This is an optimization exercise on Yosys and OpenROAD, whose aim is small area and a short achievable clock period, not a production implementation. At most, simulation tests tie the RTL to the original design; equivalence was not proved. Not every run is shown, and edits may drop behaviour that the tests do not exercise. Only the layout flow was run in runs 4 to 8; the RTL was not checked for function there.

Fig. 1: run 1, metal 1
Scale bar: 200 µm.
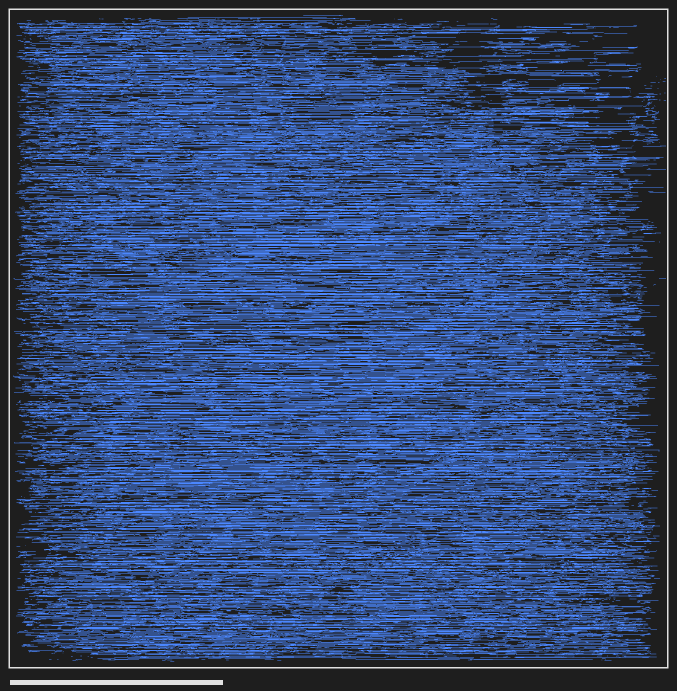
Fig. 2: run 1, met2 routing
Scale bar: 200 µm. Cells faint in the background.
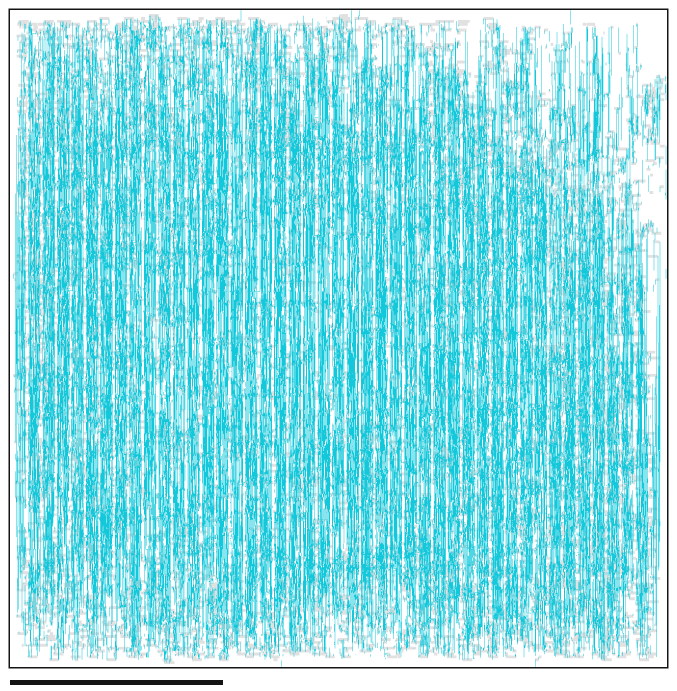
Fig. 3: run 1, M3 wires
Scale bar: 200 µm. Cells faint in the background.
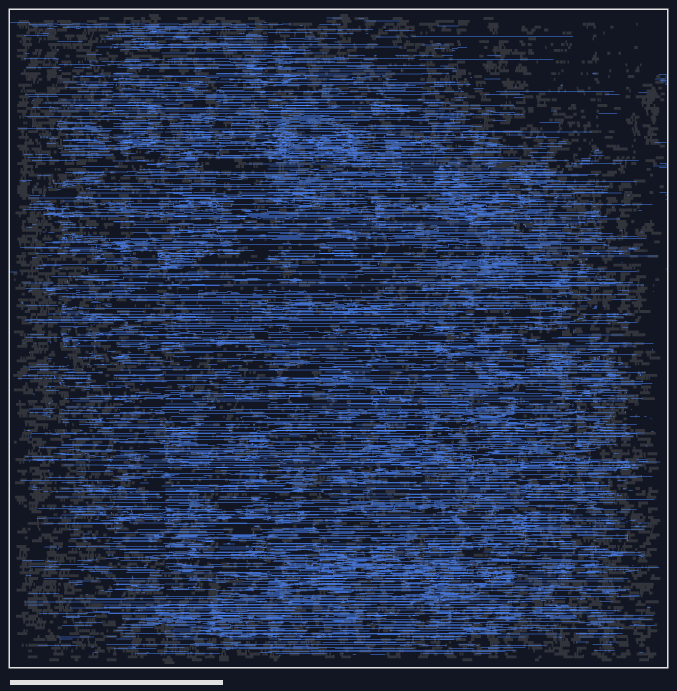
**run.sh**
```bash
#!/bin/bash
# synth_recipe.tcl (not shown) runs the flow's synth.tcl, then flattens the netlist and writes it again
# the make line also repeats each setting of config.mk as NAME=value (left out here)
make -C /OpenROAD-flow-scripts/flow DESIGN_CONFIG=/design/flow/config.mk WORK_HOME=/design/flow/orfs CLKGATE_MAP_FILE= SYNTH_SCRIPT=/design/flow/synth_recipe.tcl finish
```
**config.mk**
```make
export PLATFORM = sky130hd
export DESIGN_NAME = top
export DESIGN_NICKNAME = top
export VERILOG_FILES = /design/flow/design.v
export SDC_FILE = /design/flow/constraint.sdc
export NUM_CORES = 4
export LEC_CHECK = 0
export CAP_MARGIN = 50
export CORE_MARGIN = 2
export CORE_UTILIZATION = 25
export PLACE_DENSITY = 0.35
export SETUP_SLACK_MARGIN = 1.0
export SLEW_MARGIN = 50
```
**constraint.sdc**
```tcl
create_clock -name core_clock -period 7.5 [get_ports {clk}]
set_input_delay 1.5000 -clock core_clock [delete_from_list [all_inputs] [get_ports {clk}]]
set_output_delay 1.5000 -clock core_clock [all_outputs]
set_load 0.01 [all_outputs]
```
**design.v**
```verilog
module d_register
#(
    parameter WIDTH = 8
)
(
    input [WIDTH - 1 : 0] d ,
    input clk,
    input rst,
    output reg [WIDTH - 1 : 0] q
);
always @ (posedge clk or posedge rst) begin
    if (rst)
        q <= 0;
    else
        q <= d;
end
endmodule
module d_flipflop
(
    input d,
    input clk,
    input rst,
    output reg q
);
always @ (posedge clk or posedge rst) begin
    if (rst)
        q <= 1'b0;
    else
        q <= d;
end
endmodule
module negator
#(
parameter INPUT_WIDTH = 7
)
(
input [INPUT_WIDTH - 1 : 0] in,
input  en,
output [INPUT_WIDTH : 0] out
);
assign out = (en) ? ( (~{1'b0,in}) + 1 ): {1'b0, in}; 
endmodule
module memory
#(
parameter WORD_SIZE = 8,
parameter ADDRESS_SIZE = 8
)
(
input [ADDRESS_SIZE - 1 : 0] addr,
output [WORD_SIZE - 1 : 0] r_data,
input [WORD_SIZE - 1 : 0] w_data,
input w_en,
input rst,
input clk,
output [5:0] leds,
input button
);
integer i;
reg [WORD_SIZE - 1 : 0] mem [0 : 2**ADDRESS_SIZE - 2];
assign r_data = (addr != 2**ADDRESS_SIZE - 1) ? mem[addr]: {7'b0000000, button};
assign leds = {mem[2**ADDRESS_SIZE - 2][0],mem[2**ADDRESS_SIZE - 3][0],mem[2**ADDRESS_SIZE - 4][0],mem[2**ADDRESS_SIZE - 5][0],mem[2**ADDRESS_SIZE - 6][0], mem[2**ADDRESS_SIZE - 7][0]};
always @ (posedge clk or posedge rst) begin
    if (rst) begin
        for (i = 0; i < 2**ADDRESS_SIZE - 1; i = i + 1) begin
            mem[i] <= 0;
        end
    end 
    else begin
        if (w_en) begin
            if (addr != 2**ADDRESS_SIZE - 1)
                mem[addr] <= w_data;
        end
    end
end
endmodule
module register_file
#
(
parameter DATA_WIDTH = 8,
parameter REGISTER_ID_WIDTH = 2
)
(
    input [REGISTER_ID_WIDTH - 1 : 0] reg1,
    input [REGISTER_ID_WIDTH - 1 : 0] reg2,
    input [REGISTER_ID_WIDTH - 1 : 0] w_reg,
    input [DATA_WIDTH - 1 : 0] w_data,
    input w_en,
    input clk,
    input rst,
    output [DATA_WIDTH - 1 : 0] read1,
    output [DATA_WIDTH - 1 : 0] read2
);
reg [DATA_WIDTH - 1 : 0] data [0 : 2**REGISTER_ID_WIDTH - 1];
integer i;
assign read1 = data [reg1];
assign read2 = data [reg2];
always @ (posedge clk or posedge rst) begin
    if (rst)
    begin
        for (i = 0; i < 2**REGISTER_ID_WIDTH; i = i + 1) begin
            data[i] <= 0;
        end
    end else 
    begin
        if (w_en)
            data [w_reg] <= w_data;
    end 
end
endmodule
module alu 
# 
(
    parameter WIDTH = 8
)
(
    input wire [WIDTH - 1 : 0] a,
    input wire [WIDTH - 1 : 0] b,
    output reg [WIDTH - 1 : 0] c,
    input wire [1:0] op,
    output wire gt
);
assign gt = a > b;
always @ (a or b or op) begin
    case (op)
        2'b00: c = a + b;
        2'b01: c = ~(a & b);
        default: c = a >> b;
    endcase
end
endmodule
module control_unit
(
input [2:0] instruction,
output [1:0] op,
output branch,
output ldh,
output rd_ram,
output ldc,
output w_reg,
output w_ram
);
assign op = rom_output[7:6];
assign branch = rom_output[5];
assign ldh = rom_output[4];
assign rd_ram = rom_output[3];
assign ldc = rom_output[2];
assign w_reg = rom_output[1];
assign w_ram = rom_output[0];
reg [7:0] rom_output;
always @ (instruction) begin
    case (instruction)
        0: rom_output = 8'b00000010;
        1: rom_output = 8'b01000010;
        2: rom_output = 8'b10000010;
        3: rom_output = 8'b00100000;
        4: rom_output = 8'b00001010;
        5: rom_output = 8'b00000001;
        6: rom_output = 8'b00000110;
        7: rom_output = 8'b00010110;
    endcase
end
endmodule
module top
(
    input rst,
    input clk,
    input button,
    output [5:0] leds,
    output [7:0] imem_addr,
    input [7:0] imem_data
);
wire [5:0] raw_leds;
wire [7:0] negator_output;
wire [7:0] pc_counter_adder_a;
wire [7:0] pc_counter_adder_out;
wire [7:0] pc_counter_out;
wire take_Branch;
wire [7:0] current_instruction;
wire branch;
wire ldh;
wire rd_ram;
wire ldc;
wire w_ram;
wire w_reg;
wire [1:0] op;
wire [7:0] read1;
wire [7:0] read2;
wire gt;
wire last_cycle_gt;
wire [7:0] alu_output;
wire [7:0] r_data;
wire [1:0] parsed_reg1;
wire [1:0] parsed_reg1_alt;
wire [1:0] parsed_reg2;
wire parsed_Direction;
wire parsed_direction;
wire [3:0] parsed_constant;
wire [6:0] negator_input;
wire [7:0] ldh_constant;
wire [7:0] ldl_constant;
wire [7:0] ldc_value;
wire [1:0] reg1;
wire [7:0] alu_output_or_r_data;
wire [7:0] w_data;
assign pc_counter_adder_a = (take_Branch) ? negator_output: 1;
assign pc_counter_adder_out = pc_counter_adder_a + pc_counter_out;
assign take_Branch = branch & last_cycle_gt;
assign parsed_reg1 = current_instruction[4:3];
assign parsed_reg2 = current_instruction[2:1];
assign parsed_reg1_alt = {1'b0, parsed_direction};
assign parsed_direction = current_instruction[4];
assign parsed_constant = current_instruction[3:0];
assign ldh_constant = {parsed_constant, read1[3:0]};
assign ldl_constant = {read1[7:4], parsed_constant};
assign ldc_value = (ldh) ? ldh_constant: ldl_constant;
assign negator_input = {3'b000, parsed_constant};
assign reg1 = (ldc) ? parsed_reg1_alt: parsed_reg1;
assign alu_output_or_r_data = (rd_ram) ? r_data: alu_output;
assign w_data = (ldc) ? ldc_value: alu_output_or_r_data;
assign leds = ~raw_leds;
d_register #(.WIDTH(8)) pc_counter (.d(pc_counter_adder_out), .q(pc_counter_out), .rst(rst), .clk(clk));
d_flipflop gt_flipflop (.d(gt), .q(last_cycle_gt), .rst(rst), .clk(clk));
memory #(.WORD_SIZE(8), .ADDRESS_SIZE(8)) data_memory (.addr(read2), .r_data(r_data), .w_data(read1), .w_en(w_ram), .rst(rst), .clk(clk), .leds(raw_leds), .button(button));
assign imem_addr = pc_counter_out;
assign current_instruction = imem_data;
alu #(.WIDTH(8)) main_alu (.a(read1),.b(read2),.c(alu_output), .op(op), .gt(gt));
negator #(.INPUT_WIDTH(7)) negate (.in(negator_input), .en(parsed_direction), .out(negator_output));
control_unit cu (.instruction(current_instruction[7:5]), .op(op), .branch(branch), .ldh(ldh), .rd_ram(rd_ram), .ldc(ldc), .w_reg(w_reg), .w_ram(w_ram));
register_file #(.DATA_WIDTH(8), .REGISTER_ID_WIDTH(2)) registers (.reg1(reg1), .reg2(parsed_reg2), .w_reg(reg1), .w_data(w_data), .w_en(w_reg), .clk(clk), .rst(rst), .read1(read1), .read2(read2));
endmodule
```
==> flow_metrics.tcl, run 1 <==
set metrics [dict create \
    timing.final.ws_setup_ns 0.702 \
    firstDrtPassIters 9 \
    slew_headroom_pct 32.2 \
    viasPerCell 6.43 \
    cts_max_level 5 \
    dieHeight_um 616 \
    min_from "data_memory.mem[197][3]$_DFFE_PP0P_" \
    ctsRootBufferMaster "clkbuf_16" \
    yosys.area.top_type "dfrtp_1" \
    clk_share_pct 7.28 \
    place_hpwl_um 778000 \
    fmax_mhz 147 \
    post_cts_resized 57 \
    grt_pass1_wl_um 1240000 \
    startpoint "imem_data[1]" \
    syn_nets 10200 \
    clkLatencyLatePin_ns 1.02 \
    worst_clock_skew_ns 0.0754 \
    synth_xor_area_share_pct 0.140 \
    setup_viol 0 \
    die_w_um 616 \
    slowest_stage "nor4_1" \
    critPathLaunchType "primary input" \
    route.detailed.drc 0 \
    tightest_slew_ns 1.00 \
    postPlaceCellArea_um2 117000 \
    io_pins 25 \
    gp_congestion 1.13 \
    regArea_um2 52100 \
    multi_input_area_share_pct 30.9 \
    cts_setup_buffers 24 \
    route.met3.wl_um 140000 \
    post-route-period-util_pct 90.6 \
    timing_hold_violations_final 0 \
    syn_area_per_cell_um2 9.25 \
    diodes 221 \
    rsz0062_at_grt "false" \
    design.seq.count 2081 \
    synthTopCellsByArea "dfrtp_1 56%, o21ai_0 11%, nand2_1 10%" \
    netlist_area_um2 93600 \
    std_cell_rows 224 \
    signal_buffers 1963 \
    cp_cell_sequence "clkdlybuf4s50_1, buf_12, mux4_4, buf_12, buf_4, nand4bb_2, buf_4, nor2_1, buf_4, a221oi_1, nand3_1, nor4_1, buf_4, nand4bb_4, buf_4, a221oi_2, buf_4, o31ai_1" \
    busiest_layer "met2" \
    drv_slew 0 \
    postSynthCellCount 10100 \
    synth_seq_cells 2081 \
    drv_cap 0 \
    seq_area_frac_synth_pct 55.6 \
    final_cell_count_no_fill 16900 \
    cts-hold-fix-buffers 0 \
    netlist.area_leader.share_pct 55.6 \
    start_util_pct 25.1 \
    detail_route.iter0.violations 19600 \
    post_synth_num_cell_types 100 \
    synth_compound_area_share_pct 22.3 \
    status "finished clean" \
    grt_util_all_layers_pct 52.4 \
    synthFlopType "dfrtp_1" \
    drt-met1-wl_um 381000 \
    highest_layer "met5" \
    arrival_ns 7.62 \
    critical_path.most_common_cell "buf_4" \
    grt_pass1_vias 95400 \
    n_all_inverters 41 \
    fin_tns_setup_ns 0 \
    yosysWarnings 8 \
    antenna_found_initial 233 \
    io_buffers 24 \
    end_kind "flip-flop" \
    synth_top_family_by_area "compound AO/OA/AOI/OAI gates" \
    synth-simple-area-share_pct 15.6 \
    cts_tree "done" \
    fp.dieArea_um2 379000 \
    nets 11500 \
    critPathMaxFanout 17 \
    ctsLongestPathBuffers 4 \
    fin_crit_ns 6.80 \
    synth_most_common_cell "nand2_1" \
    dr_wl_met2_um 385000 \
    num_tap_cells 4972 \
    nFillCells 38100 \
    place_ws_ns -0.660 \
    drive_gt1_share_pct 23.7 \
    core_um2 372000 \
    crit_family "buffers and inverters" \
    synth_edf_count 0 \
    crit_buf_inv 9 \
    async_reset_ff_share_pct 100 \
    clkbuf_count 405 \
    worstReg2RegStart "registers.data[1][5]$_DFFE_PP0P_" \
    clock_sinks 2081 \
    ys_top_cells_by_count "2508 x nand2_1, 2116 x o21ai_0, 2081 x dfrtp_1" \
    routedWlPerCell_um 60.4 \
    yosys.area_share.adder_pct 0.369 \
    largest_cell_class "registers" \
    grt_max_degree 102 \
    place_inst 16100 \
    multi_input_area_um2 39600 \
    seq_area_share_pct 40.7 \
    hold_path.class "flip-flop to flip-flop" \
    clk_pin_slew_ns 0.06 \
    buf_share_pct 15.6 \
    syn_to_final_growth_pct 36.6 \
    max_stage_delay_ns 0.79 \
    multi_input_cells 7094 \
    gr-total-overflow 0 \
    grtUsageMet2_pct 67.7 \
    synth_mux_area_share_pct 1.80 \
    numCtsBuffers 275 \
    design_area_um2 128000 \
    worst_ep_required_time_ns 8.32 \
    ant_nets 0 \
    path_class "primary input to flip-flop" \
]
## Picture notes: Fig. 1
The wires run mostly horizontal. The longest straight run is 249 µm. 11017 nets have wire on it. The layer carries 381 mm of wire. The layer holds 37% of the routed length.
via count: 108000
GRT met1 Usage: 62.5%
DRT Wirelength: 1020000 µm

## Picture notes: Fig. 2
9275 nets have wire on it. The layer carries 385 mm of wire.

## Picture notes: Fig. 3
The layer holds 14% of the routed length. The wires run mostly horizontal.
met3 Use GR: 25.7%

==> run 1: final timing paths <==
kind,endpoint,slack [ns],cells past startpoint
worst max-delay path,registers.data[1][3]$_DFFE_PP0P_,0.70,18
worst min-delay path,data_memory.mem[197][3]$_DFFE_PP0P_,0.47,2
worst max register to register,registers.data[1][3]$_DFFE_PP0P_,1.50,16
worst min register to register,data_memory.mem[197][3]$_DFFE_PP0P_,0.47,2
max in group asynchronous,data_memory.mem[81][1]$_DFFE_PP0P_,4.68,7
min in group asynchronous,data_memory.mem[76][3]$_DFFE_PP0P_,0.80,2
==> run 1: per-stage QoR <==
stage / hold WS (ns) / util (%)
floorplan: 0.442 / -
global placement: 0.455 / 30.9
detailed placement: 0.463 / 31.4
CTS: 0.475 / 34.0
global route: 0.495 / 34.2
finish: 0.473 / 34.3
==> run 1: layout by cell type, fill, tap and decap left out, types with 19 or more instances in the layout <==
cell type and n:
buf_6 44, nand2b_1 21, a32o_1 39, o22ai_1 82, clkbuf_8 72, ha_1 26
nor3_1 110, a22oi_1 389, buf_4 1484, a21oi_1 137, a222oi_1 22, nand3_1 156
buf_12 344, buf_16 29, nand2_2 20, clkinv_2 38, a32oi_1 183, clkbuf_1 57
a22o_1 107, diode_2 221, mux2i_1 88, clkdlybuf4s50_1 23, and3_1 21, clkbuf_16 279
nor2_1 239, nor2_2 36, nor4_1 37, a22oi_2 23, a221oi_1 25, o21ai_0 2107
o31ai_1 19, mux2_2 44, nand4_1 91, o32ai_1 40, inv_1 33, nor3_2 25
buf_2 21, a31oi_1 42, dfrtp_1 2068, nand2_1 2487
==> run 1: tightest hold or removal path: cells and delay by family (launching register included) <==
| family | cells | cell delay (ns) |
|---|---|---|
| AO/OA/AOI/OAI | 1 | 0.06 |
| AND/OR/NAND/NOR | 1 | 0.04 |
| flip-flops | 1 | 0.34 |
==> run 1: flip-flops by register name, summed over array words and instances, names as in the netlist <==
signal and flops:
registers.data 32, pc_counter.q 8, data_memory.mem 2040, gt_flipflop.q 1
Fig. 4: run 1, the clock network
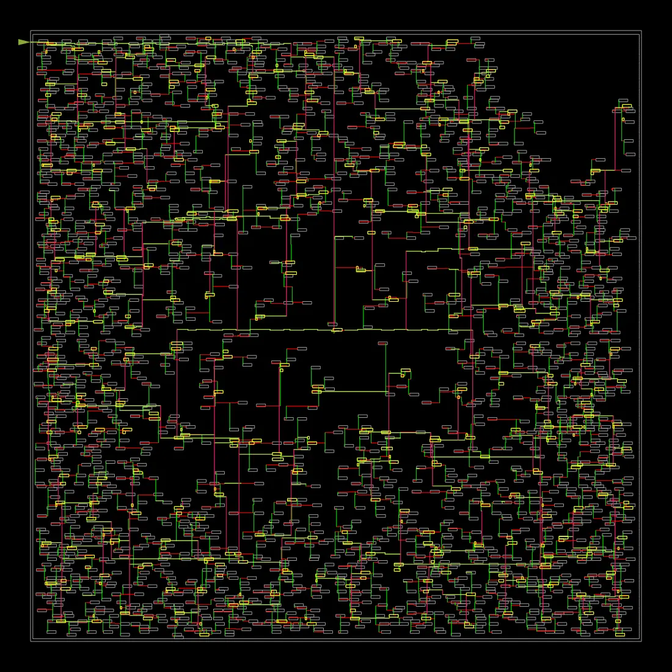

## Run 2: files that changed since run 1, shown whole
==> design.v <==
module d_register
#(
    parameter WIDTH = 8
)
(
    input [WIDTH - 1 : 0] d ,
    input clk,
    input rst,
    output reg [WIDTH - 1 : 0] q
);
always @ (posedge clk or posedge rst) begin
    if (rst)
        q <= 0;
    else
        q <= d;
end
endmodule
module d_flipflop
(
    input d,
    input clk,
    input rst,
    output reg q
);
always @ (posedge clk or posedge rst) begin
    if (rst)
        q <= 1'b0;
    else
        q <= d;
end
endmodule
module negator
#(
parameter INPUT_WIDTH = 7
)
(
input [INPUT_WIDTH - 1 : 0] in,
input  en,
output [INPUT_WIDTH : 0] out
);
assign out = (en) ? ( (~{1'b0,in}) + 1 ): {1'b0, in}; 
endmodule
module mem_byte
(
    input            clk,
    input            we,
    input            hold,
    input      [7:0] wd,
    output reg [7:0] q
);
always @(posedge clk)
    q <= ({8{we}} & wd) | ({8{hold}} & q);
endmodule
module mem_tri
(
    input        clk,
    input  [2:0] sel,
    input        str,
    input        clr,
    input  [7:0] wd,
    output [7:0] y_n,
    output [2:0] bit0
);
wire [2:0] we   = sel & {3{str}};
wire [2:0] hold = ~(we | {3{clr}});
wire [7:0] q0, q1, q2;
mem_byte b0 (.clk(clk), .we(we[0]), .hold(hold[0]), .wd(wd), .q(q0));
mem_byte b1 (.clk(clk), .we(we[1]), .hold(hold[1]), .wd(wd), .q(q1));
mem_byte b2 (.clk(clk), .we(we[2]), .hold(hold[2]), .wd(wd), .q(q2));
assign bit0 = {q2[0], q1[0], q0[0]};
assign y_n = ~(({8{sel[0]}} & q0) | ({8{sel[1]}} & q1) | ({8{sel[2]}} & q2));
endmodule
module register_file
#
(
parameter DATA_WIDTH = 8,
parameter REGISTER_ID_WIDTH = 2
)
(
    input [REGISTER_ID_WIDTH - 1 : 0] reg1,
    input [REGISTER_ID_WIDTH - 1 : 0] reg2,
    input [REGISTER_ID_WIDTH - 1 : 0] w_reg,
    input [DATA_WIDTH - 1 : 0] w_data,
    input w_en,
    input clk,
    input rst,
    output [DATA_WIDTH - 1 : 0] read1,
    output [DATA_WIDTH - 1 : 0] read2
);
reg [DATA_WIDTH - 1 : 0] data [0 : 2**REGISTER_ID_WIDTH - 1];
integer i;
assign read1 = data [reg1];
assign read2 = data [reg2];
always @ (posedge clk or posedge rst) begin
    if (rst)
    begin
        for (i = 0; i < 2**REGISTER_ID_WIDTH; i = i + 1) begin
            data[i] <= 0;
        end
    end else 
    begin
        if (w_en)
            data [w_reg] <= w_data;
    end 
end
endmodule
module alu 
# 
(
    parameter WIDTH = 8
)
(
    input wire [WIDTH - 1 : 0] a,
    input wire [WIDTH - 1 : 0] b,
    output reg [WIDTH - 1 : 0] c,
    input wire [1:0] op,
    output wire gt
);
assign gt = a > b;
always @ (a or b or op) begin
    case (op)
        2'b00: c = a + b;
        2'b01: c = ~(a & b);
        default: c = a >> b;
    endcase
end
endmodule
module control_unit
(
input [2:0] instruction,
output [1:0] op,
output branch,
output ldh,
output rd_ram,
output ldc,
output w_reg,
output w_ram
);
assign op = rom_output[7:6];
assign branch = rom_output[5];
assign ldh = rom_output[4];
assign rd_ram = rom_output[3];
assign ldc = rom_output[2];
assign w_reg = rom_output[1];
assign w_ram = rom_output[0];
reg [7:0] rom_output;
always @ (instruction) begin
    case (instruction)
        0: rom_output = 8'b00000010;
        1: rom_output = 8'b01000010;
        2: rom_output = 8'b10000010;
        3: rom_output = 8'b00100000;
        4: rom_output = 8'b00001010;
        5: rom_output = 8'b00000001;
        6: rom_output = 8'b00000110;
        7: rom_output = 8'b00010110;
    endcase
end
endmodule
module top
(
    input rst,
    input clk,
    input button,
    output [5:0] leds,
    output [7:0] imem_addr,
    input [7:0] imem_data
);
reg [7:0] pc;
reg       flag;
reg [7:0] ra, rb, rc, rd;
reg       clr;
wire [7:0] I  = imem_data;
wire [2:0] op = I[7:5];
wire is_add = (op == 3'd0);
wire is_nand = (op == 3'd1);
wire is_shr = (op == 3'd2);
wire is_bgt = (op == 3'd3);
wire is_ld  = (op == 3'd4);
wire is_str = (op == 3'd5);
wire is_ldc = op[2] & op[1];
wire is_ldh = (op == 3'd7);
wire [1:0] s1 = is_ldc ? {1'b0, I[4]} : I[4:3];
wire [1:0] s2 = I[2:1];
reg [7:0] a, b;
always @(*) begin
    case (s1)
        2'd0: a = ra;
        2'd1: a = rb;
        2'd2: a = rc;
        default: a = rd;
    endcase
    case (s2)
        2'd0: b = ra;
        2'd1: b = rb;
        2'd2: b = rc;
        default: b = rd;
    endcase
end
wire [15:0] lo_sel, hi_sel;
genvar gi;
generate
    for (gi = 0; gi < 16; gi = gi + 1) begin : pre_g
        assign lo_sel[gi] = (b[3:0] == gi);
        assign hi_sel[gi] = (b[7:4] == gi);
    end
endgenerate
wire [254:0] sel;
wire [7:0]   y_n [0:84];
wire [2:0]   bit0 [0:84];
generate
    for (gi = 0; gi < 255; gi = gi + 1) begin : sel_g
        assign sel[gi] = hi_sel[gi / 16] & lo_sel[gi % 16];
    end
    for (gi = 0; gi < 85; gi = gi + 1) begin : tri_g
        mem_tri u (.clk(clk), .sel(sel[3*gi+2:3*gi]), .str(is_str), .clr(clr),
                   .wd(a), .y_n(y_n[gi]), .bit0(bit0[gi]));
    end
endgenerate
reg [7:0] mem_rd;
integer k;
always @(*) begin
    mem_rd = 8'd0;
    for (k = 0; k < 85; k = k + 1)
        mem_rd = mem_rd | ~y_n[k];
end
wire       is255  = hi_sel[15] & lo_sel[15];
wire [7:0] r_data = is255 ? {7'b0, button} : (clr ? 8'd0 : mem_rd);
assign leds = ~{bit0[84], bit0[83]} | {6{clr}};
wire [7:0] sum  = a + b;
wire [7:0] nnd  = ~(a & b);
wire [7:0] shr  = (b[7:3] != 5'd0) ? 8'd0 : (a >> b[2:0]);
wire       gt   = a > b;
reg [7:0] wdata;
always @(*) begin
    case (op)
        3'd0: wdata = sum;
        3'd1: wdata = nnd;
        3'd2: wdata = shr;
        3'd4: wdata = r_data;
        3'd6: wdata = {a[7:4], I[3:0]};
        3'd7: wdata = {I[3:0], a[3:0]};
        default: wdata = sum;
    endcase
end
wire wreg = ~(is_bgt | is_str);
always @(posedge clk or posedge rst) begin
    if (rst) begin
        ra <= 8'd0;
        rb <= 8'd0;
        rc <= 8'd0;
        rd <= 8'd0;
    end else if (wreg) begin
        case (s1)
            2'd0: ra <= wdata;
            2'd1: rb <= wdata;
            2'd2: rc <= wdata;
            default: rd <= wdata;
        endcase
    end
end
wire [7:0] off  = I[4] ? (8'd0 - {4'd0, I[3:0]}) : {4'd0, I[3:0]};
wire       take = is_bgt & flag;
wire [7:0] pc_next = pc + (take ? off : 8'd1);
always @(posedge clk or posedge rst) begin
    if (rst) begin
        pc   <= 8'd0;
        flag <= 1'b0;
        clr  <= 1'b1;
    end else begin
        pc   <= pc_next;
        flag <= gt;
        clr  <= 1'b0;
    end
end
assign imem_addr = pc;
endmodule
==> config.mk <==
export PLATFORM = sky130hd
export DESIGN_NAME = top
export DESIGN_NICKNAME = top
export VERILOG_FILES = /design/flow/design.v
export SDC_FILE = /design/flow/constraint.sdc
export NUM_CORES = 4
export LEC_CHECK = 0
export CAP_MARGIN = 20
export CORE_MARGIN = 2
export CORE_UTILIZATION = 55
export PLACE_DENSITY = 0.65
export SETUP_SLACK_MARGIN = 0
export SLEW_MARGIN = 20
export SYNTH_HIERARCHICAL = 1
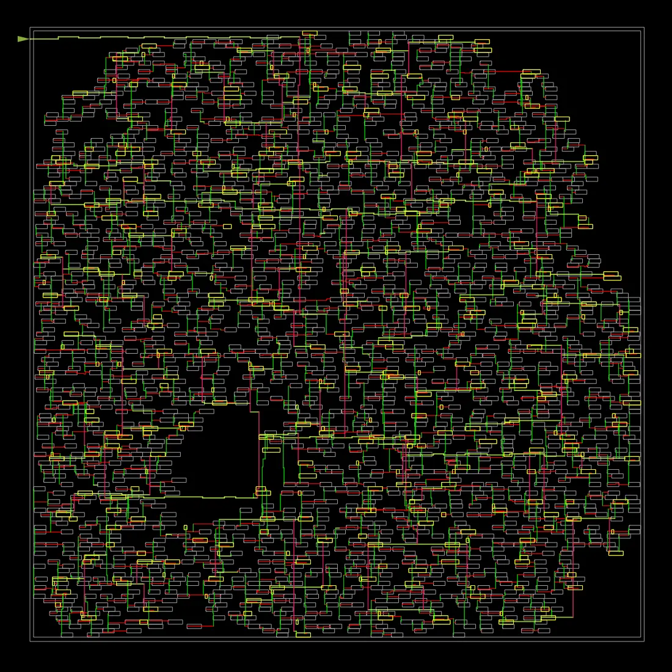
Fig. 5. The clock network (run 2).
Clock Latency Late Sink: 0.84 ns
flip-flop and latch count: 2082

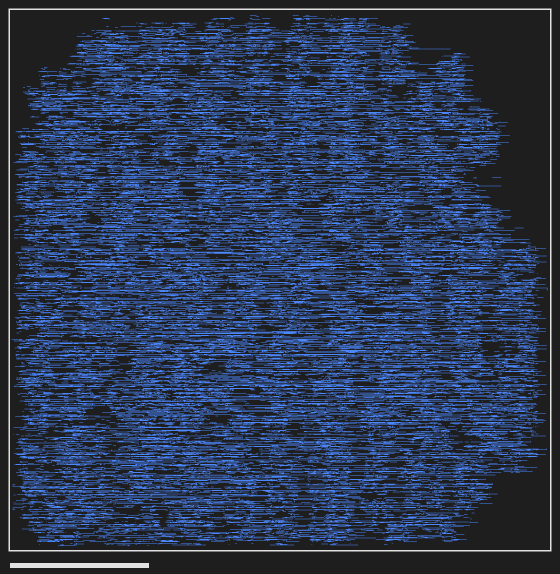
Fig. 6. Metal 1 (run 2).
Scale bar: 100 µm.
6634 nets have wire on it. The layer carries 112 mm of wire. The longest straight run is 141 µm.
DRT Wirelength: 263000 µm
GRT met1 Usage: 47.7%
via count: 64300

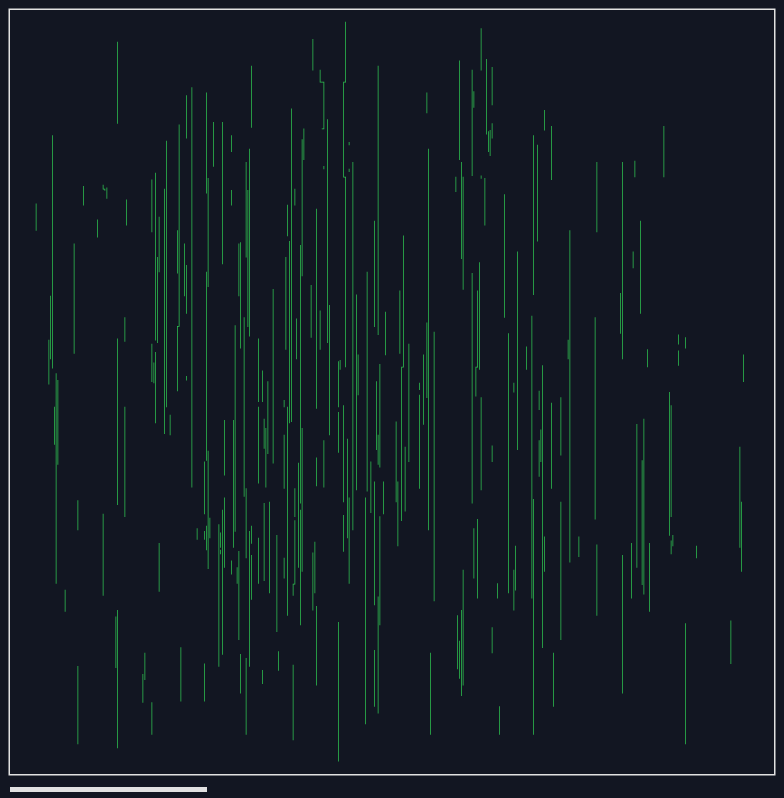
Fig. 7. Metal 4 (run 2).
Scale bar: 100 µm.
The longest straight run is 203 µm. The layer carries 11100 µm of wire. The wires run mostly vertical. The layer holds 4.2% of the routed length.

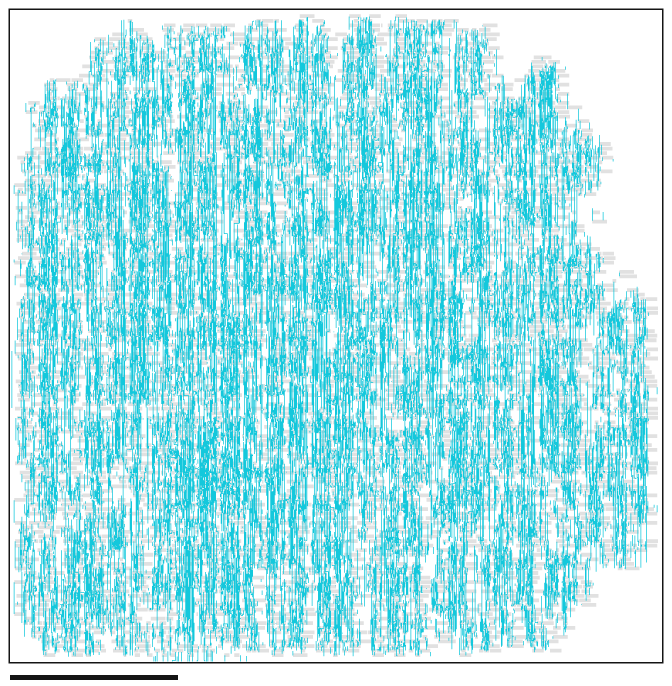
Fig. 8. Met2 routing (run 2).
Scale bar: 100 µm. Cells faint in the background.
The longest straight run is 135 µm. The wires run mostly vertical.
GR Util met2: 48.9%

==> run 2 against run 1 <==
Against the previous run: still clean; count of clock-buffer cells in the layout shrank 94; sequential share of layout area grew 7.4 points; final area shrank 32%; wire length shrank 74%; synthesized area shrank 13%; first-iteration DRC count shrank 47%; core utilization grew 25 points; die area shrank 60%; sequential cell count grew 1; largest cell class unchanged.
==> flow_metrics.tcl, run 2 <==
set metrics [dict create \
    fp.dieArea_um2 151000 \
    fmax_mhz 143 \
    end_kind "flip-flop" \
    cts_tree "done" \
    nets 6748 \
    clk_pin_slew_ns 0.06 \
    drv_slew 0 \
    synth_seq_cells 2082 \
    grt_util_all_layers_pct 33.3 \
    syn_area_per_cell_um2 11.6 \
    critPathLaunchType "primary input" \
    setup_viol 0 \
    max_stage_delay_ns 0.94 \
    cts_setup_buffers 0 \
    worst_ep_required_time_ns 8.19 \
    fin_crit_ns 6.99 \
    slowest_stage "clkdlybuf4s50_1" \
    slew_headroom_pct 11.0 \
    post_cts_resized 0 \
    critical_path.most_common_cell "buf_4" \
    synth_mux_area_share_pct 0.681 \
    die_w_um 389 \
    place_hpwl_um 167000 \
    synth_top_family_by_area "compound AO/OA/AOI/OAI gates" \
    ctsRootBufferMaster "clkbuf_16" \
    rsz0062_at_grt "false" \
    seq_area_frac_synth_pct 51.5 \
    post-route-period-util_pct 93.2 \
    timing_hold_violations_final 0 \
    path_class "primary input to flip-flop" \
    ant_nets 0 \
    antenna_found_initial 11 \
    postSynthCellCount 7003 \
    critPathMaxFanout 14 \
    ys_top_cells_by_count "2041 x a22o_1, 2040 x dfxtp_1, 680 x a222oi_1" \
    ctsLongestPathBuffers 3 \
    netlist.area_leader.share_pct 50.2 \
    yosysWarnings 8 \
    synthTopCellsByArea "dfxtp_1 50%, a22o_1 22%, a222oi_1 8.4%" \
    cts_max_level 4 \
    status "finished clean" \
    core_um2 147000 \
    post_synth_num_cell_types 65 \
    detail_route.iter0.violations 10400 \
    io_buffers 24 \
    final_cell_count_no_fill 8814 \
    syn_to_final_growth_pct 7.02 \
    drv_cap 0 \
    largestRegisters "tri_g.u.b0.q (680), tri_g.u.b1.q (680), tri_g.u.b2.q (680)" \
    synth_most_common_cell "a22o_1" \
    timing.final.ws_setup_ns 0.510 \
    drive_gt1_share_pct 11.4 \
    place_ws_ns -0.0630 \
    async_reset_ff_share_pct 2.02 \
    yosys.area_share.adder_pct 0.418 \
    firstDrtPassIters 10 \
    grt_max_degree 162 \
    gp_congestion 0.974 \
    tightest_slew_ns 1.32 \
    cts-hold-fix-buffers 0 \
    synthFlopType "dfxtp_1" \
    clock_sinks 2082 \
    numCtsBuffers 204 \
    synth_compound_area_share_pct 33.0 \
    viasPerCell 7.29 \
    route.detailed.drc 0 \
    crit_buf_inv 5 \
    place_inst 8433 \
    utilization_pct 59.1 \
]
-- run 2: cell count changes after synthesis, sizes merged, moves of 404 or more --
cell    delta
a222oi   +658
a22o    +1933
a22oi    -404
buf      +561
clkbuf   -645
dfrtp   -2040
dfxtp   +2040
nand2   -2454
o21ai   -2095
-- run 2: worst paths after layout --
| path | start | to | slack, ns | cells after the start |
|---|---|---|---|---|
| min in group asynchronous | rst | pc[2]$_DFF_PP0_ | 1.10 | 3 |
| min | tri_g[3].u.b2.q[7]$_DFF_P_ | tri_g[3].u.b2.q[7]$_DFF_P_ | 0.47 | 1 |
| max reg2reg | rb[3]$_DFFE_PP0P_ | rb[3]$_DFFE_PP0P_ | 1.66 | 16 |
| max in group asynchronous | rst | rd[3]$_DFFE_PP0P_ | 5.95 | 3 |
| max | imem_data[2] | rb[3]$_DFFE_PP0P_ | 0.51 | 17 |
| min reg2reg | tri_g[3].u.b2.q[7]$_DFF_P_ | tri_g[3].u.b2.q[7]$_DFF_P_ | 0.47 | 1 |
-- run 2: per-stage QoR --
step	area [µm²]	hold WS, ns	setup TNS (ns)
final	87100	0.469	0
after detailed placement	79900	0.452	-0.215
after CTS	87000	0.472	0
after floorplan	81500	0.438	-37.71
after global routing	87000	0.480	0
after global placement	79900	0.451	-0.178
-- run 2: cell type report --
cell class              count  area [µm²]
clock inverters            65         938
flip-flops and latches   2082       41900
fillers                 12000       60300
repair buffers            323        2710
well taps                1930        2410
inverters                  41         199
multi-input cells        4059       32700
diodes                      3        7.51
clock buffers             311        6170
-- run 2: modules after synthesis, one instance, submodules excluded --
module	flops+latches	times used
mem_byte	8	255
mem_tri	0	85
top	42	1
-- run 2: per-layer routing --
metal | track usage, % | wire length [µm]
met1 | 47.7 | 112000
met2 | 48.9 | 113000
met3 | 6.78 | 26300
met4 | 13.7 | 11100
met5 | 0 | 69
==> run 3: changes to the inputs <==
--- a/config.mk
+++ b/config.mk
@@ -10,5 +10,5 @@
 export CORE_UTILIZATION = 55
 export PLACE_DENSITY = 0.65
-export SETUP_SLACK_MARGIN = 0
+export SETUP_SLACK_MARGIN = 3.0
 export SLEW_MARGIN = 20
 export SYNTH_HIERARCHICAL = 1
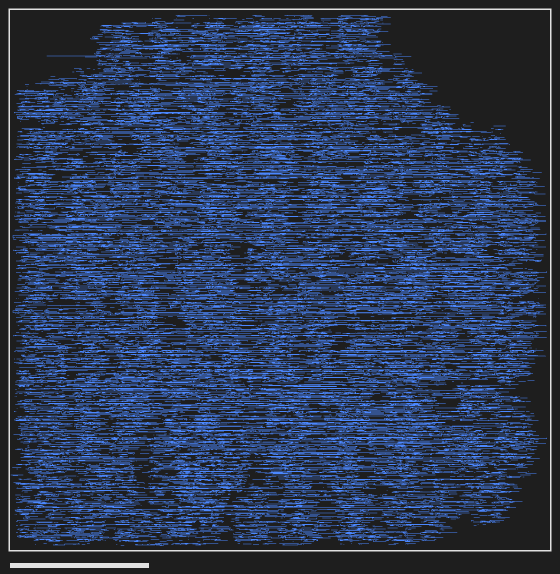
Fig. 9. Metal 1 (run 3).
Scale bar: 100 µm.
6852 nets have wire on it. The longest straight run is 110 µm. The layer carries 113 mm of wire. The wires run mostly horizontal.

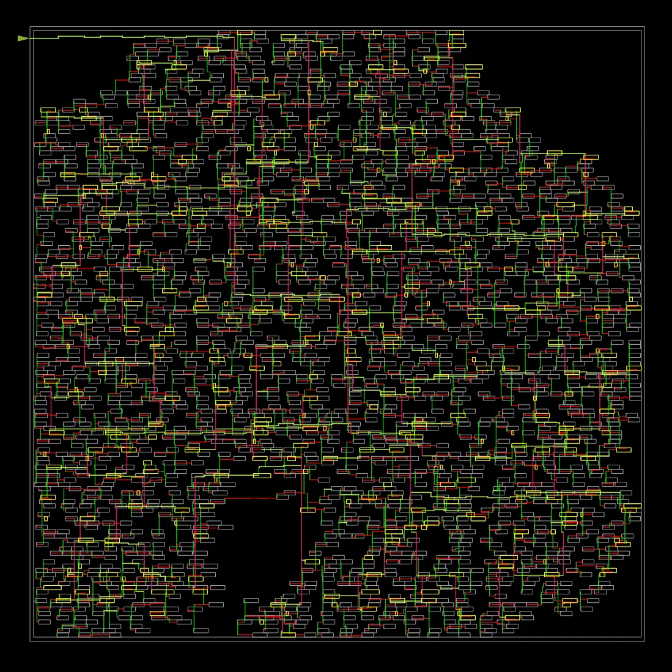
Fig. 10. The clock network (run 3).
Num CTS Buffers: 205
Clock Skew: 0.0652 ns
Sink Count: 2082

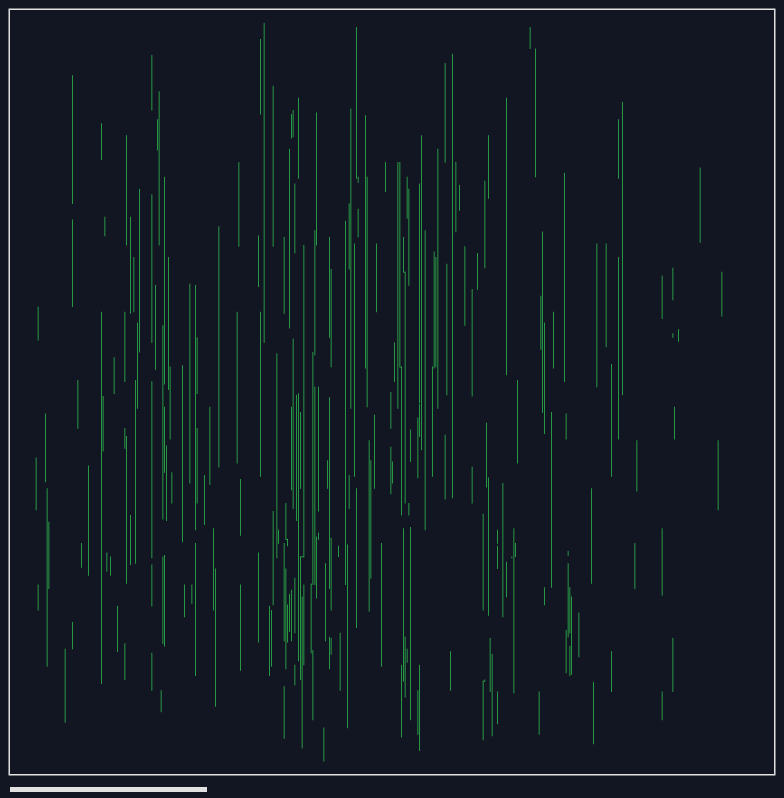
Fig. 11. Metal 4 (run 3).
Scale bar: 100 µm.
The longest straight run is 226 µm. 160 nets have wire on it. The layer carries 11700 µm of wire. The wires run mostly vertical.
DRT Wirelength: 267000 µm
via count: 65300

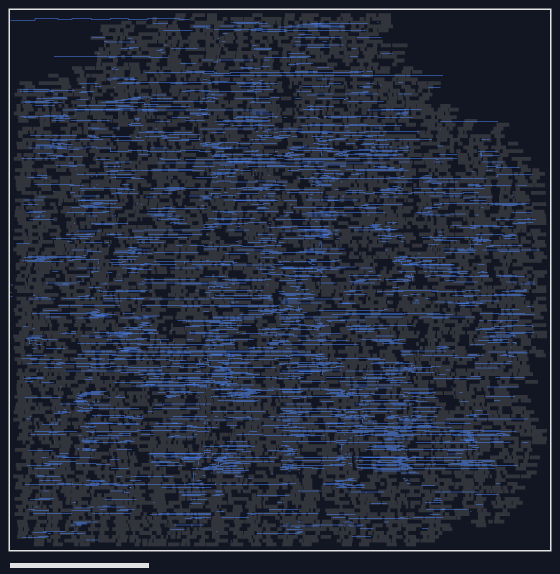
Fig. 12. M3 wires (run 3).
Scale bar: 100 µm. Cells faint in the background.
The layer carries 26.3 mm of wire. The wires run mostly horizontal. 1182 nets have wire on it.

==> run 3 against run 2 <==
Against the previous run: first-iteration DRC count is 9.2% higher; cell count rose by 2.2%; fmax up 29%; still clean; critical path depth grew 1; count of clock-buffer cells in the layout down 8; clock skew rose by 0.026 ns.
==> flow_metrics.tcl, run 3 <==
set metrics [dict create \
    status "finished clean" \
    synth_edf_count 0 \
    antenna_found_initial 5 \
    gr-usage-met3_pct 6.26 \
    busiest_layer "met2" \
    grt_pass1_vias 59700 \
    postSynthCellCount 7003 \
    detail_route.iter0.violations 11400 \
    nets 6938 \
    final_cell_count_no_fill 9007 \
    nFillCells 11700 \
    highest_layer "met5" \
    whs_ns 0.470 \
    fmax_mhz 184 \
    timing.final.ws_setup_ns 2.06 \
    fin_crit_ns 5.44 \
    critPathLaunchType "primary input" \
    path_class "primary input to flip-flop" \
    ctsRootBufferMaster "clkbuf_16" \
    synthTopCellsByArea "dfxtp_1 50%, a22o_1 22%, a222oi_1 8.4%" \
    netlist.area_leader.share_pct 50.2 \
    final_common_cell "a22o_1" \
    clk_pin_slew_ns 0.06 \
    yosys.area.top_type "dfxtp_1" \
    drv_cap 0 \
    ctsLongestPathBuffers 3 \
    clkLatencyLatePin_ns 0.86 \
    slew_headroom_pct 20.3 \
    yosysWarnings 8 \
    postPlaceCellArea_um2 80200 \
    fin_tns_setup_ns 0 \
    gr-total-overflow 0 \
    start_util_pct 55.2 \
    netlist_area_um2 81300 \
    die_w_um 389 \
    utilization_pct 61.0 \
    gp_congestion 0.903 \
    drive_gt1_share_pct 15.5 \
    routedWlPerCell_um 29.6 \
    post_synth_num_cell_types 65 \
    route.detailed.drc 0 \
    design_area_um2 89900 \
    synth_most_common_cell "a22o_1" \
    synth_seq_cells 2082 \
    grtUsageMet1_pct 48.2 \
    grtUsageMet2_pct 49.1 \
    timing_hold_violations_final 0 \
    io_pins 25 \
    setup_viol 0 \
    syn_area_per_cell_um2 11.6 \
    place_inst 8481 \
    dr_wl_met2_um 116000 \
    grt_util_all_layers_pct 33.6 \
    tightest_slew_ns 1.20 \
    cts-hold-fix-buffers 0 \
    std_cell_rows 141 \
    synthFlopType "dfxtp_1" \
    cts_tree "done" \
    final_cell_mix "2041 x a22o_1, 2040 x dfxtp_1, 680 x a222oi_1, 394 x buf_4, 279 x a21oi_1" \
    drt-met1-wl_um 113000 \
    io_buffers 24 \
    arrival_ns 6.13 \
    fp.dieArea_um2 151000 \
    route.met3.wl_um 26300 \
    dieHeight_um 389 \
    critPathMaxFanout 10 \
    place_hpwl_um 165000 \
    ant_nets 0 \
    viasPerCell 7.25 \
    syn_nets 7040 \
    worst_ep_required_time_ns 8.19 \
    rsz0062_at_grt "true" \
    firstDrtPassIters 10 \
    cts_max_level 4 \
    post-route-period-util_pct 72.5 \
    drv_slew 0 \
    syn_to_final_growth_pct 10.5 \
    hold_path.class "flip-flop to flip-flop" \
    core_um2 147000 \
    ys_top_cells_by_count "2041 x a22o_1, 2040 x dfxtp_1, 680 x a222oi_1" \
    grt_pass1_wl_um 395000 \
    end_kind "flip-flop" \
    place_ws_ns 0.267 \
    seq_area_frac_synth_pct 51.5 \
    largestRegisters "tri_g.u.b0.q (680), tri_g.u.b1.q (680), tri_g.u.b2.q (680)" \
    async_reset_ff_share_pct 2.02 \
    grt_max_degree 216 \
]
run 3: cell counts after synthesis:
Identical to the previous run, type by type.
run 3: critical path, cell delays in order:
cell and delay [ns]:
buf_8 0.10, buf_12 0.13, mux4_2 0.54, inv_2 0.11, nor2_2 0.09, nand2_4 0.19
buf_12 0.18, nor2_2 0.07, buf_4 0.17, a222oi_1 0.42, nand4_1 0.38, nor4_4 0.45
buf_4 0.20, nand4_1 0.24, or4_4 0.64, a211oi_2 0.27, a21oi_2 0.12, mux2_4 0.29
run 3: kinds of logic (layout without fill, tap and decap cells):
group	Yosys count	in the layout	share of synthesized area, %
AOI/OAI and AO/OA	3102	3102	33.0
xor gates and xnor gates	12	12	0.129
adders and majority gates	26	26	0.418
and+or+nand+nor	878	878	5.86
muxes	40	40	0.681
other	1	5	0.00461
DFF	2082	2082	51.5
buffers and inverters	862	932	8.44
run 3: area by class of cell:
class,count,area [µm²],share of cell area [%]
timing repair buffer,512,4800,5.34
multi-input combinational,4059,33300,37.1
antenna,4,10.0,0.0111
inverter,41,206,0.230
clock inverter,76,1130,1.25
tap,1930,2410,2.69
clock buffer,303,6100,6.79
sequential,2082,41900,46.6
run 3: modules after synthesis, one instance, submodules excluded:
| module | copies in the design | area [µm²] | flip-flops and latches |
|---|---|---|---|
| top | 1 | 6370 | 42 |
| mem_tri | 85 | 143 | 0 |
| mem_byte | 255 | 246 | 8 |
run 3: path summary, 6_finish.rpt:
kind,end,slack [ns],cells past startpoint,startpoint
max in group asynchronous,ra[3]$_DFFE_PP0P_,5.99,3,rst
min,tri_g[72].u.b2.q[3]$_DFF_P_,0.47,1,tri_g[72].u.b2.q[3]$_DFF_P_
min in group asynchronous,pc[2]$_DFF_PP0_,1.09,3,rst
max reg2reg,rb[3]$_DFFE_PP0P_,2.51,16,rb[5]$_DFFE_PP0P_
min reg2reg,tri_g[72].u.b2.q[3]$_DFF_P_,0.47,1,tri_g[72].u.b2.q[3]$_DFF_P_
max,rb[3]$_DFFE_PP0P_,2.06,18,imem_data[1]
run 3: timing repair:
item,4_1_cts,5_1_grt
pin swaps,81,103
gates resized for setup,158,112
endpoints found under the setup margin,130,158
setup buffers,73,63
cloned,5,0
==> run 4: changes to the inputs <==
--- a/design.v
+++ b/design.v
@@ -69,5 +69,5 @@
 mem_byte b2 (.clk(clk), .we(we[2]), .hold(hold[2]), .wd(wd), .q(q2));
 assign bit0 = {q2[0], q1[0], q0[0]};
-assign y_n = ~(({8{sel[0]}} & q0) | ({8{sel[1]}} & q1) | ({8{sel[2]}} & q2));
+assign y_n  = ~(({8{sel[0]}} & q0) | ({8{sel[1]}} & q1) | ({8{sel[2]}} & q2));
 endmodule
 module register_file
@@ -173,12 +173,7 @@
 wire [7:0] I  = imem_data;
 wire [2:0] op = I[7:5];
-wire is_add = (op == 3'd0);
-wire is_nand = (op == 3'd1);
-wire is_shr = (op == 3'd2);
 wire is_bgt = (op == 3'd3);
-wire is_ld  = (op == 3'd4);
 wire is_str = (op == 3'd5);
 wire is_ldc = op[2] & op[1];
-wire is_ldh = (op == 3'd7);
 wire [1:0] s1 = is_ldc ? {1'b0, I[4]} : I[4:3];
 wire [1:0] s2 = I[2:1];
@@ -198,19 +193,33 @@
     endcase
 end
-wire [15:0] lo_sel, hi_sel;
-genvar gi;
+wire [3:0] s2_oh = 4'd1 << s2;
+wire [15:0] lo_r [0:3];
+wire [15:0] hi_r [0:3];
+genvar gi, gr;
 generate
     for (gi = 0; gi < 16; gi = gi + 1) begin : pre_g
-        assign lo_sel[gi] = (b[3:0] == gi);
-        assign hi_sel[gi] = (b[7:4] == gi);
+        assign lo_r[0][gi] = (ra[3:0] == gi);
+        assign lo_r[1][gi] = (rb[3:0] == gi);
+        assign lo_r[2][gi] = (rc[3:0] == gi);
+        assign lo_r[3][gi] = (rd[3:0] == gi);
+        assign hi_r[0][gi] = (ra[7:4] == gi);
+        assign hi_r[1][gi] = (rb[7:4] == gi);
+        assign hi_r[2][gi] = (rc[7:4] == gi);
+        assign hi_r[3][gi] = (rd[7:4] == gi);
     end
 endgenerate
-wire [254:0] sel;
-wire [7:0]   y_n [0:84];
-wire [2:0]   bit0 [0:84];
+wire [15:0] lo_sel = ({16{s2_oh[0]}} & lo_r[0]) | ({16{s2_oh[1]}} & lo_r[1]) |
+                     ({16{s2_oh[2]}} & lo_r[2]) | ({16{s2_oh[3]}} & lo_r[3]);
+wire [15:0] hi_sel = ({16{s2_oh[0]}} & hi_r[0]) | ({16{s2_oh[1]}} & hi_r[1]) |
+                     ({16{s2_oh[2]}} & hi_r[2]) | ({16{s2_oh[3]}} & hi_r[3]);
+wire [255:0] sel;
 generate
-    for (gi = 0; gi < 255; gi = gi + 1) begin : sel_g
+    for (gi = 0; gi < 256; gi = gi + 1) begin : sel_g
         assign sel[gi] = hi_sel[gi / 16] & lo_sel[gi % 16];
     end
+endgenerate
+wire [7:0] y_n [0:84];
+wire [2:0] bit0 [0:84];
+generate
     for (gi = 0; gi < 85; gi = gi + 1) begin : tri_g
         mem_tri u (.clk(clk), .sel(sel[3*gi+2:3*gi]), .str(is_str), .clr(clr),
@@ -225,6 +234,5 @@
         mem_rd = mem_rd | ~y_n[k];
 end
-wire       is255  = hi_sel[15] & lo_sel[15];
-wire [7:0] r_data = is255 ? {7'b0, button} : (clr ? 8'd0 : mem_rd);
+wire [7:0] r_data = (mem_rd & {8{~clr}}) | {7'b0, sel[255] & button};
 assign leds = ~{bit0[84], bit0[83]} | {6{clr}};
 wire [7:0] sum  = a + b;
==> run 4 against run 3 <==
Against the previous run: synthesized cell count grew 2.3%; critical path type unchanged; first-iteration DRC count decreased by 7.1%; highest routed layer unchanged; non-clock buffer count decreased by 145.
==> flow_metrics.tcl, run 4 <==
set metrics [dict create \
    status "finished clean" \
    synth_most_common_cell "a22o_1" \
    clkLatencyLatePin_ns 0.83 \
    io_pins 25 \
    critPathMaxFanout 7 \
    cts-hold-fix-buffers 0 \
    grt_util_all_layers_pct 33.2 \
    dieHeight_um 391 \
    gp_congestion 0.930 \
    synth_edf_count 0 \
    hold_path.class "flip-flop to flip-flop" \
    postSynthCellCount 7163 \
    viasPerCell 7.28 \
    post_synth_num_cell_types 72 \
    gr-total-overflow 0 \
    fmax_mhz 199 \
    yosys.area.top_type "dfxtp_1" \
    slowest_stage "a222oi_1" \
    start_util_pct 55.5 \
    crit_family "simple AND/OR/NAND/NOR gates" \
    synthFlopType "dfxtp_1" \
    cts_max_level 4 \
    critPathLaunchType "primary input" \
    std_cell_rows 141 \
    arrival_ns 5.67 \
    post_cts_resized 223 \
    syn_area_per_cell_um2 11.5 \
    crit_buf_inv 4 \
    largestRegisters "tri_g.u.b0.q (680), tri_g.u.b1.q (680), tri_g.u.b2.q (680)" \
    synthTopCellsByArea "dfxtp_1 50%, a22o_1 22%, a222oi_1 8.3%" \
    final_common_cell "a22o_1" \
    cts_tree "done" \
    firstDrtPassIters 11 \
    fp.dieArea_um2 153000 \
    numCtsBuffers 205 \
    end_kind "flip-flop" \
    ant_nets 0 \
    timing.final.ws_setup_ns 2.48 \
    drive_gt1_share_pct 13.9 \
    yosysWarnings 8 \
    setup_viol 0 \
    io_buffers 24 \
    seq_area_frac_synth_pct 50.9 \
    nets 6936 \
    max_stage_delay_ns 0.77 \
    syn_to_final_growth_pct 9.44 \
    grt_max_degree 168 \
    rsz0062_at_grt "true" \
    grt_pass1_vias 60400 \
    grt_pass1_wl_um 396000 \
    detail_route.iter0.violations 10600 \
    drv_cap 0 \
    ys_top_cells_by_count "2041 x a22o_1, 2040 x dfxtp_1, 681 x a222oi_1" \
    clk_pin_slew_ns 0.06 \
    slew_headroom_pct 6.67 \
    ctsRootBufferMaster "clkbuf_16" \
    ctsLongestPathBuffers 3 \
    worst_clock_skew_ns 0.0323 \
    cts_setup_buffers 111 \
    place_ws_ns -0.214 \
    syn_nets 7200 \
    netlist.area_leader.share_pct 49.7 \
    worst_ep_required_time_ns 8.16 \
    antenna_found_initial 5 \
    die_w_um 391 \
    routedWlPerCell_um 29.4 \
    utilization_pct 60.8 \
    route.detailed.drc 0 \
    fin_crit_ns 5.02 \
    whs_ns 0.468 \
    tightest_slew_ns 1.40 \
    timing_hold_violations_final 0 \
    core_um2 148000 \
    cp_cell_sequence "buf_12, nor2b_4, nand3b_1, buf_4, o22ai_4, nor3_4, buf_12, nor2_4, buf_6, a222oi_1, nand4_1, nor4_4, nand4_1, o21ai_2, o211ai_1, a21oi_2, a21oi_1" \
    synth_seq_cells 2082 \
    place_hpwl_um 161000 \
    async_reset_ff_share_pct 2.02 \
    path_class "primary input to flip-flop" \
    final_cell_mix "2041 x a22o_1, 2040 x dfxtp_1, 681 x a222oi_1, 286 x a21oi_1, 266 x nor2_1" \
    drv_slew 0 \
    clock_sinks 2082 \
    post-route-period-util_pct 66.9 \
    netlist_area_um2 82200 \
]
[run 4: cell families (layout without fill, tap and decap cells)]
logic type	Yosys count	after routing	synth area share (%)
adder cells (fa/ha/maj)	27	27	0.426
flip-flops	2082	2082	50.9
multiplexers	41	41	0.660
AO/OA/AOI/OAI	3150	3150	33.0
AND/OR/NAND/NOR	976	976	6.44
buffers and inverters	871	783	8.40
other	1	2	0.00456
XOR/XNOR	15	15	0.160
[run 4: worst paths after layout]
check,from,to,slack (ns),cells after the start
worst max-delay path,imem_data[2],rc[6]$_DFFE_PP0P_,2.48,17
worst min-delay path,tri_g[70].u.b1.q[0]$_DFF_P_,tri_g[70].u.b1.q[0]$_DFF_P_,0.47,1
worst max register to register,rc[0]$_DFFE_PP0P_,rc[6]$_DFFE_PP0P_,2.71,15
worst min register to register,tri_g[70].u.b1.q[0]$_DFF_P_,tri_g[70].u.b1.q[0]$_DFF_P_,0.47,1
max in group asynchronous,rst,ra[6]$_DFFE_PP0P_,5.98,3
min in group asynchronous,rst,pc[1]$_DFF_PP0_,1.12,3
[run 4: layout make-up]
class | count | area [µm²]
fillers | 11800 | 58000
flip-flops and latches | 2082 | 41900
multi-input cells | 4210 | 34600
clock buffers | 306 | 6150
repair buffers | 367 | 3800
well taps | 1930 | 2410
clock inverters | 77 | 1030
inverters | 33 | 130
diodes | 1 | 2.50
[run 4: per-module statistics from Yosys, one instance, submodules excluded]
| module | cell area (µm²) | cells |
|---|---|---|
| mem_byte | 246 | 18 |
| mem_tri | 143 | 17 |
| top | 7240 | 1128 |
[run 4: metrics by stage]
step                instance area [µm²]  TNS [ns]  instances
CTS                               89300         0       8967
floorplan                         82400   -0.0909       7163
global placement                  80100    -0.648       8467
detailed placement                80100    -0.782       8468
global route                      90000         0       9005
finish                            90000         0       9006
[run 4: layer usage]
metal  up-vias  global-route usage, %  share of wire, %
li1      28600                      -                 -
met1     32700                   47.8                43
met2      3743                   49.0                43
met3       573                   6.33               9.5
met4         4                   12.6               4.1
met5         -                      0             0.010
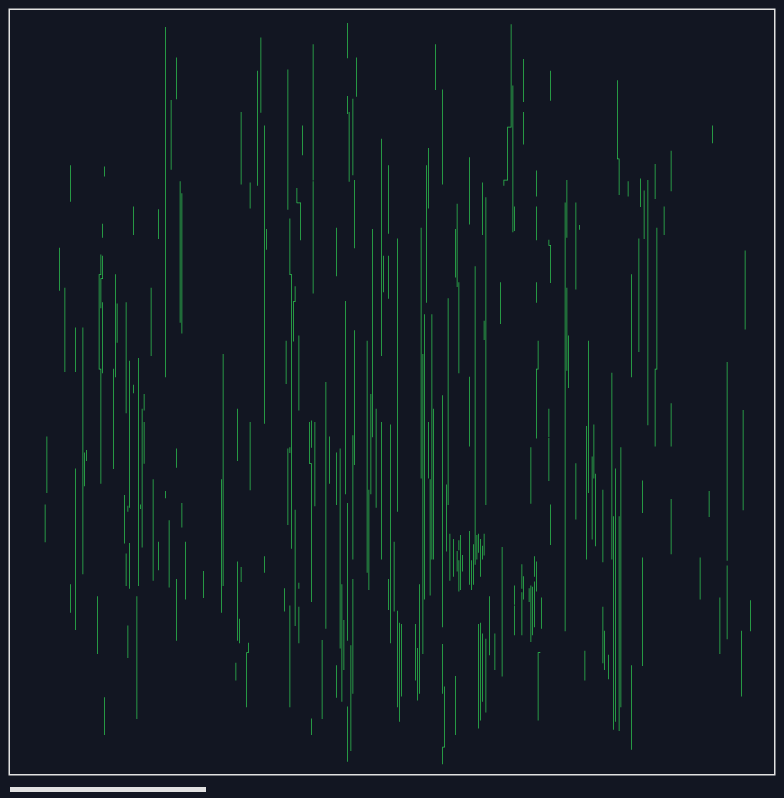
Fig. 13. Metal 4 (run 4).
Scale bar: 100 µm.
The layer holds 4.1% of the routed length. The layer carries 10900 µm of wire. The longest straight run is 219 µm. 186 nets have wire on it.

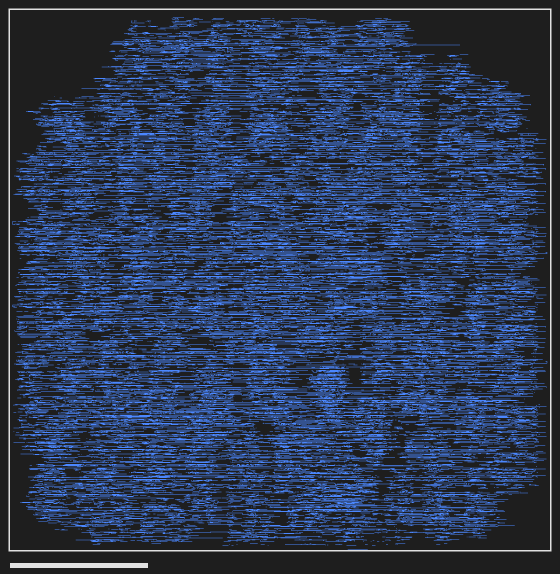
Fig. 14. Metal 1 (run 4).
Scale bar: 100 µm.
6825 nets have wire on it. The longest straight run is 103 µm.
via count: 65600
DRT Wirelength: 265000 µm
GRT met1 Usage: 47.8%

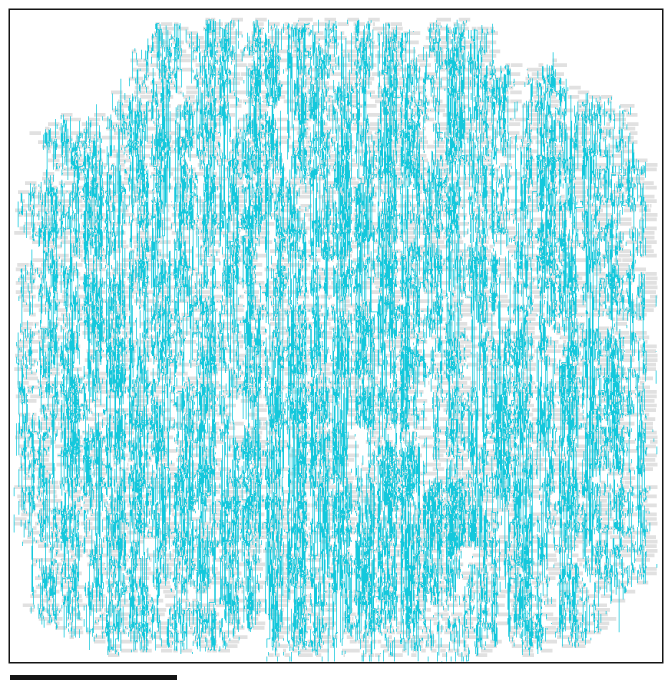
Fig. 15. Met2 routing (run 4).
Scale bar: 100 µm. Cells faint in the background.
The wires run mostly vertical. 6175 nets have wire on it. The longest straight run is 181 µm. The layer holds 43% of the routed length.
GR Util met2: 49.0%

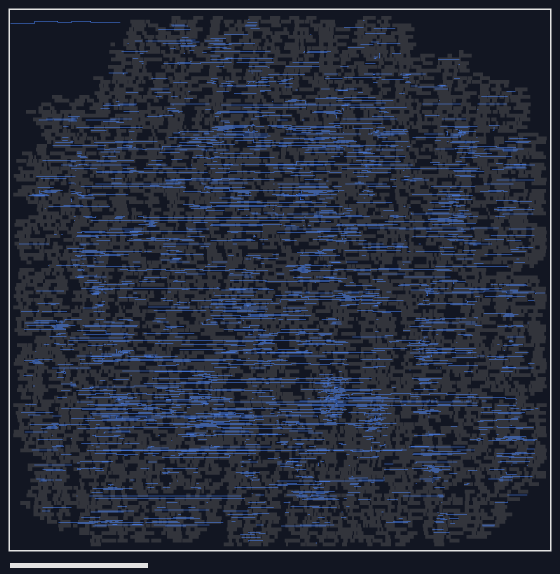
Fig. 16. M3 wires (run 4).
Scale bar: 100 µm. Cells faint in the background.
The longest straight run is 168 µm. The layer carries 25.2 mm of wire. The wires run mostly horizontal. 1136 nets have wire on it. The layer holds 9.5% of the routed length.

==> run 5: changes to the inputs <==
--- a/config.mk
+++ b/config.mk
@@ -9,4 +9,5 @@
 export CORE_MARGIN = 2
 export CORE_UTILIZATION = 55
+export CTS_BUF_LIST = sky130_fd_sc_hd__clkbuf_4 sky130_fd_sc_hd__clkbuf_8
 export PLACE_DENSITY = 0.65
 export SETUP_SLACK_MARGIN = 3.0
==> run 5 against run 4 <==
Against the previous run: register-to-register slack better by 0.09 ns; highest routed layer unchanged; non-clock buffer count is 14 higher; cell count grew 2.3%.
==> flow_metrics.tcl, run 5 <==
set metrics [dict create \
    place_hpwl_um 161000 \
    synth_edf_count 0 \
    setup_viol 0 \
    io_pins 25 \
    synth_top_family_by_area "compound AO/OA/AOI/OAI gates" \
    dieHeight_um 391 \
    netlist.area_leader.share_pct 49.7 \
    drv_slew 0 \
    io_buffers 24 \
    netlist_area_um2 82200 \
    fmax_mhz 207 \
    end_kind "flip-flop" \
    fin_crit_ns 4.83 \
    post_synth_num_cell_types 72 \
    arrival_ns 5.62 \
    tightest_slew_ns 1.22 \
    hold_path.class "flip-flop to flip-flop" \
    critPathLaunchType "primary input" \
    critPathMaxFanout 10 \
    ctsRootBufferMaster "clkbuf_8" \
    min_delay_path_depth 1 \
    cts_max_level 5 \
    slew_headroom_pct 18.8 \
    gr-total-overflow 0 \
    std_cell_rows 141 \
    grt_util_all_layers_pct 33.2 \
    clk_pin_slew_ns 0.06 \
    final_cell_mix "2041 x a22o_1, 2040 x dfxtp_1, 681 x a222oi_1, 427 x clkbuf_8, 286 x a21oi_1" \
    nets 7089 \
    grt_max_degree 168 \
    synthFlopType "dfxtp_1" \
    drv_cap 0 \
    crit_buf_inv 3 \
    route.detailed.drc 0 \
    clock_sinks 2082 \
    ant_nets 0 \
    firstDrtPassIters 12 \
    synth_xor_area_share_pct 0.160 \
    syn_area_per_cell_um2 11.5 \
    antenna_found_initial 5 \
    synth_mux_area_share_pct 0.660 \
    largestRegisters "tri_g.u.b0.q (680), tri_g.u.b1.q (680), tri_g.u.b2.q (680)" \
    die_w_um 391 \
    seq_area_frac_synth_pct 50.9 \
    place_ws_ns -0.214 \
    timing.final.ws_setup_ns 2.67 \
    cp.depth 16 \
    routedWlPerCell_um 28.9 \
    synthTopCellsByArea "dfxtp_1 50%, a22o_1 22%, a222oi_1 8.3%" \
    max_stage_delay_ns 0.79 \
    synth_seq_cells 2082 \
    postSynthCellCount 7163 \
    post-route-period-util_pct 64.4 \
    gp_congestion 0.930 \
    reg2reg_depth 17 \
    status "finished clean" \
    grt_pass1_vias 61400 \
    cp_cell_sequence "buf_12, nor2b_4, nand3b_1, o22ai_2, nor2_4, buf_6, buf_6, nor2_2, a222oi_1, nand4_1, nor4_4, nand4_1, o21ai_1, o21ai_1, a21oi_2, a21oi_1" \
    yosysWarnings 8 \
    final_common_cell "a22o_1" \
    fp.dieArea_um2 153000 \
    start_util_pct 55.5 \
    yosys.area_share.adder_pct 0.426 \
    cts_tree "done" \
    postPlaceCellArea_um2 80100 \
    detail_route.iter0.violations 11100 \
    timing_hold_violations_final 0 \
    design_area_um2 90100 \
    ys_top_cells_by_count "2041 x a22o_1, 2040 x dfxtp_1, 681 x a222oi_1" \
    path_class "primary input to flip-flop" \
    slowest_stage "a222oi_1" \
    whs_ns 0.468 \
    ctsLongestPathBuffers 4 \
    drive_gt1_share_pct 17.3 \
    async_reset_ff_share_pct 2.02 \
    core_um2 148000 \
    worst_ep_required_time_ns 8.29 \
    viasPerCell 7.19 \
    syn_nets 7200 \
    grt_pass1_wl_um 396000 \
    rsz0062_at_grt "true" \
    synth_compound_area_share_pct 33.0 \
    yosys.area.top_type "dfxtp_1" \
    nFillCells 11900 \
    synth_most_common_cell "a22o_1" \
    syn_to_final_growth_pct 9.54 \
    synth-simple-area-share_pct 6.44 \
    crit_family "simple AND/OR/NAND/NOR gates" \
]
run 5: cell counts after synthesis:
No cell type changed its count.
run 5: path summary, 6_finish.rpt:
path,from,slack (ns),end
max,imem_data[2],2.67,rc[1]$_DFFE_PP0P_
max reg2reg,rd[0]$_DFFE_PP0P_,2.80,ra[0]$_DFFE_PP0P_
min reg2reg,tri_g[14].u.b2.q[0]$_DFF_P_,0.47,tri_g[14].u.b2.q[0]$_DFF_P_
min in group asynchronous,rst,0.97,rc[5]$_DFFE_PP0P_
max in group asynchronous,rst,6.09,ra[4]$_DFFE_PP0P_
min,tri_g[14].u.b2.q[0]$_DFF_P_,0.47,tri_g[14].u.b2.q[0]$_DFF_P_
run 5: metrics by stage:
step                      std cells  TNS [ns]  utilization, %
final                          9216         0            60.8
after global routing           9215         0            60.8
after CTS                      9141         0            60.0
after detailed placement       8468    -0.782            54.1
after global placement         8467    -0.648            54.1
after floorplan                7163   -0.0909               -
run 5: cell families after synthesis:
logic type / count (synthesis)
AO/OA/AOI/OAI: 3150
XOR/XNOR: 15
AND/OR/NAND/NOR: 976
other: 1
adder cells (fa/ha/maj): 27
buffers and inverters: 871
multiplexers: 41
flip-flops: 2082
run 5: what timing repair did:
item | in CTS | in global routing
setup buffers | 94 | 65
pin swaps | 124 | 129
hold buffers | 0 | 0
setup endpoints to repair | 274 | 170
gates resized for setup | 168 | 145
gates cloned | 2 | 5
run 5: layout make-up:
class	instances	area [µm²]	area share (%)
clock inverter	44	462	0.513
sequential	2082	41900	46.5
tap	1930	2410	2.68
multi-input combinational	4210	34600	38.4
timing repair buffer	381	3900	4.33
clock buffer	533	6670	7.41
inverter	33	128	0.142
antenna	3	7.51	0.00834
run 5: routing by layer:
layer | wire length (µm) | track usage [%]
met5 | 22 | 0
met4 | 10400 | 12.9
met3 | 26100 | 6.11
met2 | 116000 | 49.2
met1 | 114000 | 47.6
run 5: worst register-to-register path: cells and delay by family (launching register included):
kind            cells  cell delay (ns)
simple gates        7             1.61
compound gates      5             1.49
buf+inv             5             0.87
flops               1             0.58
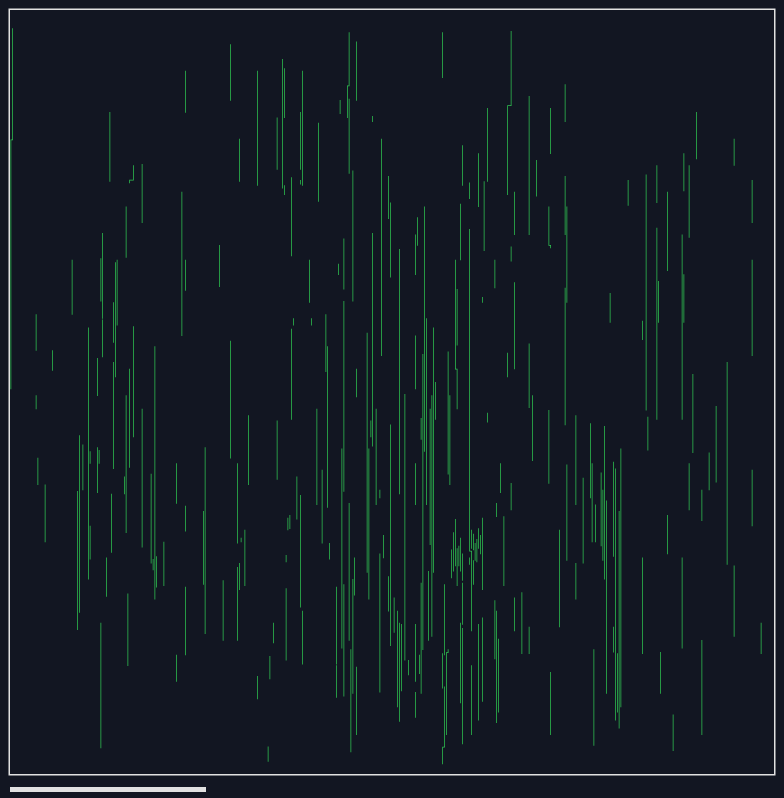
Fig. 17. Metal 4 (run 5).
Scale bar: 100 µm.
The wires run mostly vertical. The layer holds 3.9% of the routed length.
DRT Wirelength: 267000 µm
via count: 66300

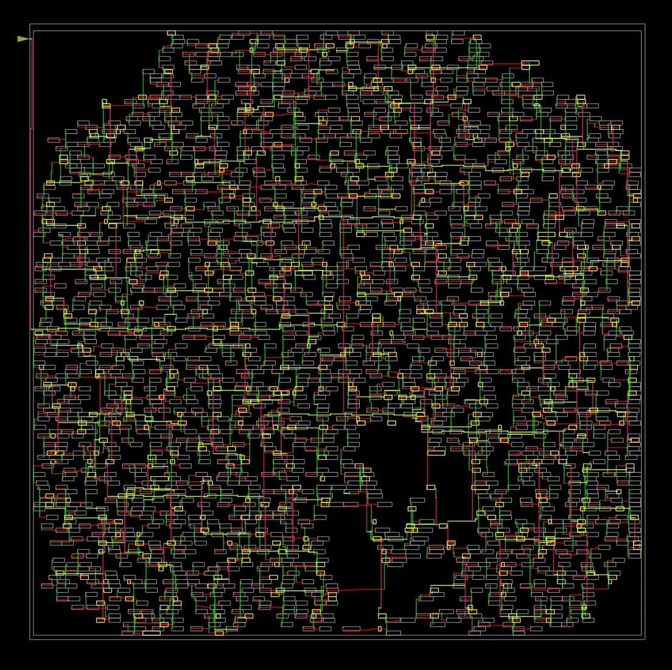
Fig. 18. The clock network (run 5).
Clock Skew: 0.0770 ns
Num CTS Buffers: 344
Clock Latency Late Sink: 1.03 ns
clk_buf instances: 533

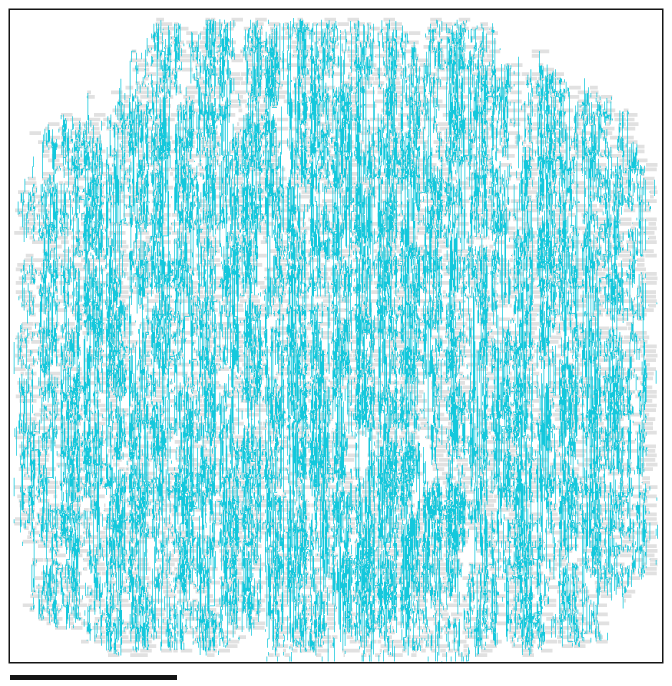
Fig. 19. Met2 routing (run 5).
Scale bar: 100 µm. Cells faint in the background.
The wires run mostly vertical. The layer carries 116 mm of wire. The longest straight run is 157 µm. The layer holds 44% of the routed length. 6327 nets have wire on it.
GR Util met2: 49.2%

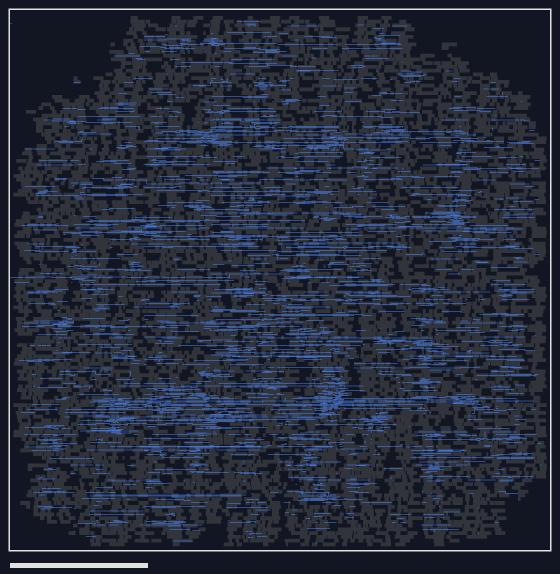
Fig. 20. M3 wires (run 5).
Scale bar: 100 µm. Cells faint in the background.
The layer holds 9.8% of the routed length. 1191 nets have wire on it.

==> run 6: a larger rewrite; changed files in full <==
==> design.v <==
module d_register
#(
    parameter WIDTH = 8
)
(
    input [WIDTH - 1 : 0] d ,
    input clk,
    input rst,
    output reg [WIDTH - 1 : 0] q
);
always @ (posedge clk or posedge rst) begin
    if (rst)
        q <= 0;
    else
        q <= d;
end
endmodule
module d_flipflop
(
    input d,
    input clk,
    input rst,
    output reg q
);
always @ (posedge clk or posedge rst) begin
    if (rst)
        q <= 1'b0;
    else
        q <= d;
end
endmodule
module negator
#(
parameter INPUT_WIDTH = 7
)
(
input [INPUT_WIDTH - 1 : 0] in,
input  en,
output [INPUT_WIDTH : 0] out
);
assign out = (en) ? ( (~{1'b0,in}) + 1 ): {1'b0, in}; 
endmodule
module mem_byte
(
    input            clk,
    input            we,
    input            hold,
    input            sel,
    input      [7:0] wd,
    output reg [7:0] q,
    output     [7:0] rd_n
);
always @(posedge clk)
    q <= ({8{we}} & wd) | ({8{hold}} & q);
assign rd_n = ~({8{sel}} & q);
endmodule
module register_file
(
    input            clk,
    input            rst,
    input      [3:0] ld_we,
    input      [3:0] alu_we,
    input      [7:0] r_data,
    input      [7:0] wdata,
    output reg [7:0] q0,
    output reg [7:0] q1,
    output reg [7:0] q2,
    output reg [7:0] q3
);
wire [3:0] keep = ~(ld_we | alu_we);
always @(posedge clk or posedge rst) begin
    if (rst) begin
        q0 <= 8'd0;
        q1 <= 8'd0;
        q2 <= 8'd0;
        q3 <= 8'd0;
    end else begin
        q0 <= ({8{ld_we[0]}} & r_data) | ({8{alu_we[0]}} & wdata) | ({8{keep[0]}} & q0);
        q1 <= ({8{ld_we[1]}} & r_data) | ({8{alu_we[1]}} & wdata) | ({8{keep[1]}} & q1);
        q2 <= ({8{ld_we[2]}} & r_data) | ({8{alu_we[2]}} & wdata) | ({8{keep[2]}} & q2);
        q3 <= ({8{ld_we[3]}} & r_data) | ({8{alu_we[3]}} & wdata) | ({8{keep[3]}} & q3);
    end
end
endmodule
module alu 
# 
(
    parameter WIDTH = 8
)
(
    input wire [WIDTH - 1 : 0] a,
    input wire [WIDTH - 1 : 0] b,
    output reg [WIDTH - 1 : 0] c,
    input wire [1:0] op,
    output wire gt
);
assign gt = a > b;
always @ (a or b or op) begin
    case (op)
        2'b00: c = a + b;
        2'b01: c = ~(a & b);
        default: c = a >> b;
    endcase
end
endmodule
module control_unit
(
input [2:0] instruction,
output [1:0] op,
output branch,
output ldh,
output rd_ram,
output ldc,
output w_reg,
output w_ram
);
assign op = rom_output[7:6];
assign branch = rom_output[5];
assign ldh = rom_output[4];
assign rd_ram = rom_output[3];
assign ldc = rom_output[2];
assign w_reg = rom_output[1];
assign w_ram = rom_output[0];
reg [7:0] rom_output;
always @ (instruction) begin
    case (instruction)
        0: rom_output = 8'b00000010;
        1: rom_output = 8'b01000010;
        2: rom_output = 8'b10000010;
        3: rom_output = 8'b00100000;
        4: rom_output = 8'b00001010;
        5: rom_output = 8'b00000001;
        6: rom_output = 8'b00000110;
        7: rom_output = 8'b00010110;
    endcase
end
endmodule
module top
(
    input rst,
    input clk,
    input button,
    output [5:0] leds,
    output [7:0] imem_addr,
    input [7:0] imem_data
);
reg [7:0] pc;
reg       flag;
wire [7:0] ra, rb, rc, rd;
reg       clr;
wire [7:0] I  = imem_data;
wire [2:0] op = I[7:5];
wire is_bgt = (op == 3'd3);
wire is_ld  = (op == 3'd4);
wire is_str = (op == 3'd5);
wire is_ldc = op[2] & op[1];
wire [1:0] s1 = is_ldc ? {1'b0, I[4]} : I[4:3];
wire [1:0] s2 = I[2:1];
reg [7:0] a, b;
always @(*) begin
    case (s1)
        2'd0: a = ra;
        2'd1: a = rb;
        2'd2: a = rc;
        default: a = rd;
    endcase
    case (s2)
        2'd0: b = ra;
        2'd1: b = rb;
        2'd2: b = rc;
        default: b = rd;
    endcase
end
wire [3:0] s2_oh = 4'd1 << s2;
wire [15:0] lo_r [0:3];
wire [15:0] hi_r [0:3];
genvar gi;
generate
    for (gi = 0; gi < 16; gi = gi + 1) begin : pre_g
        assign lo_r[0][gi] = (ra[3:0] == gi);
        assign lo_r[1][gi] = (rb[3:0] == gi);
        assign lo_r[2][gi] = (rc[3:0] == gi);
        assign lo_r[3][gi] = (rd[3:0] == gi);
        assign hi_r[0][gi] = (ra[7:4] == gi);
        assign hi_r[1][gi] = (rb[7:4] == gi);
        assign hi_r[2][gi] = (rc[7:4] == gi);
        assign hi_r[3][gi] = (rd[7:4] == gi);
    end
endgenerate
wire [15:0] lo_sel = ({16{s2_oh[0]}} & lo_r[0]) | ({16{s2_oh[1]}} & lo_r[1]) |
                     ({16{s2_oh[2]}} & lo_r[2]) | ({16{s2_oh[3]}} & lo_r[3]);
wire [15:0] hi_sel = ({16{s2_oh[0]}} & hi_r[0]) | ({16{s2_oh[1]}} & hi_r[1]) |
                     ({16{s2_oh[2]}} & hi_r[2]) | ({16{s2_oh[3]}} & hi_r[3]);
wire [255:0] sel;
generate
    for (gi = 0; gi < 256; gi = gi + 1) begin : sel_g
        assign sel[gi] = hi_sel[gi / 16] & lo_sel[gi % 16];
    end
endgenerate
wire [7:0] rd_n [0:254];
wire [7:0] mem_q [0:254];
generate
    for (gi = 0; gi < 255; gi = gi + 1) begin : byte_g
        wire we = is_str & sel[gi];
        mem_byte u (.clk(clk), .we(we), .hold(~(we | clr)), .sel(sel[gi]),
                    .wd(a), .q(mem_q[gi]), .rd_n(rd_n[gi]));
    end
endgenerate
reg [7:0] mem_rd;
integer k;
always @(*) begin
    mem_rd = 8'd0;
    for (k = 0; k < 255; k = k + 1)
        mem_rd = mem_rd | ~rd_n[k];
end
wire [7:0] r_data = (mem_rd & {8{~clr}}) | {7'b0, sel[255] & button};
assign leds = ~{mem_q[254][0], mem_q[253][0], mem_q[252][0],
                mem_q[251][0], mem_q[250][0], mem_q[249][0]} | {6{clr}};
wire [7:0] sum  = a + b;
wire [7:0] nnd  = ~(a & b);
wire [7:0] shr  = (b[7:3] != 5'd0) ? 8'd0 : (a >> b[2:0]);
wire       gt   = a > b;
reg [7:0] wdata;
always @(*) begin
    case (op)
        3'd1: wdata = nnd;
        3'd2: wdata = shr;
        3'd6: wdata = {a[7:4], I[3:0]};
        3'd7: wdata = {I[3:0], a[3:0]};
        default: wdata = sum;
    endcase
end
wire [3:0] s1_oh  = 4'd1 << s1;
wire       wr_alu = ~(is_bgt | is_str | is_ld);
register_file regs (.clk(clk), .rst(rst),
                    .ld_we(s1_oh & {4{is_ld}}), .alu_we(s1_oh & {4{wr_alu}}),
                    .r_data(r_data), .wdata(wdata),
                    .q0(ra), .q1(rb), .q2(rc), .q3(rd));
wire [7:0] off  = I[4] ? (8'd0 - {4'd0, I[3:0]}) : {4'd0, I[3:0]};
wire       take = is_bgt & flag;
wire [7:0] pc_next = pc + (take ? off : 8'd1);
always @(posedge clk or posedge rst) begin
    if (rst) begin
        pc   <= 8'd0;
        flag <= 1'b0;
        clr  <= 1'b1;
    end else begin
        pc   <= pc_next;
        flag <= gt;
        clr  <= 1'b0;
    end
end
assign imem_addr = pc;
endmodule
==> config.mk <==
export PLATFORM = sky130hd
export DESIGN_NAME = top
export DESIGN_NICKNAME = top
export VERILOG_FILES = /design/flow/design.v
export SDC_FILE = /design/flow/constraint.sdc
export NUM_CORES = 4
export LEC_CHECK = 0
export CAP_MARGIN = 20
export CORE_MARGIN = 2
export CORE_UTILIZATION = 55
export PLACE_DENSITY = 0.65
export SETUP_SLACK_MARGIN = 3.0
export SLEW_MARGIN = 20
export SYNTH_HIERARCHICAL = 1
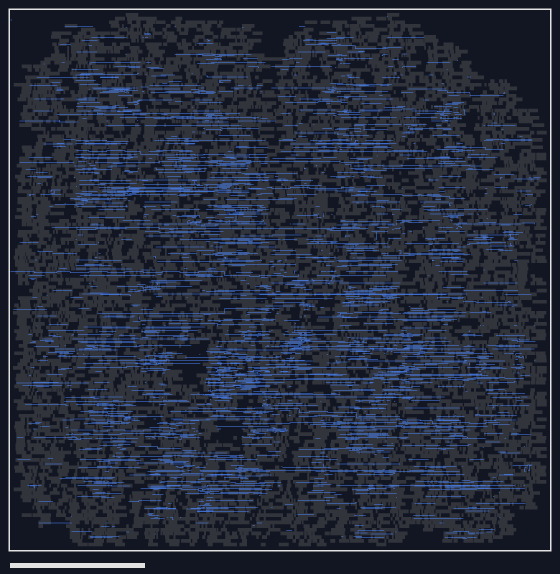
Fig. 21. M3 wires (run 6).
Scale bar: 100 µm. Cells faint in the background.
The layer carries 27.7 mm of wire. The layer holds 9.4% of the routed length. 1012 nets have wire on it. The longest straight run is 154 µm. The wires run mostly horizontal.

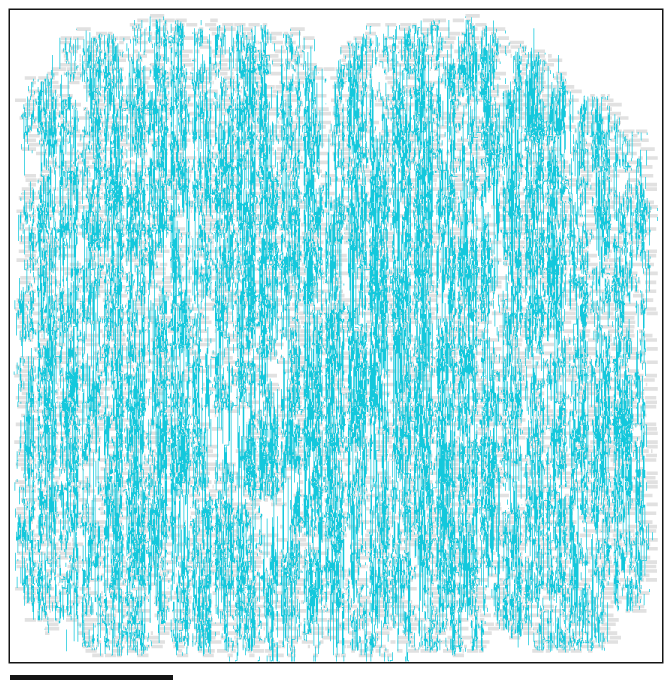
Fig. 22. Met2 routing (run 6).
Scale bar: 100 µm. Cells faint in the background.
7533 nets have wire on it. The layer holds 43% of the routed length. The wires run mostly vertical. The longest straight run is 184 µm.
via count: 71200
DRT Wirelength: 296000 µm
GR Util met2: 54.8%

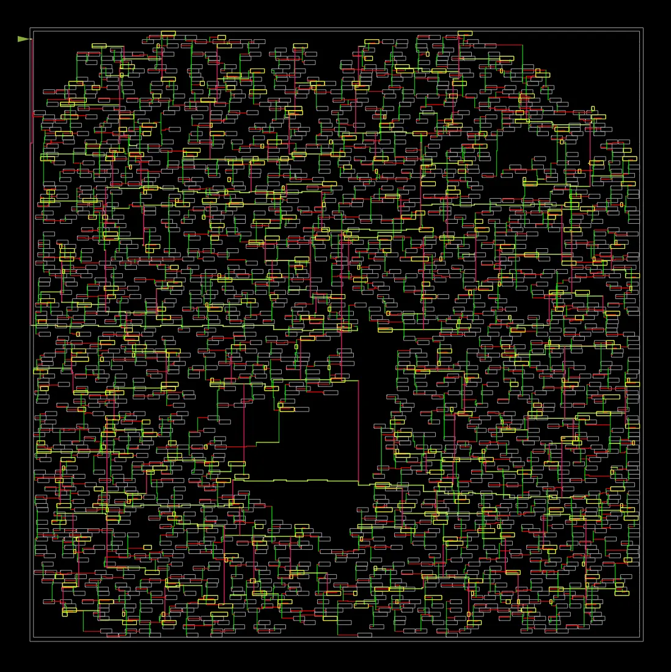
Fig. 23. The clock network (run 6).
Clock Latency Late Sink: 0.87 ns
Num CTS Buffers: 209

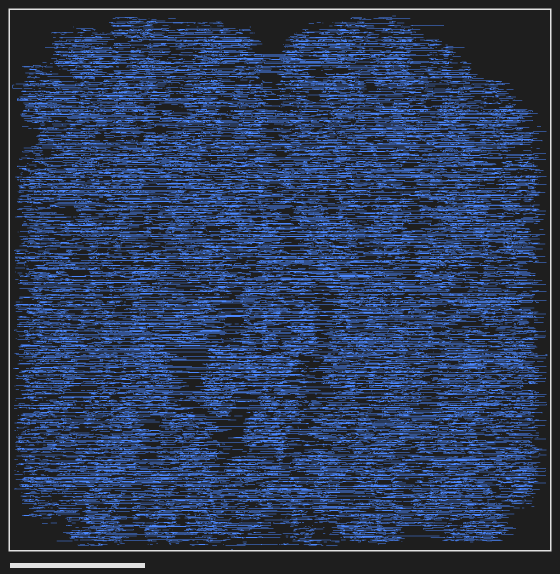
Fig. 24. Metal 1 (run 6).
Scale bar: 100 µm.
The layer holds 42% of the routed length. The longest straight run is 174 µm. 8468 nets have wire on it. The layer carries 124 mm of wire. The wires run mostly horizontal.
GRT met1 Usage: 48.2%

==> run 6 against run 5 <==
Against the previous run: clock skew is 0.031 ns lower; critical path depth is 2 higher; synthesized area is 4.6% higher; wire length is 11% higher; highest routed layer unchanged; non-clock buffer count is 83 lower; final area is 3.6% higher; first-iteration DRC count is 26% lower; fmax is 3.1% higher; still clean; via count is 7.5% higher; die area is 4.5% higher.
==> flow_metrics.tcl, run 6 <==
set metrics [dict create \
    routedWlPerCell_um 27.1 \
    synth_seq_cells 2082 \
    rsz0062_at_grt "true" \
    tightest_slew_ns 1.24 \
    crit_buf_inv 6 \
    synth_most_common_cell "nand2_1" \
    final_cell_count_no_fill 10900 \
    drv_cap 0 \
    multi_input_area_um2 38100 \
    cts_max_level 4 \
    min_delay_path_depth 1 \
    grt_util_all_layers_pct 35.6 \
    clock_sinks 2082 \
    critPathMaxFanout 8 \
    cts_tree "done" \
    reg2reg_depth 14 \
    place_ws_ns 0.322 \
    nets 8712 \
    synthFlopType "dfxtp_1" \
    regArea_um2 41900 \
    grt_pass1_vias 67100 \
    yosysWarnings 9 \
    crit_path_end "regs.q3[4]$_DFF_PP0_" \
    firstDrtPassIters 6 \
    drt-met1-wl_um 124000 \
    ys_top_cells_by_count "2081 x nand2_1, 2072 x a22o_1, 2040 x dfxtp_1" \
    final_cell_mix "2078 x nand2_1, 2072 x a22o_1, 2040 x dfxtp_1, 755 x nor2_1, 539 x nand4_1" \
    syn_to_final_growth_pct 8.55 \
    post-route-period-util_pct 62.4 \
    detail_route.iter0.violations 8205 \
    syn_area_per_cell_um2 9.46 \
    min_from "byte_g[155].u.q[5]$_DFF_P_" \
    io_buffers 24 \
    crit_family "simple AND/OR/NAND/NOR gates" \
    slew_headroom_pct 17.4 \
    startpoint "imem_data[2]" \
    gp_congestion 0.951 \
    post_synth_num_cell_types 72 \
    netlist.area_leader.share_pct 47.5 \
    setup_viol 0 \
    io_pins 25 \
    fin_crit_ns 4.68 \
    synth_edf_count 0 \
    worstReg2RegStart "regs.q3[4]$_DFF_PP0_" \
    die_w_um 399 \
    cts-hold-fix-buffers 0 \
    viasPerCell 6.52 \
    cp_cell_sequence "buf_8, buf_12, buf_4, nand3_1, nor2_2, a211oi_4, buf_4, clkbuf_16, buf_4, nor2_1, nand2_1, nand4_1, nor4_1, nand4_1, nor4_2, nor2_1, a22o_1, a21o_1" \
    hold_path.class "flip-flop to flip-flop" \
    postSynthCellCount 9092 \
    seq_area_frac_synth_pct 48.7 \
    slowest_stage "nor4_1" \
    status "finished clean" \
    dieHeight_um 399 \
    highest_layer "met5" \
    worst_ep_required_time_ns 8.26 \
    critical_path.most_common_cell "buf_4" \
    async_reset_ff_share_pct 2.02 \
    nFillCells 13400 \
    path_class "primary input to flip-flop" \
    worst_clock_skew_ns 0.0463 \
    dr_wl_met2_um 128000 \
    ff2ff_setup_slack_ns 2.92 \
    timing.final.ws_setup_ns 2.82 \
    hold_end "byte_g[155].u.q[5]$_DFF_P_" \
    fp.dieArea_um2 159000 \
    r2r_end "regs.q3[2]$_DFF_PP0_" \
    max_stage_delay_ns 0.66 \
    top_register "byte_g.u.q" \
    syn_nets 9129 \
]
[run 6: cell types whose count changed in the layout (fill, tap and decap cells not counted), moves of 34 or more]
| cell | delta |
|---|---|
| buf_4 | -65 |
| and2_2 | -86 |
| clkbuf_16 | +220 |
| nand2_1 | +2051 |
| a222oi_1 | -681 |
| clkbuf_1 | +42 |
| nor2_1 | +505 |
| a21oi_1 | -267 |
| clkbuf_4 | -108 |
| nor4_2 | +36 |
| nand4_1 | +368 |
| nor4_1 | +34 |
| clkbuf_8 | -368 |
| and2_1 | -168 |
[run 6: stage by stage]
step / hold slack (ns) / utilization [%] / area (µm²)
finish: 0.471 / 60.0 / 93300
global placement: 0.452 / 53.4 / 83100
global route: 0.480 / 59.9 / 93300
floorplan: 0.440 / - / 86200
detailed placement: 0.453 / 53.4 / 83100
CTS: 0.473 / 59.2 / 92100
[run 6: area by class of cell]
class / instances / area share, %
repair buffers: 298 / 3.46
inverters: 35 / 0.153
diodes: 8 / 0.0215
well taps: 2058 / 2.76
clock inverters: 82 / 1.20
flip-flops and latches: 2082 / 44.9
multi-input cells: 6049 / 40.8
clock buffers: 313 / 6.72
[run 6: per-layer routing]
| metal | up-vias | global-route usage (%) |
|---|---|---|
| met4 | 2 | 16.8 |
| met3 | 800 | 6.52 |
| met5 | - | 0 |
| li1 | 32000 | - |
| met1 | 34700 | 48.2 |
| met2 | 3745 | 54.8 |
[run 6: Yosys stat by module, one instance, submodules excluded]
module	cell area [µm²]	copies in the design	flip-flops and latches	cells inside
mem_byte	288	255	8	27
top	11100	1	10	2098
register_file	1440	1	32	109
[run 6: kinds of logic after synthesis]
group                      Yosys count  synth area share (%)
xor gates and xnor gates            15                 0.153
adders and majority gates           26                 0.396
DFF                               2082                  48.7
and+or+nand+nor                   3722                  18.6
buffers and inverters              966                  9.12
AOI/OAI and AO/OA                 2265                  22.7
muxes                               15                 0.307
other                                1               0.00436
[run 6: what timing repair did]
action | CTS | global route
resized for setup | 177 | 162
setup endpoints to repair | 2054 | 359
setup buffers | 64 | 33
pin swaps | 60 | 76
cloned | 9 | 9
Fig. 25: run 6, metal 4
Scale bar: 100 µm.
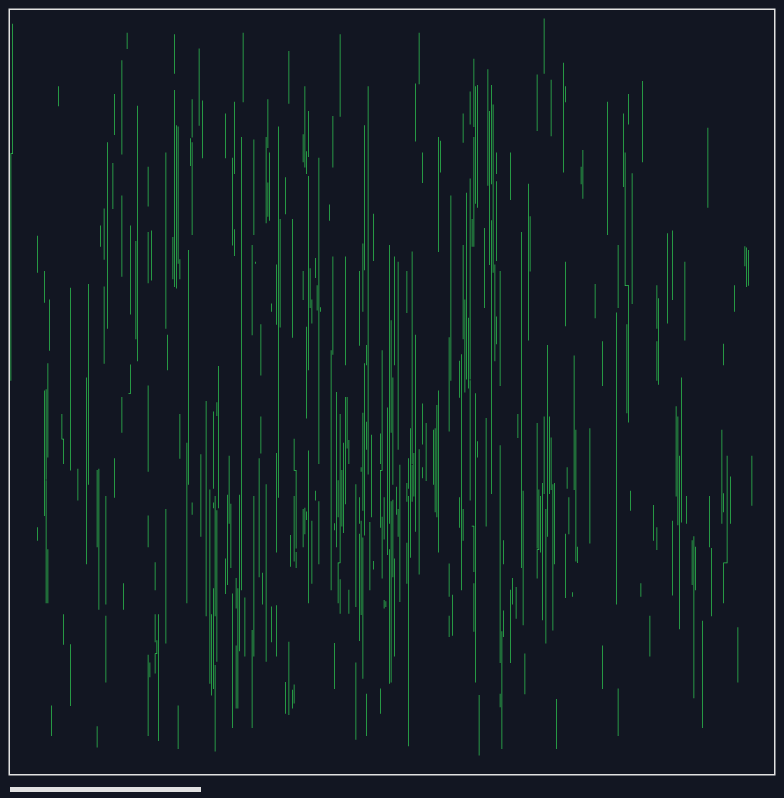

==> run 7: changes to the inputs <==
--- a/config.mk
+++ b/config.mk
@@ -9,4 +9,6 @@
 export CORE_MARGIN = 2
 export CORE_UTILIZATION = 55
+export CTS_CLUSTER_DIAMETER = 120
+export CTS_CLUSTER_SIZE = 30
 export PLACE_DENSITY = 0.65
 export SETUP_SLACK_MARGIN = 3.0
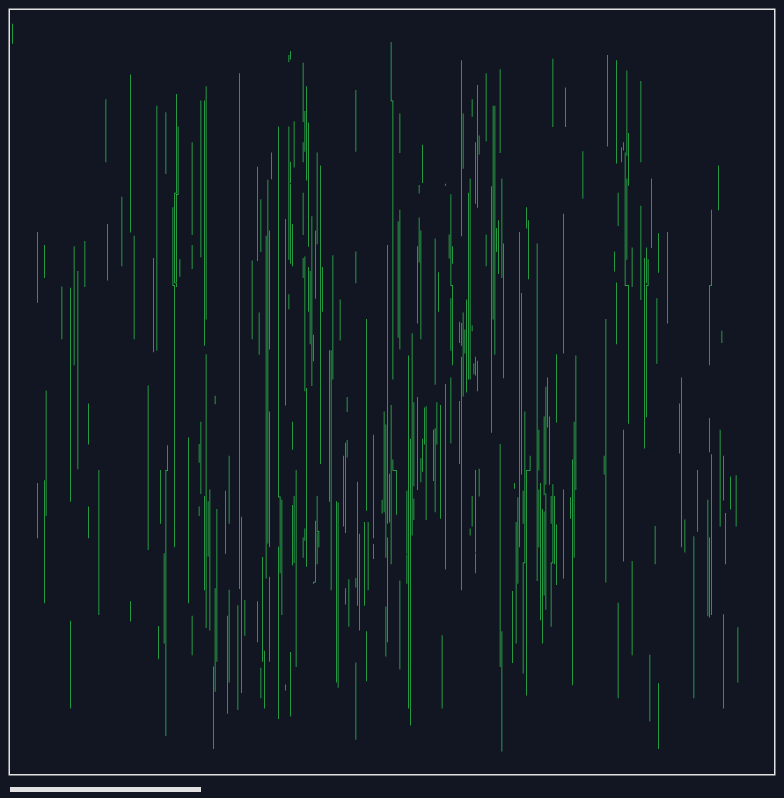
Fig. 26. Metal 4 (run 7).
Scale bar: 100 µm.
The wires run mostly vertical. The layer holds 5.2% of the routed length. The longest straight run is 269 µm.
via count: 70200
DRT Wirelength: 292000 µm

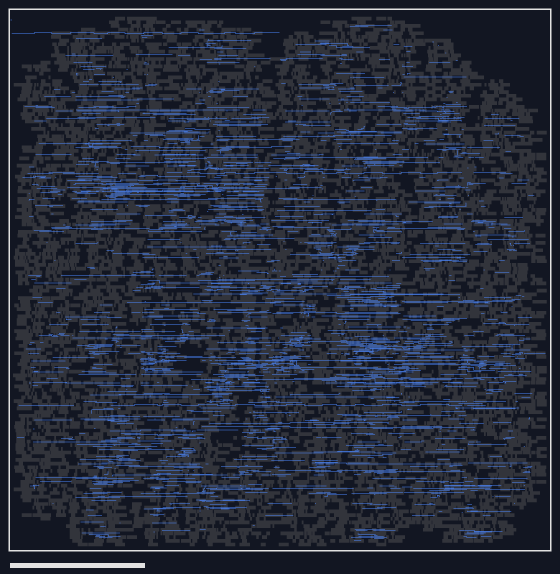
Fig. 27. M3 wires (run 7).
Scale bar: 100 µm. Cells faint in the background.
The wires run mostly horizontal. 1030 nets have wire on it. The layer carries 25.8 mm of wire. The layer holds 8.8% of the routed length.
met3 Use GR: 5.55%

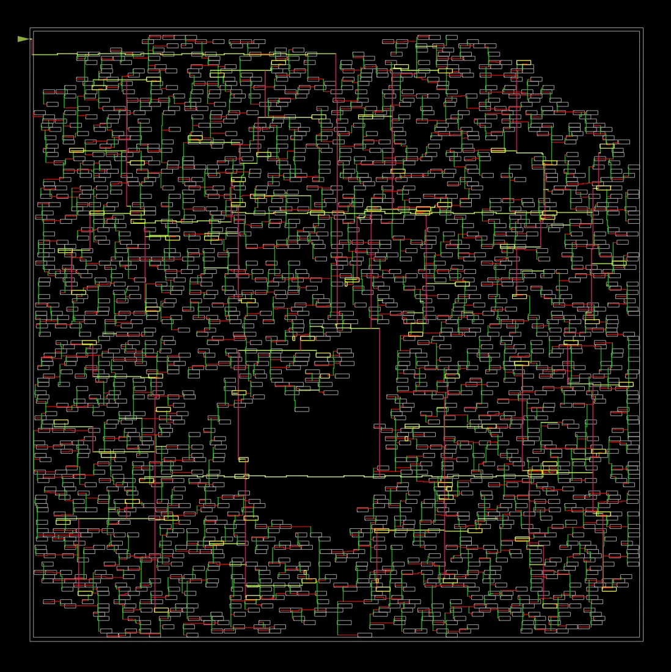
Fig. 28. The clock network (run 7).
Clock Latency Late Sink: 0.77 ns
Clock Skew: 0.0457 ns
clk_buf instances: 88
Num CTS Buffers: 79

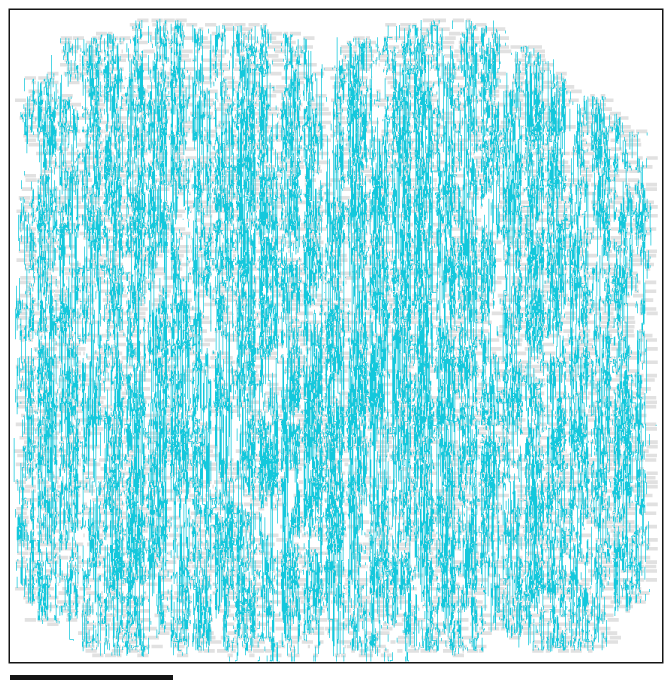
Fig. 29. Met2 routing (run 7).
Scale bar: 100 µm. Cells faint in the background.
7411 nets have wire on it. The layer carries 128 mm of wire.

==> run 7 against run 6 <==
Against the previous run: sequential cell count unchanged; hold slack improved by 0.012 ns; still clean; global-route usage decreased by 0.41 points; non-clock buffer count increased by 14; synthesized area unchanged.
==> flow_metrics.tcl, run 7 <==
set metrics [dict create \
    die_w_um 399 \
    io_pins 25 \
    crit_path_end "regs.q3[2]$_DFF_PP0_" \
    dieHeight_um 399 \
    post_synth_num_cell_types 72 \
    regArea_um2 41900 \
    min_from "byte_g[83].u.q[5]$_DFF_P_" \
    path_class "primary input to flip-flop" \
    place_hpwl_um 179000 \
    clock_sinks 2082 \
    end_kind "flip-flop" \
    worstReg2RegStart "regs.q0[4]$_DFF_PP0_" \
    syn_to_final_growth_pct 3.11 \
    yosys.area.top_type "dfxtp_1" \
    drive_gt1_share_pct 8.53 \
    routedWlPerCell_um 27.5 \
    status "finished clean" \
    synthTopCellsByArea "dfxtp_1 48%, a22o_1 21%, nand2_1 9.1%" \
    timing_hold_violations_final 0 \
    grt_util_all_layers_pct 35.2 \
    netlist_area_um2 86000 \
    final_cell_mix "2076 x nand2_1, 2072 x a22o_1, 2040 x dfxtp_1, 703 x nor2_1, 539 x nand4_1" \
    reg2reg_depth 13 \
    slowest_stage "a211oi_4" \
    top_register "byte_g.u.q" \
    antenna_found_initial 9 \
    firstDrtPassIters 6 \
    place_inst 10400 \
    largest_reg_flops 2040 \
    start_util_pct 55.2 \
    seq_area_frac_synth_pct 48.7 \
    ctsRootBufferMaster "clkbuf_16" \
    drv_slew 0 \
    cts_max_level 3 \
    whs_ns 0.483 \
    route.detailed.drc 0 \
    worst_ep_required_time_ns 8.14 \
    fin_tns_setup_ns 0 \
    critPathMaxFanout 10 \
    fin_crit_ns 4.73 \
    grt_pass1_vias 65600 \
    synth_edf_count 0 \
    cts_tree "done" \
    slew_headroom_pct 12.7 \
    grt_pass1_wl_um 428000 \
    drv_cap 0 \
    ff2ff_setup_slack_ns 2.82 \
    async_reset_ff_share_pct 2.02 \
    critPathLaunchType "primary input" \
    place_ws_ns 0.322 \
    utilization_pct 56.9 \
    clk_pin_slew_ns 0.11 \
    postPlaceCellArea_um2 83100 \
    cts-hold-fix-buffers 0 \
    final_cell_count_no_fill 10600 \
    design_area_um2 88600 \
    fp.dieArea_um2 159000 \
    setup_viol 0 \
    postSynthCellCount 9092 \
    cp_cell_sequence "buf_12, buf_8, nor2b_1, nand3_2, o22ai_2, a211oi_4, buf_12, nor2_1, nand2_1, nand4_1, nor4_4, buf_4, nand4_1, nor4_2, nor2_2, a22o_1, a21o_1" \
    timing.final.ws_setup_ns 2.77 \
    gp_congestion 0.951 \
    io_buffers 24 \
    nets 8596 \
    nFillCells 13800 \
    detail_route.iter0.violations 8042 \
    arrival_ns 5.37 \
]
==> run 7: cell counts after synthesis <==
No cell type changed its count.
==> run 7: critical path: cells and delay by family <==
family | cells | cell delay [ns]
AND/OR/NAND/NOR | 9 | 2.02
buffers and inverters | 4 | 0.72
AO/OA/AOI/OAI | 4 | 1.09
==> run 7: how the worst min path moves through the flow <==
stage / endpoint / slack, ns / cells after the start
3_3_place_gp: byte_g[218].u.q[5]$_DFF_P_ / 0.45 / 1
2_1_floorplan: byte_g[0].u.q[5]$_DFF_P_ / 0.44 / 1
3_5_place_dp: byte_g[217].u.q[5]$_DFF_P_ / 0.45 / 1
6_report: byte_g[83].u.q[5]$_DFF_P_ / 0.48 / 1
5_1_grt: byte_g[13].u.q[5]$_DFF_P_ / 0.49 / 1
4_1_cts: byte_g[155].u.q[5]$_DFF_P_ / 0.48 / 1
==> run 7: layout make-up <==
| cell class | count | share of cell area [%] |
|---|---|---|
| flip-flops and latches | 2082 | 47.3 |
| multi-input cells | 6049 | 43.3 |
| clock buffers | 88 | 2.39 |
| diodes | 8 | 0.0226 |
| clock inverters | 4 | 0.0522 |
| inverters | 35 | 0.161 |
| repair buffers | 312 | 3.90 |
| well taps | 2058 | 2.90 |
==> run 7: what timing repair did <==
action,4_1_cts,5_1_grt
setup endpoints to repair,2073,542
cloned,11,5
gates resized for setup,256,177
pin swaps,82,87
buffers inserted,81,32
==> run 7: cells by family after synthesis <==
family / share of synthesized area [%]
other: 0.00436
AND/OR/NAND/NOR: 18.6
adder cells (fa/ha/maj): 0.396
XOR/XNOR: 0.153
flip-flops: 48.7
multiplexers: 0.307
AO/OA/AOI/OAI: 22.7
buffers and inverters: 9.12
==> run 7: routing by layer <==
layer  wire, µm  up-vias  GRT usage, %
met5         13        -             0
met2     128000     3552          54.2
met1     123000    34400          48.4
li1           -    31500             -
met4      15200        2          16.1
met3      25800      665          5.55
==> run 7: per-module statistics from Yosys, one instance, submodules excluded <==
module	copies in the design	cells inside
top	1	2098
register_file	1	109
mem_byte	255	27
==> run 8: changes to the inputs <==
--- a/config.mk
+++ b/config.mk
@@ -8,8 +8,6 @@
 export CAP_MARGIN = 20
 export CORE_MARGIN = 2
-export CORE_UTILIZATION = 55
-export CTS_CLUSTER_DIAMETER = 120
-export CTS_CLUSTER_SIZE = 30
-export PLACE_DENSITY = 0.65
+export CORE_UTILIZATION = 70
+export PLACE_DENSITY = 0.8
 export SETUP_SLACK_MARGIN = 3.0
 export SLEW_MARGIN = 20
==> run 8 against run 7 <==
Against the previous run: critical path depth is the same; count of clock-buffer cells in the layout grew 195; wire length shrank 1.6%; still clean; synthesized cell count is the same; core utilization grew 19 points; synthesized area is the same.
==> flow_metrics.tcl, run 8 <==
set metrics [dict create \
    status "finished clean" \
    clkLatencyLatePin_ns 0.86 \
    design_area_um2 92100 \
    synthFlopType "dfxtp_1" \
    die_w_um 354 \
    hold_path.class "flip-flop to flip-flop" \
    cp.depth 17 \
    min_from "byte_g[56].u.q[5]$_DFF_P_" \
    start_util_pct 70.5 \
    numCtsBuffers 196 \
    syn_area_per_cell_um2 9.46 \
    crit_path_end "regs.q0[3]$_DFF_PP0_" \
    final_common_cell "nand2_1" \
    antenna_found_initial 15 \
    postSynthCellCount 9092 \
    ff2ff_setup_slack_ns 2.96 \
    whs_ns 0.470 \
    startpoint "imem_data[2]" \
    crit_family "simple AND/OR/NAND/NOR gates" \
    nFillCells 8610 \
    multi_input_area_um2 38100 \
    ctsRootBufferMaster "clkbuf_16" \
    gp_congestion 1.00 \
    io_pins 25 \
    post-route-period-util_pct 63.0 \
    cts_tree "done" \
    netlist_area_um2 86000 \
    timing_hold_violations_final 0 \
    syn_nets 9129 \
    drv_slew 0 \
    synth_seq_cells 2082 \
    post_synth_num_cell_types 72 \
    async_reset_ff_share_pct 2.02 \
    place_inst 9937 \
    dieHeight_um 354 \
    cts_max_level 4 \
    fin_crit_ns 4.73 \
    grt_max_degree 152 \
    syn_to_final_growth_pct 7.13 \
    timing.final.ws_setup_ns 2.77 \
    slew_headroom_pct 17.8 \
    setup_viol 0 \
    final_cell_mix "2075 x nand2_1, 2072 x a22o_1, 2040 x dfxtp_1, 728 x nor2_1, 539 x nand4_1" \
    grt_pass1_vias 67600 \
    rsz0062_at_grt "true" \
    gr-total-overflow 0 \
    cts-hold-fix-buffers 0 \
    largest_reg_flops 2040 \
    min_delay_path_depth 1 \
    drv_cap 0 \
    reg2reg_depth 14 \
    worst_ep_required_time_ns 8.23 \
    nets 8682 \
    clock_sinks 2082 \
    grt_pass1_wl_um 420000 \
    drive_gt1_share_pct 10.2 \
    worstReg2RegStart "regs.q3[0]$_DFF_PP0_" \
    critPathMaxFanout 15 \
    detail_route.iter0.violations 10500 \
    std_cell_rows 128 \
    final_cell_count_no_fill 10400 \
    synthTopCellsByArea "dfxtp_1 48%, a22o_1 21%, nand2_1 9.1%" \
    routedWlPerCell_um 27.6 \
    r2r_end "regs.q3[1]$_DFF_PP0_" \
    grt_util_all_layers_pct 43.2 \
    route.detailed.drc 0 \
    viasPerCell 7.04 \
    ctsLongestPathBuffers 3 \
    arrival_ns 5.46 \
    top_register "byte_g.u.q" \
    place_hpwl_um 173000 \
    fmax_mhz 211 \
    yosysWarnings 9 \
    crit_buf_inv 4 \
    ant_nets 0 \
    firstDrtPassIters 10 \
    fp.dieArea_um2 126000 \
    netlist.area_leader.share_pct 47.5 \
    end_kind "flip-flop" \
    place_ws_ns 0.0776 \
    hold_end "byte_g[56].u.q[5]$_DFF_P_" \
    ys_top_cells_by_count "2081 x nand2_1, 2072 x a22o_1, 2040 x dfxtp_1" \
    max_stage_delay_ns 0.70 \
    postPlaceCellArea_um2 82200 \
    cp_cell_sequence "buf_12, clkbuf_16, nor2b_1, nand2_2, o22ai_2, a311oi_4, buf_12, clkbuf_16, nor2_2, nand2_1, nand4_1, nor4_2, nand4_1, nor4_4, nor2_2, a22o_1, a21o_1" \
    clk_pin_slew_ns 0.06 \
    synth_most_common_cell "nand2_1" \
    seq_area_frac_synth_pct 48.7 \
    regArea_um2 41900 \
    slowest_stage "nand4_1" \
    fin_tns_setup_ns 0 \
    synth_edf_count 0 \
    yosys.area.top_type "dfxtp_1" \
    critPathLaunchType "primary input" \
    path_class "primary input to flip-flop" \
    core_um2 122000 \
    tightest_slew_ns 1.23 \
    io_buffers 24 \
]
[run 8: cell counts after synthesis]
Identical to the previous run, type by type.
[run 8: repair_timing]
action                     in CTS  in global routing
setup endpoints to repair    1979                184
pin swaps                      43                 91
resized for setup             154                204
cloned                          7                 11
setup buffers                  61                 56
[run 8: worst register-to-register path: stages, from the launching register on]
cell	delay [ns]
dfrtp_1	0.69
inv_1	0.20
nand2_1	0.16
nor3_1	0.08
nor3_2	0.26
buf_6	0.36
nor2_1	0.22
nand2_1	0.10
nand4_1	0.20
nor4_2	0.60
nand4_1	0.53
nor4_2	0.41
nor2_1	0.18
a22o_1	0.30
a21o_1	0.15
[run 8: per-module statistics from Yosys (local to each module, per instance)]
module	flops+latches	area, µm²
top	10	11100
register_file	32	1440
mem_byte	8	288
[run 8: cells by family after synthesis]
kind of cell	after synthesis	synth area share, %
buf+inv	966	9.12
flops	2082	48.7
simple gates	3722	18.6
mux	15	0.307
fa+ha+maj	26	0.396
xor+xnor	15	0.153
other cells	1	0.00436
compound gates	2265	22.7
[run 8: routing by layer]
metal / routed length (µm) / GRT usage (%)
met5: 175 / 0
met4: 19300 / 25.6
met3: 36100 / 10.7
met2: 122000 / 64.1
met1: 110000 / 57.2
[run 8: through the flow]
step,utilization [%]
floorplan,-
global placement,67.4
detailed placement,67.4
CTS,74.3
global route,75.6
finish,75.6
[run 8: area by class of cell]
type | count | share of cell area (%)
clock buffer | 283 | 6.42
tap | 1625 | 2.21
clock inverter | 72 | 1.07
inverter | 35 | 0.159
timing repair buffer | 281 | 3.31
multi-input combinational | 6049 | 41.3
sequential | 2082 | 45.5
antenna | 5 | 0.0136
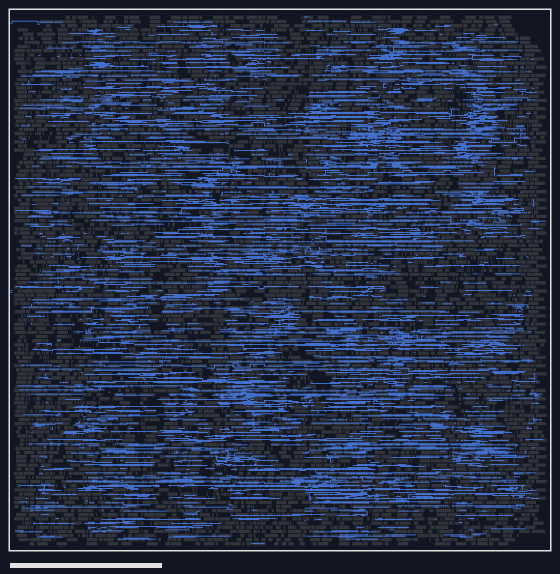
Fig. 30. M3 wires (run 8).
Scale bar: 100 µm. Cells faint in the background.
The wires run mostly horizontal. The longest straight run is 156 µm.
via count: 73400
met3 Use GR: 10.7%
DRT Wirelength: 288000 µm

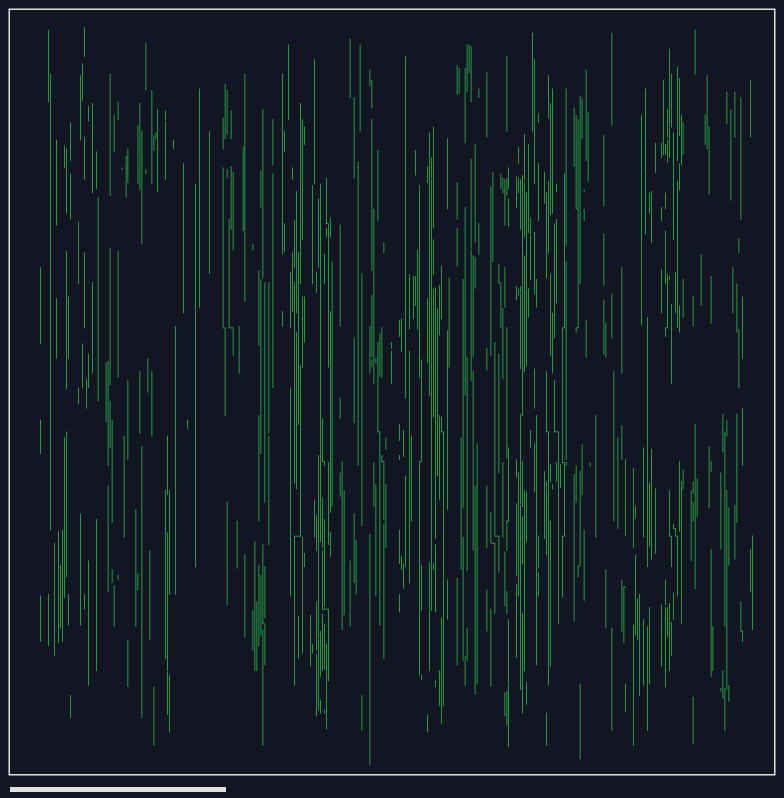
Fig. 31. Metal 4 (run 8).
Scale bar: 100 µm.
The wires run mostly vertical. The longest straight run is 212 µm. The layer carries 19300 µm of wire. The layer holds 6.7% of the routed length.

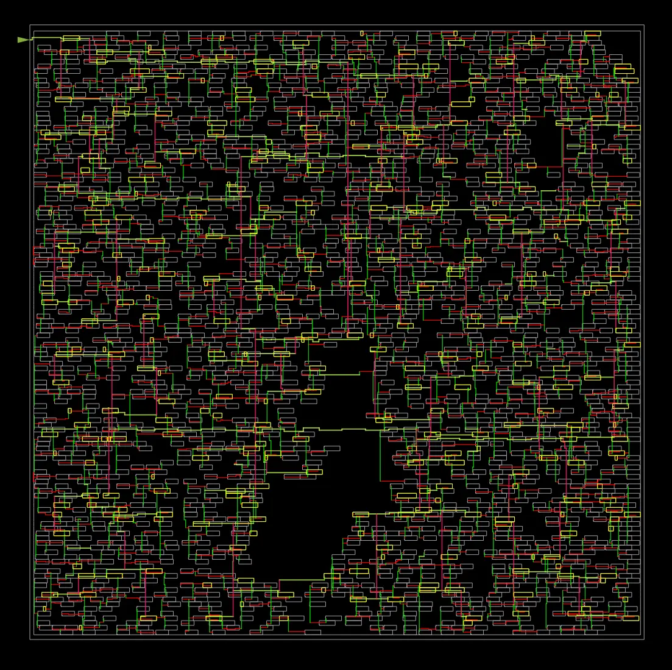
Fig. 32. The clock network (run 8).
clk_buf instances: 283
Clock Skew: 0.0378 ns

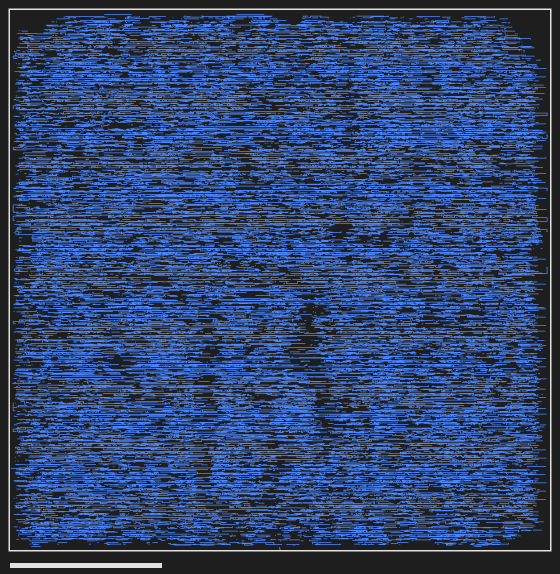
Fig. 33. Metal 1 (run 8).
Scale bar: 100 µm.
The wires run mostly horizontal. The layer holds 38% of the routed length. The layer carries 110 mm of wire. The longest straight run is 157 µm.

-- re-timing with driven ports --
No port has a modelled driver above. Below, the same layouts with a new extraction and two added sets of constraints.
Step 1, drivers: a clkbuf_16 drives clk and a buf_2 each remaining input, both assumed.
Step 2 moves the port delays by t, midway between the first and last clock arrival at a register: inputs arrive t later, outputs are due t later. That takes back most of the time a late clock gives input paths.
Three values: no drivers, after step 1, after step 2; two values: the first two.
| run | shift t [ns] | slack for setup (ns) | cell pins on the clock port's net |
|---|---|---|---|
| run 1 | 1.110 | 0.702 / 0.795 / -0.315 | 1 |
| run 2 | 0.906 | 0.510 / 0.569 / -0.337 | 1 |
| run 3 | 0.911 | 2.062 / 2.094 / 1.183 | 1 |
| run 4 | 0.899 | 2.482 / 2.446 / 1.547 | 1 |
| run 5 | 1.070 | 2.670 / 2.556 / 1.486 | 1 |
| run 6 | 0.930 | 2.817 / 2.846 / 1.915 | 1 |
| run 7 | 0.831 | 2.773 / 2.800 / 1.969 | 1 |
| run 8 | 0.929 | 2.771 / 2.783 / 1.854 | 1 |
With both steps, setup timing fails in run 1 and run 2, where it was met with ideal ports. The setup slack of run 5, which loses most, moves by -0.114 ns with the drivers and by -1.184 ns with both steps.
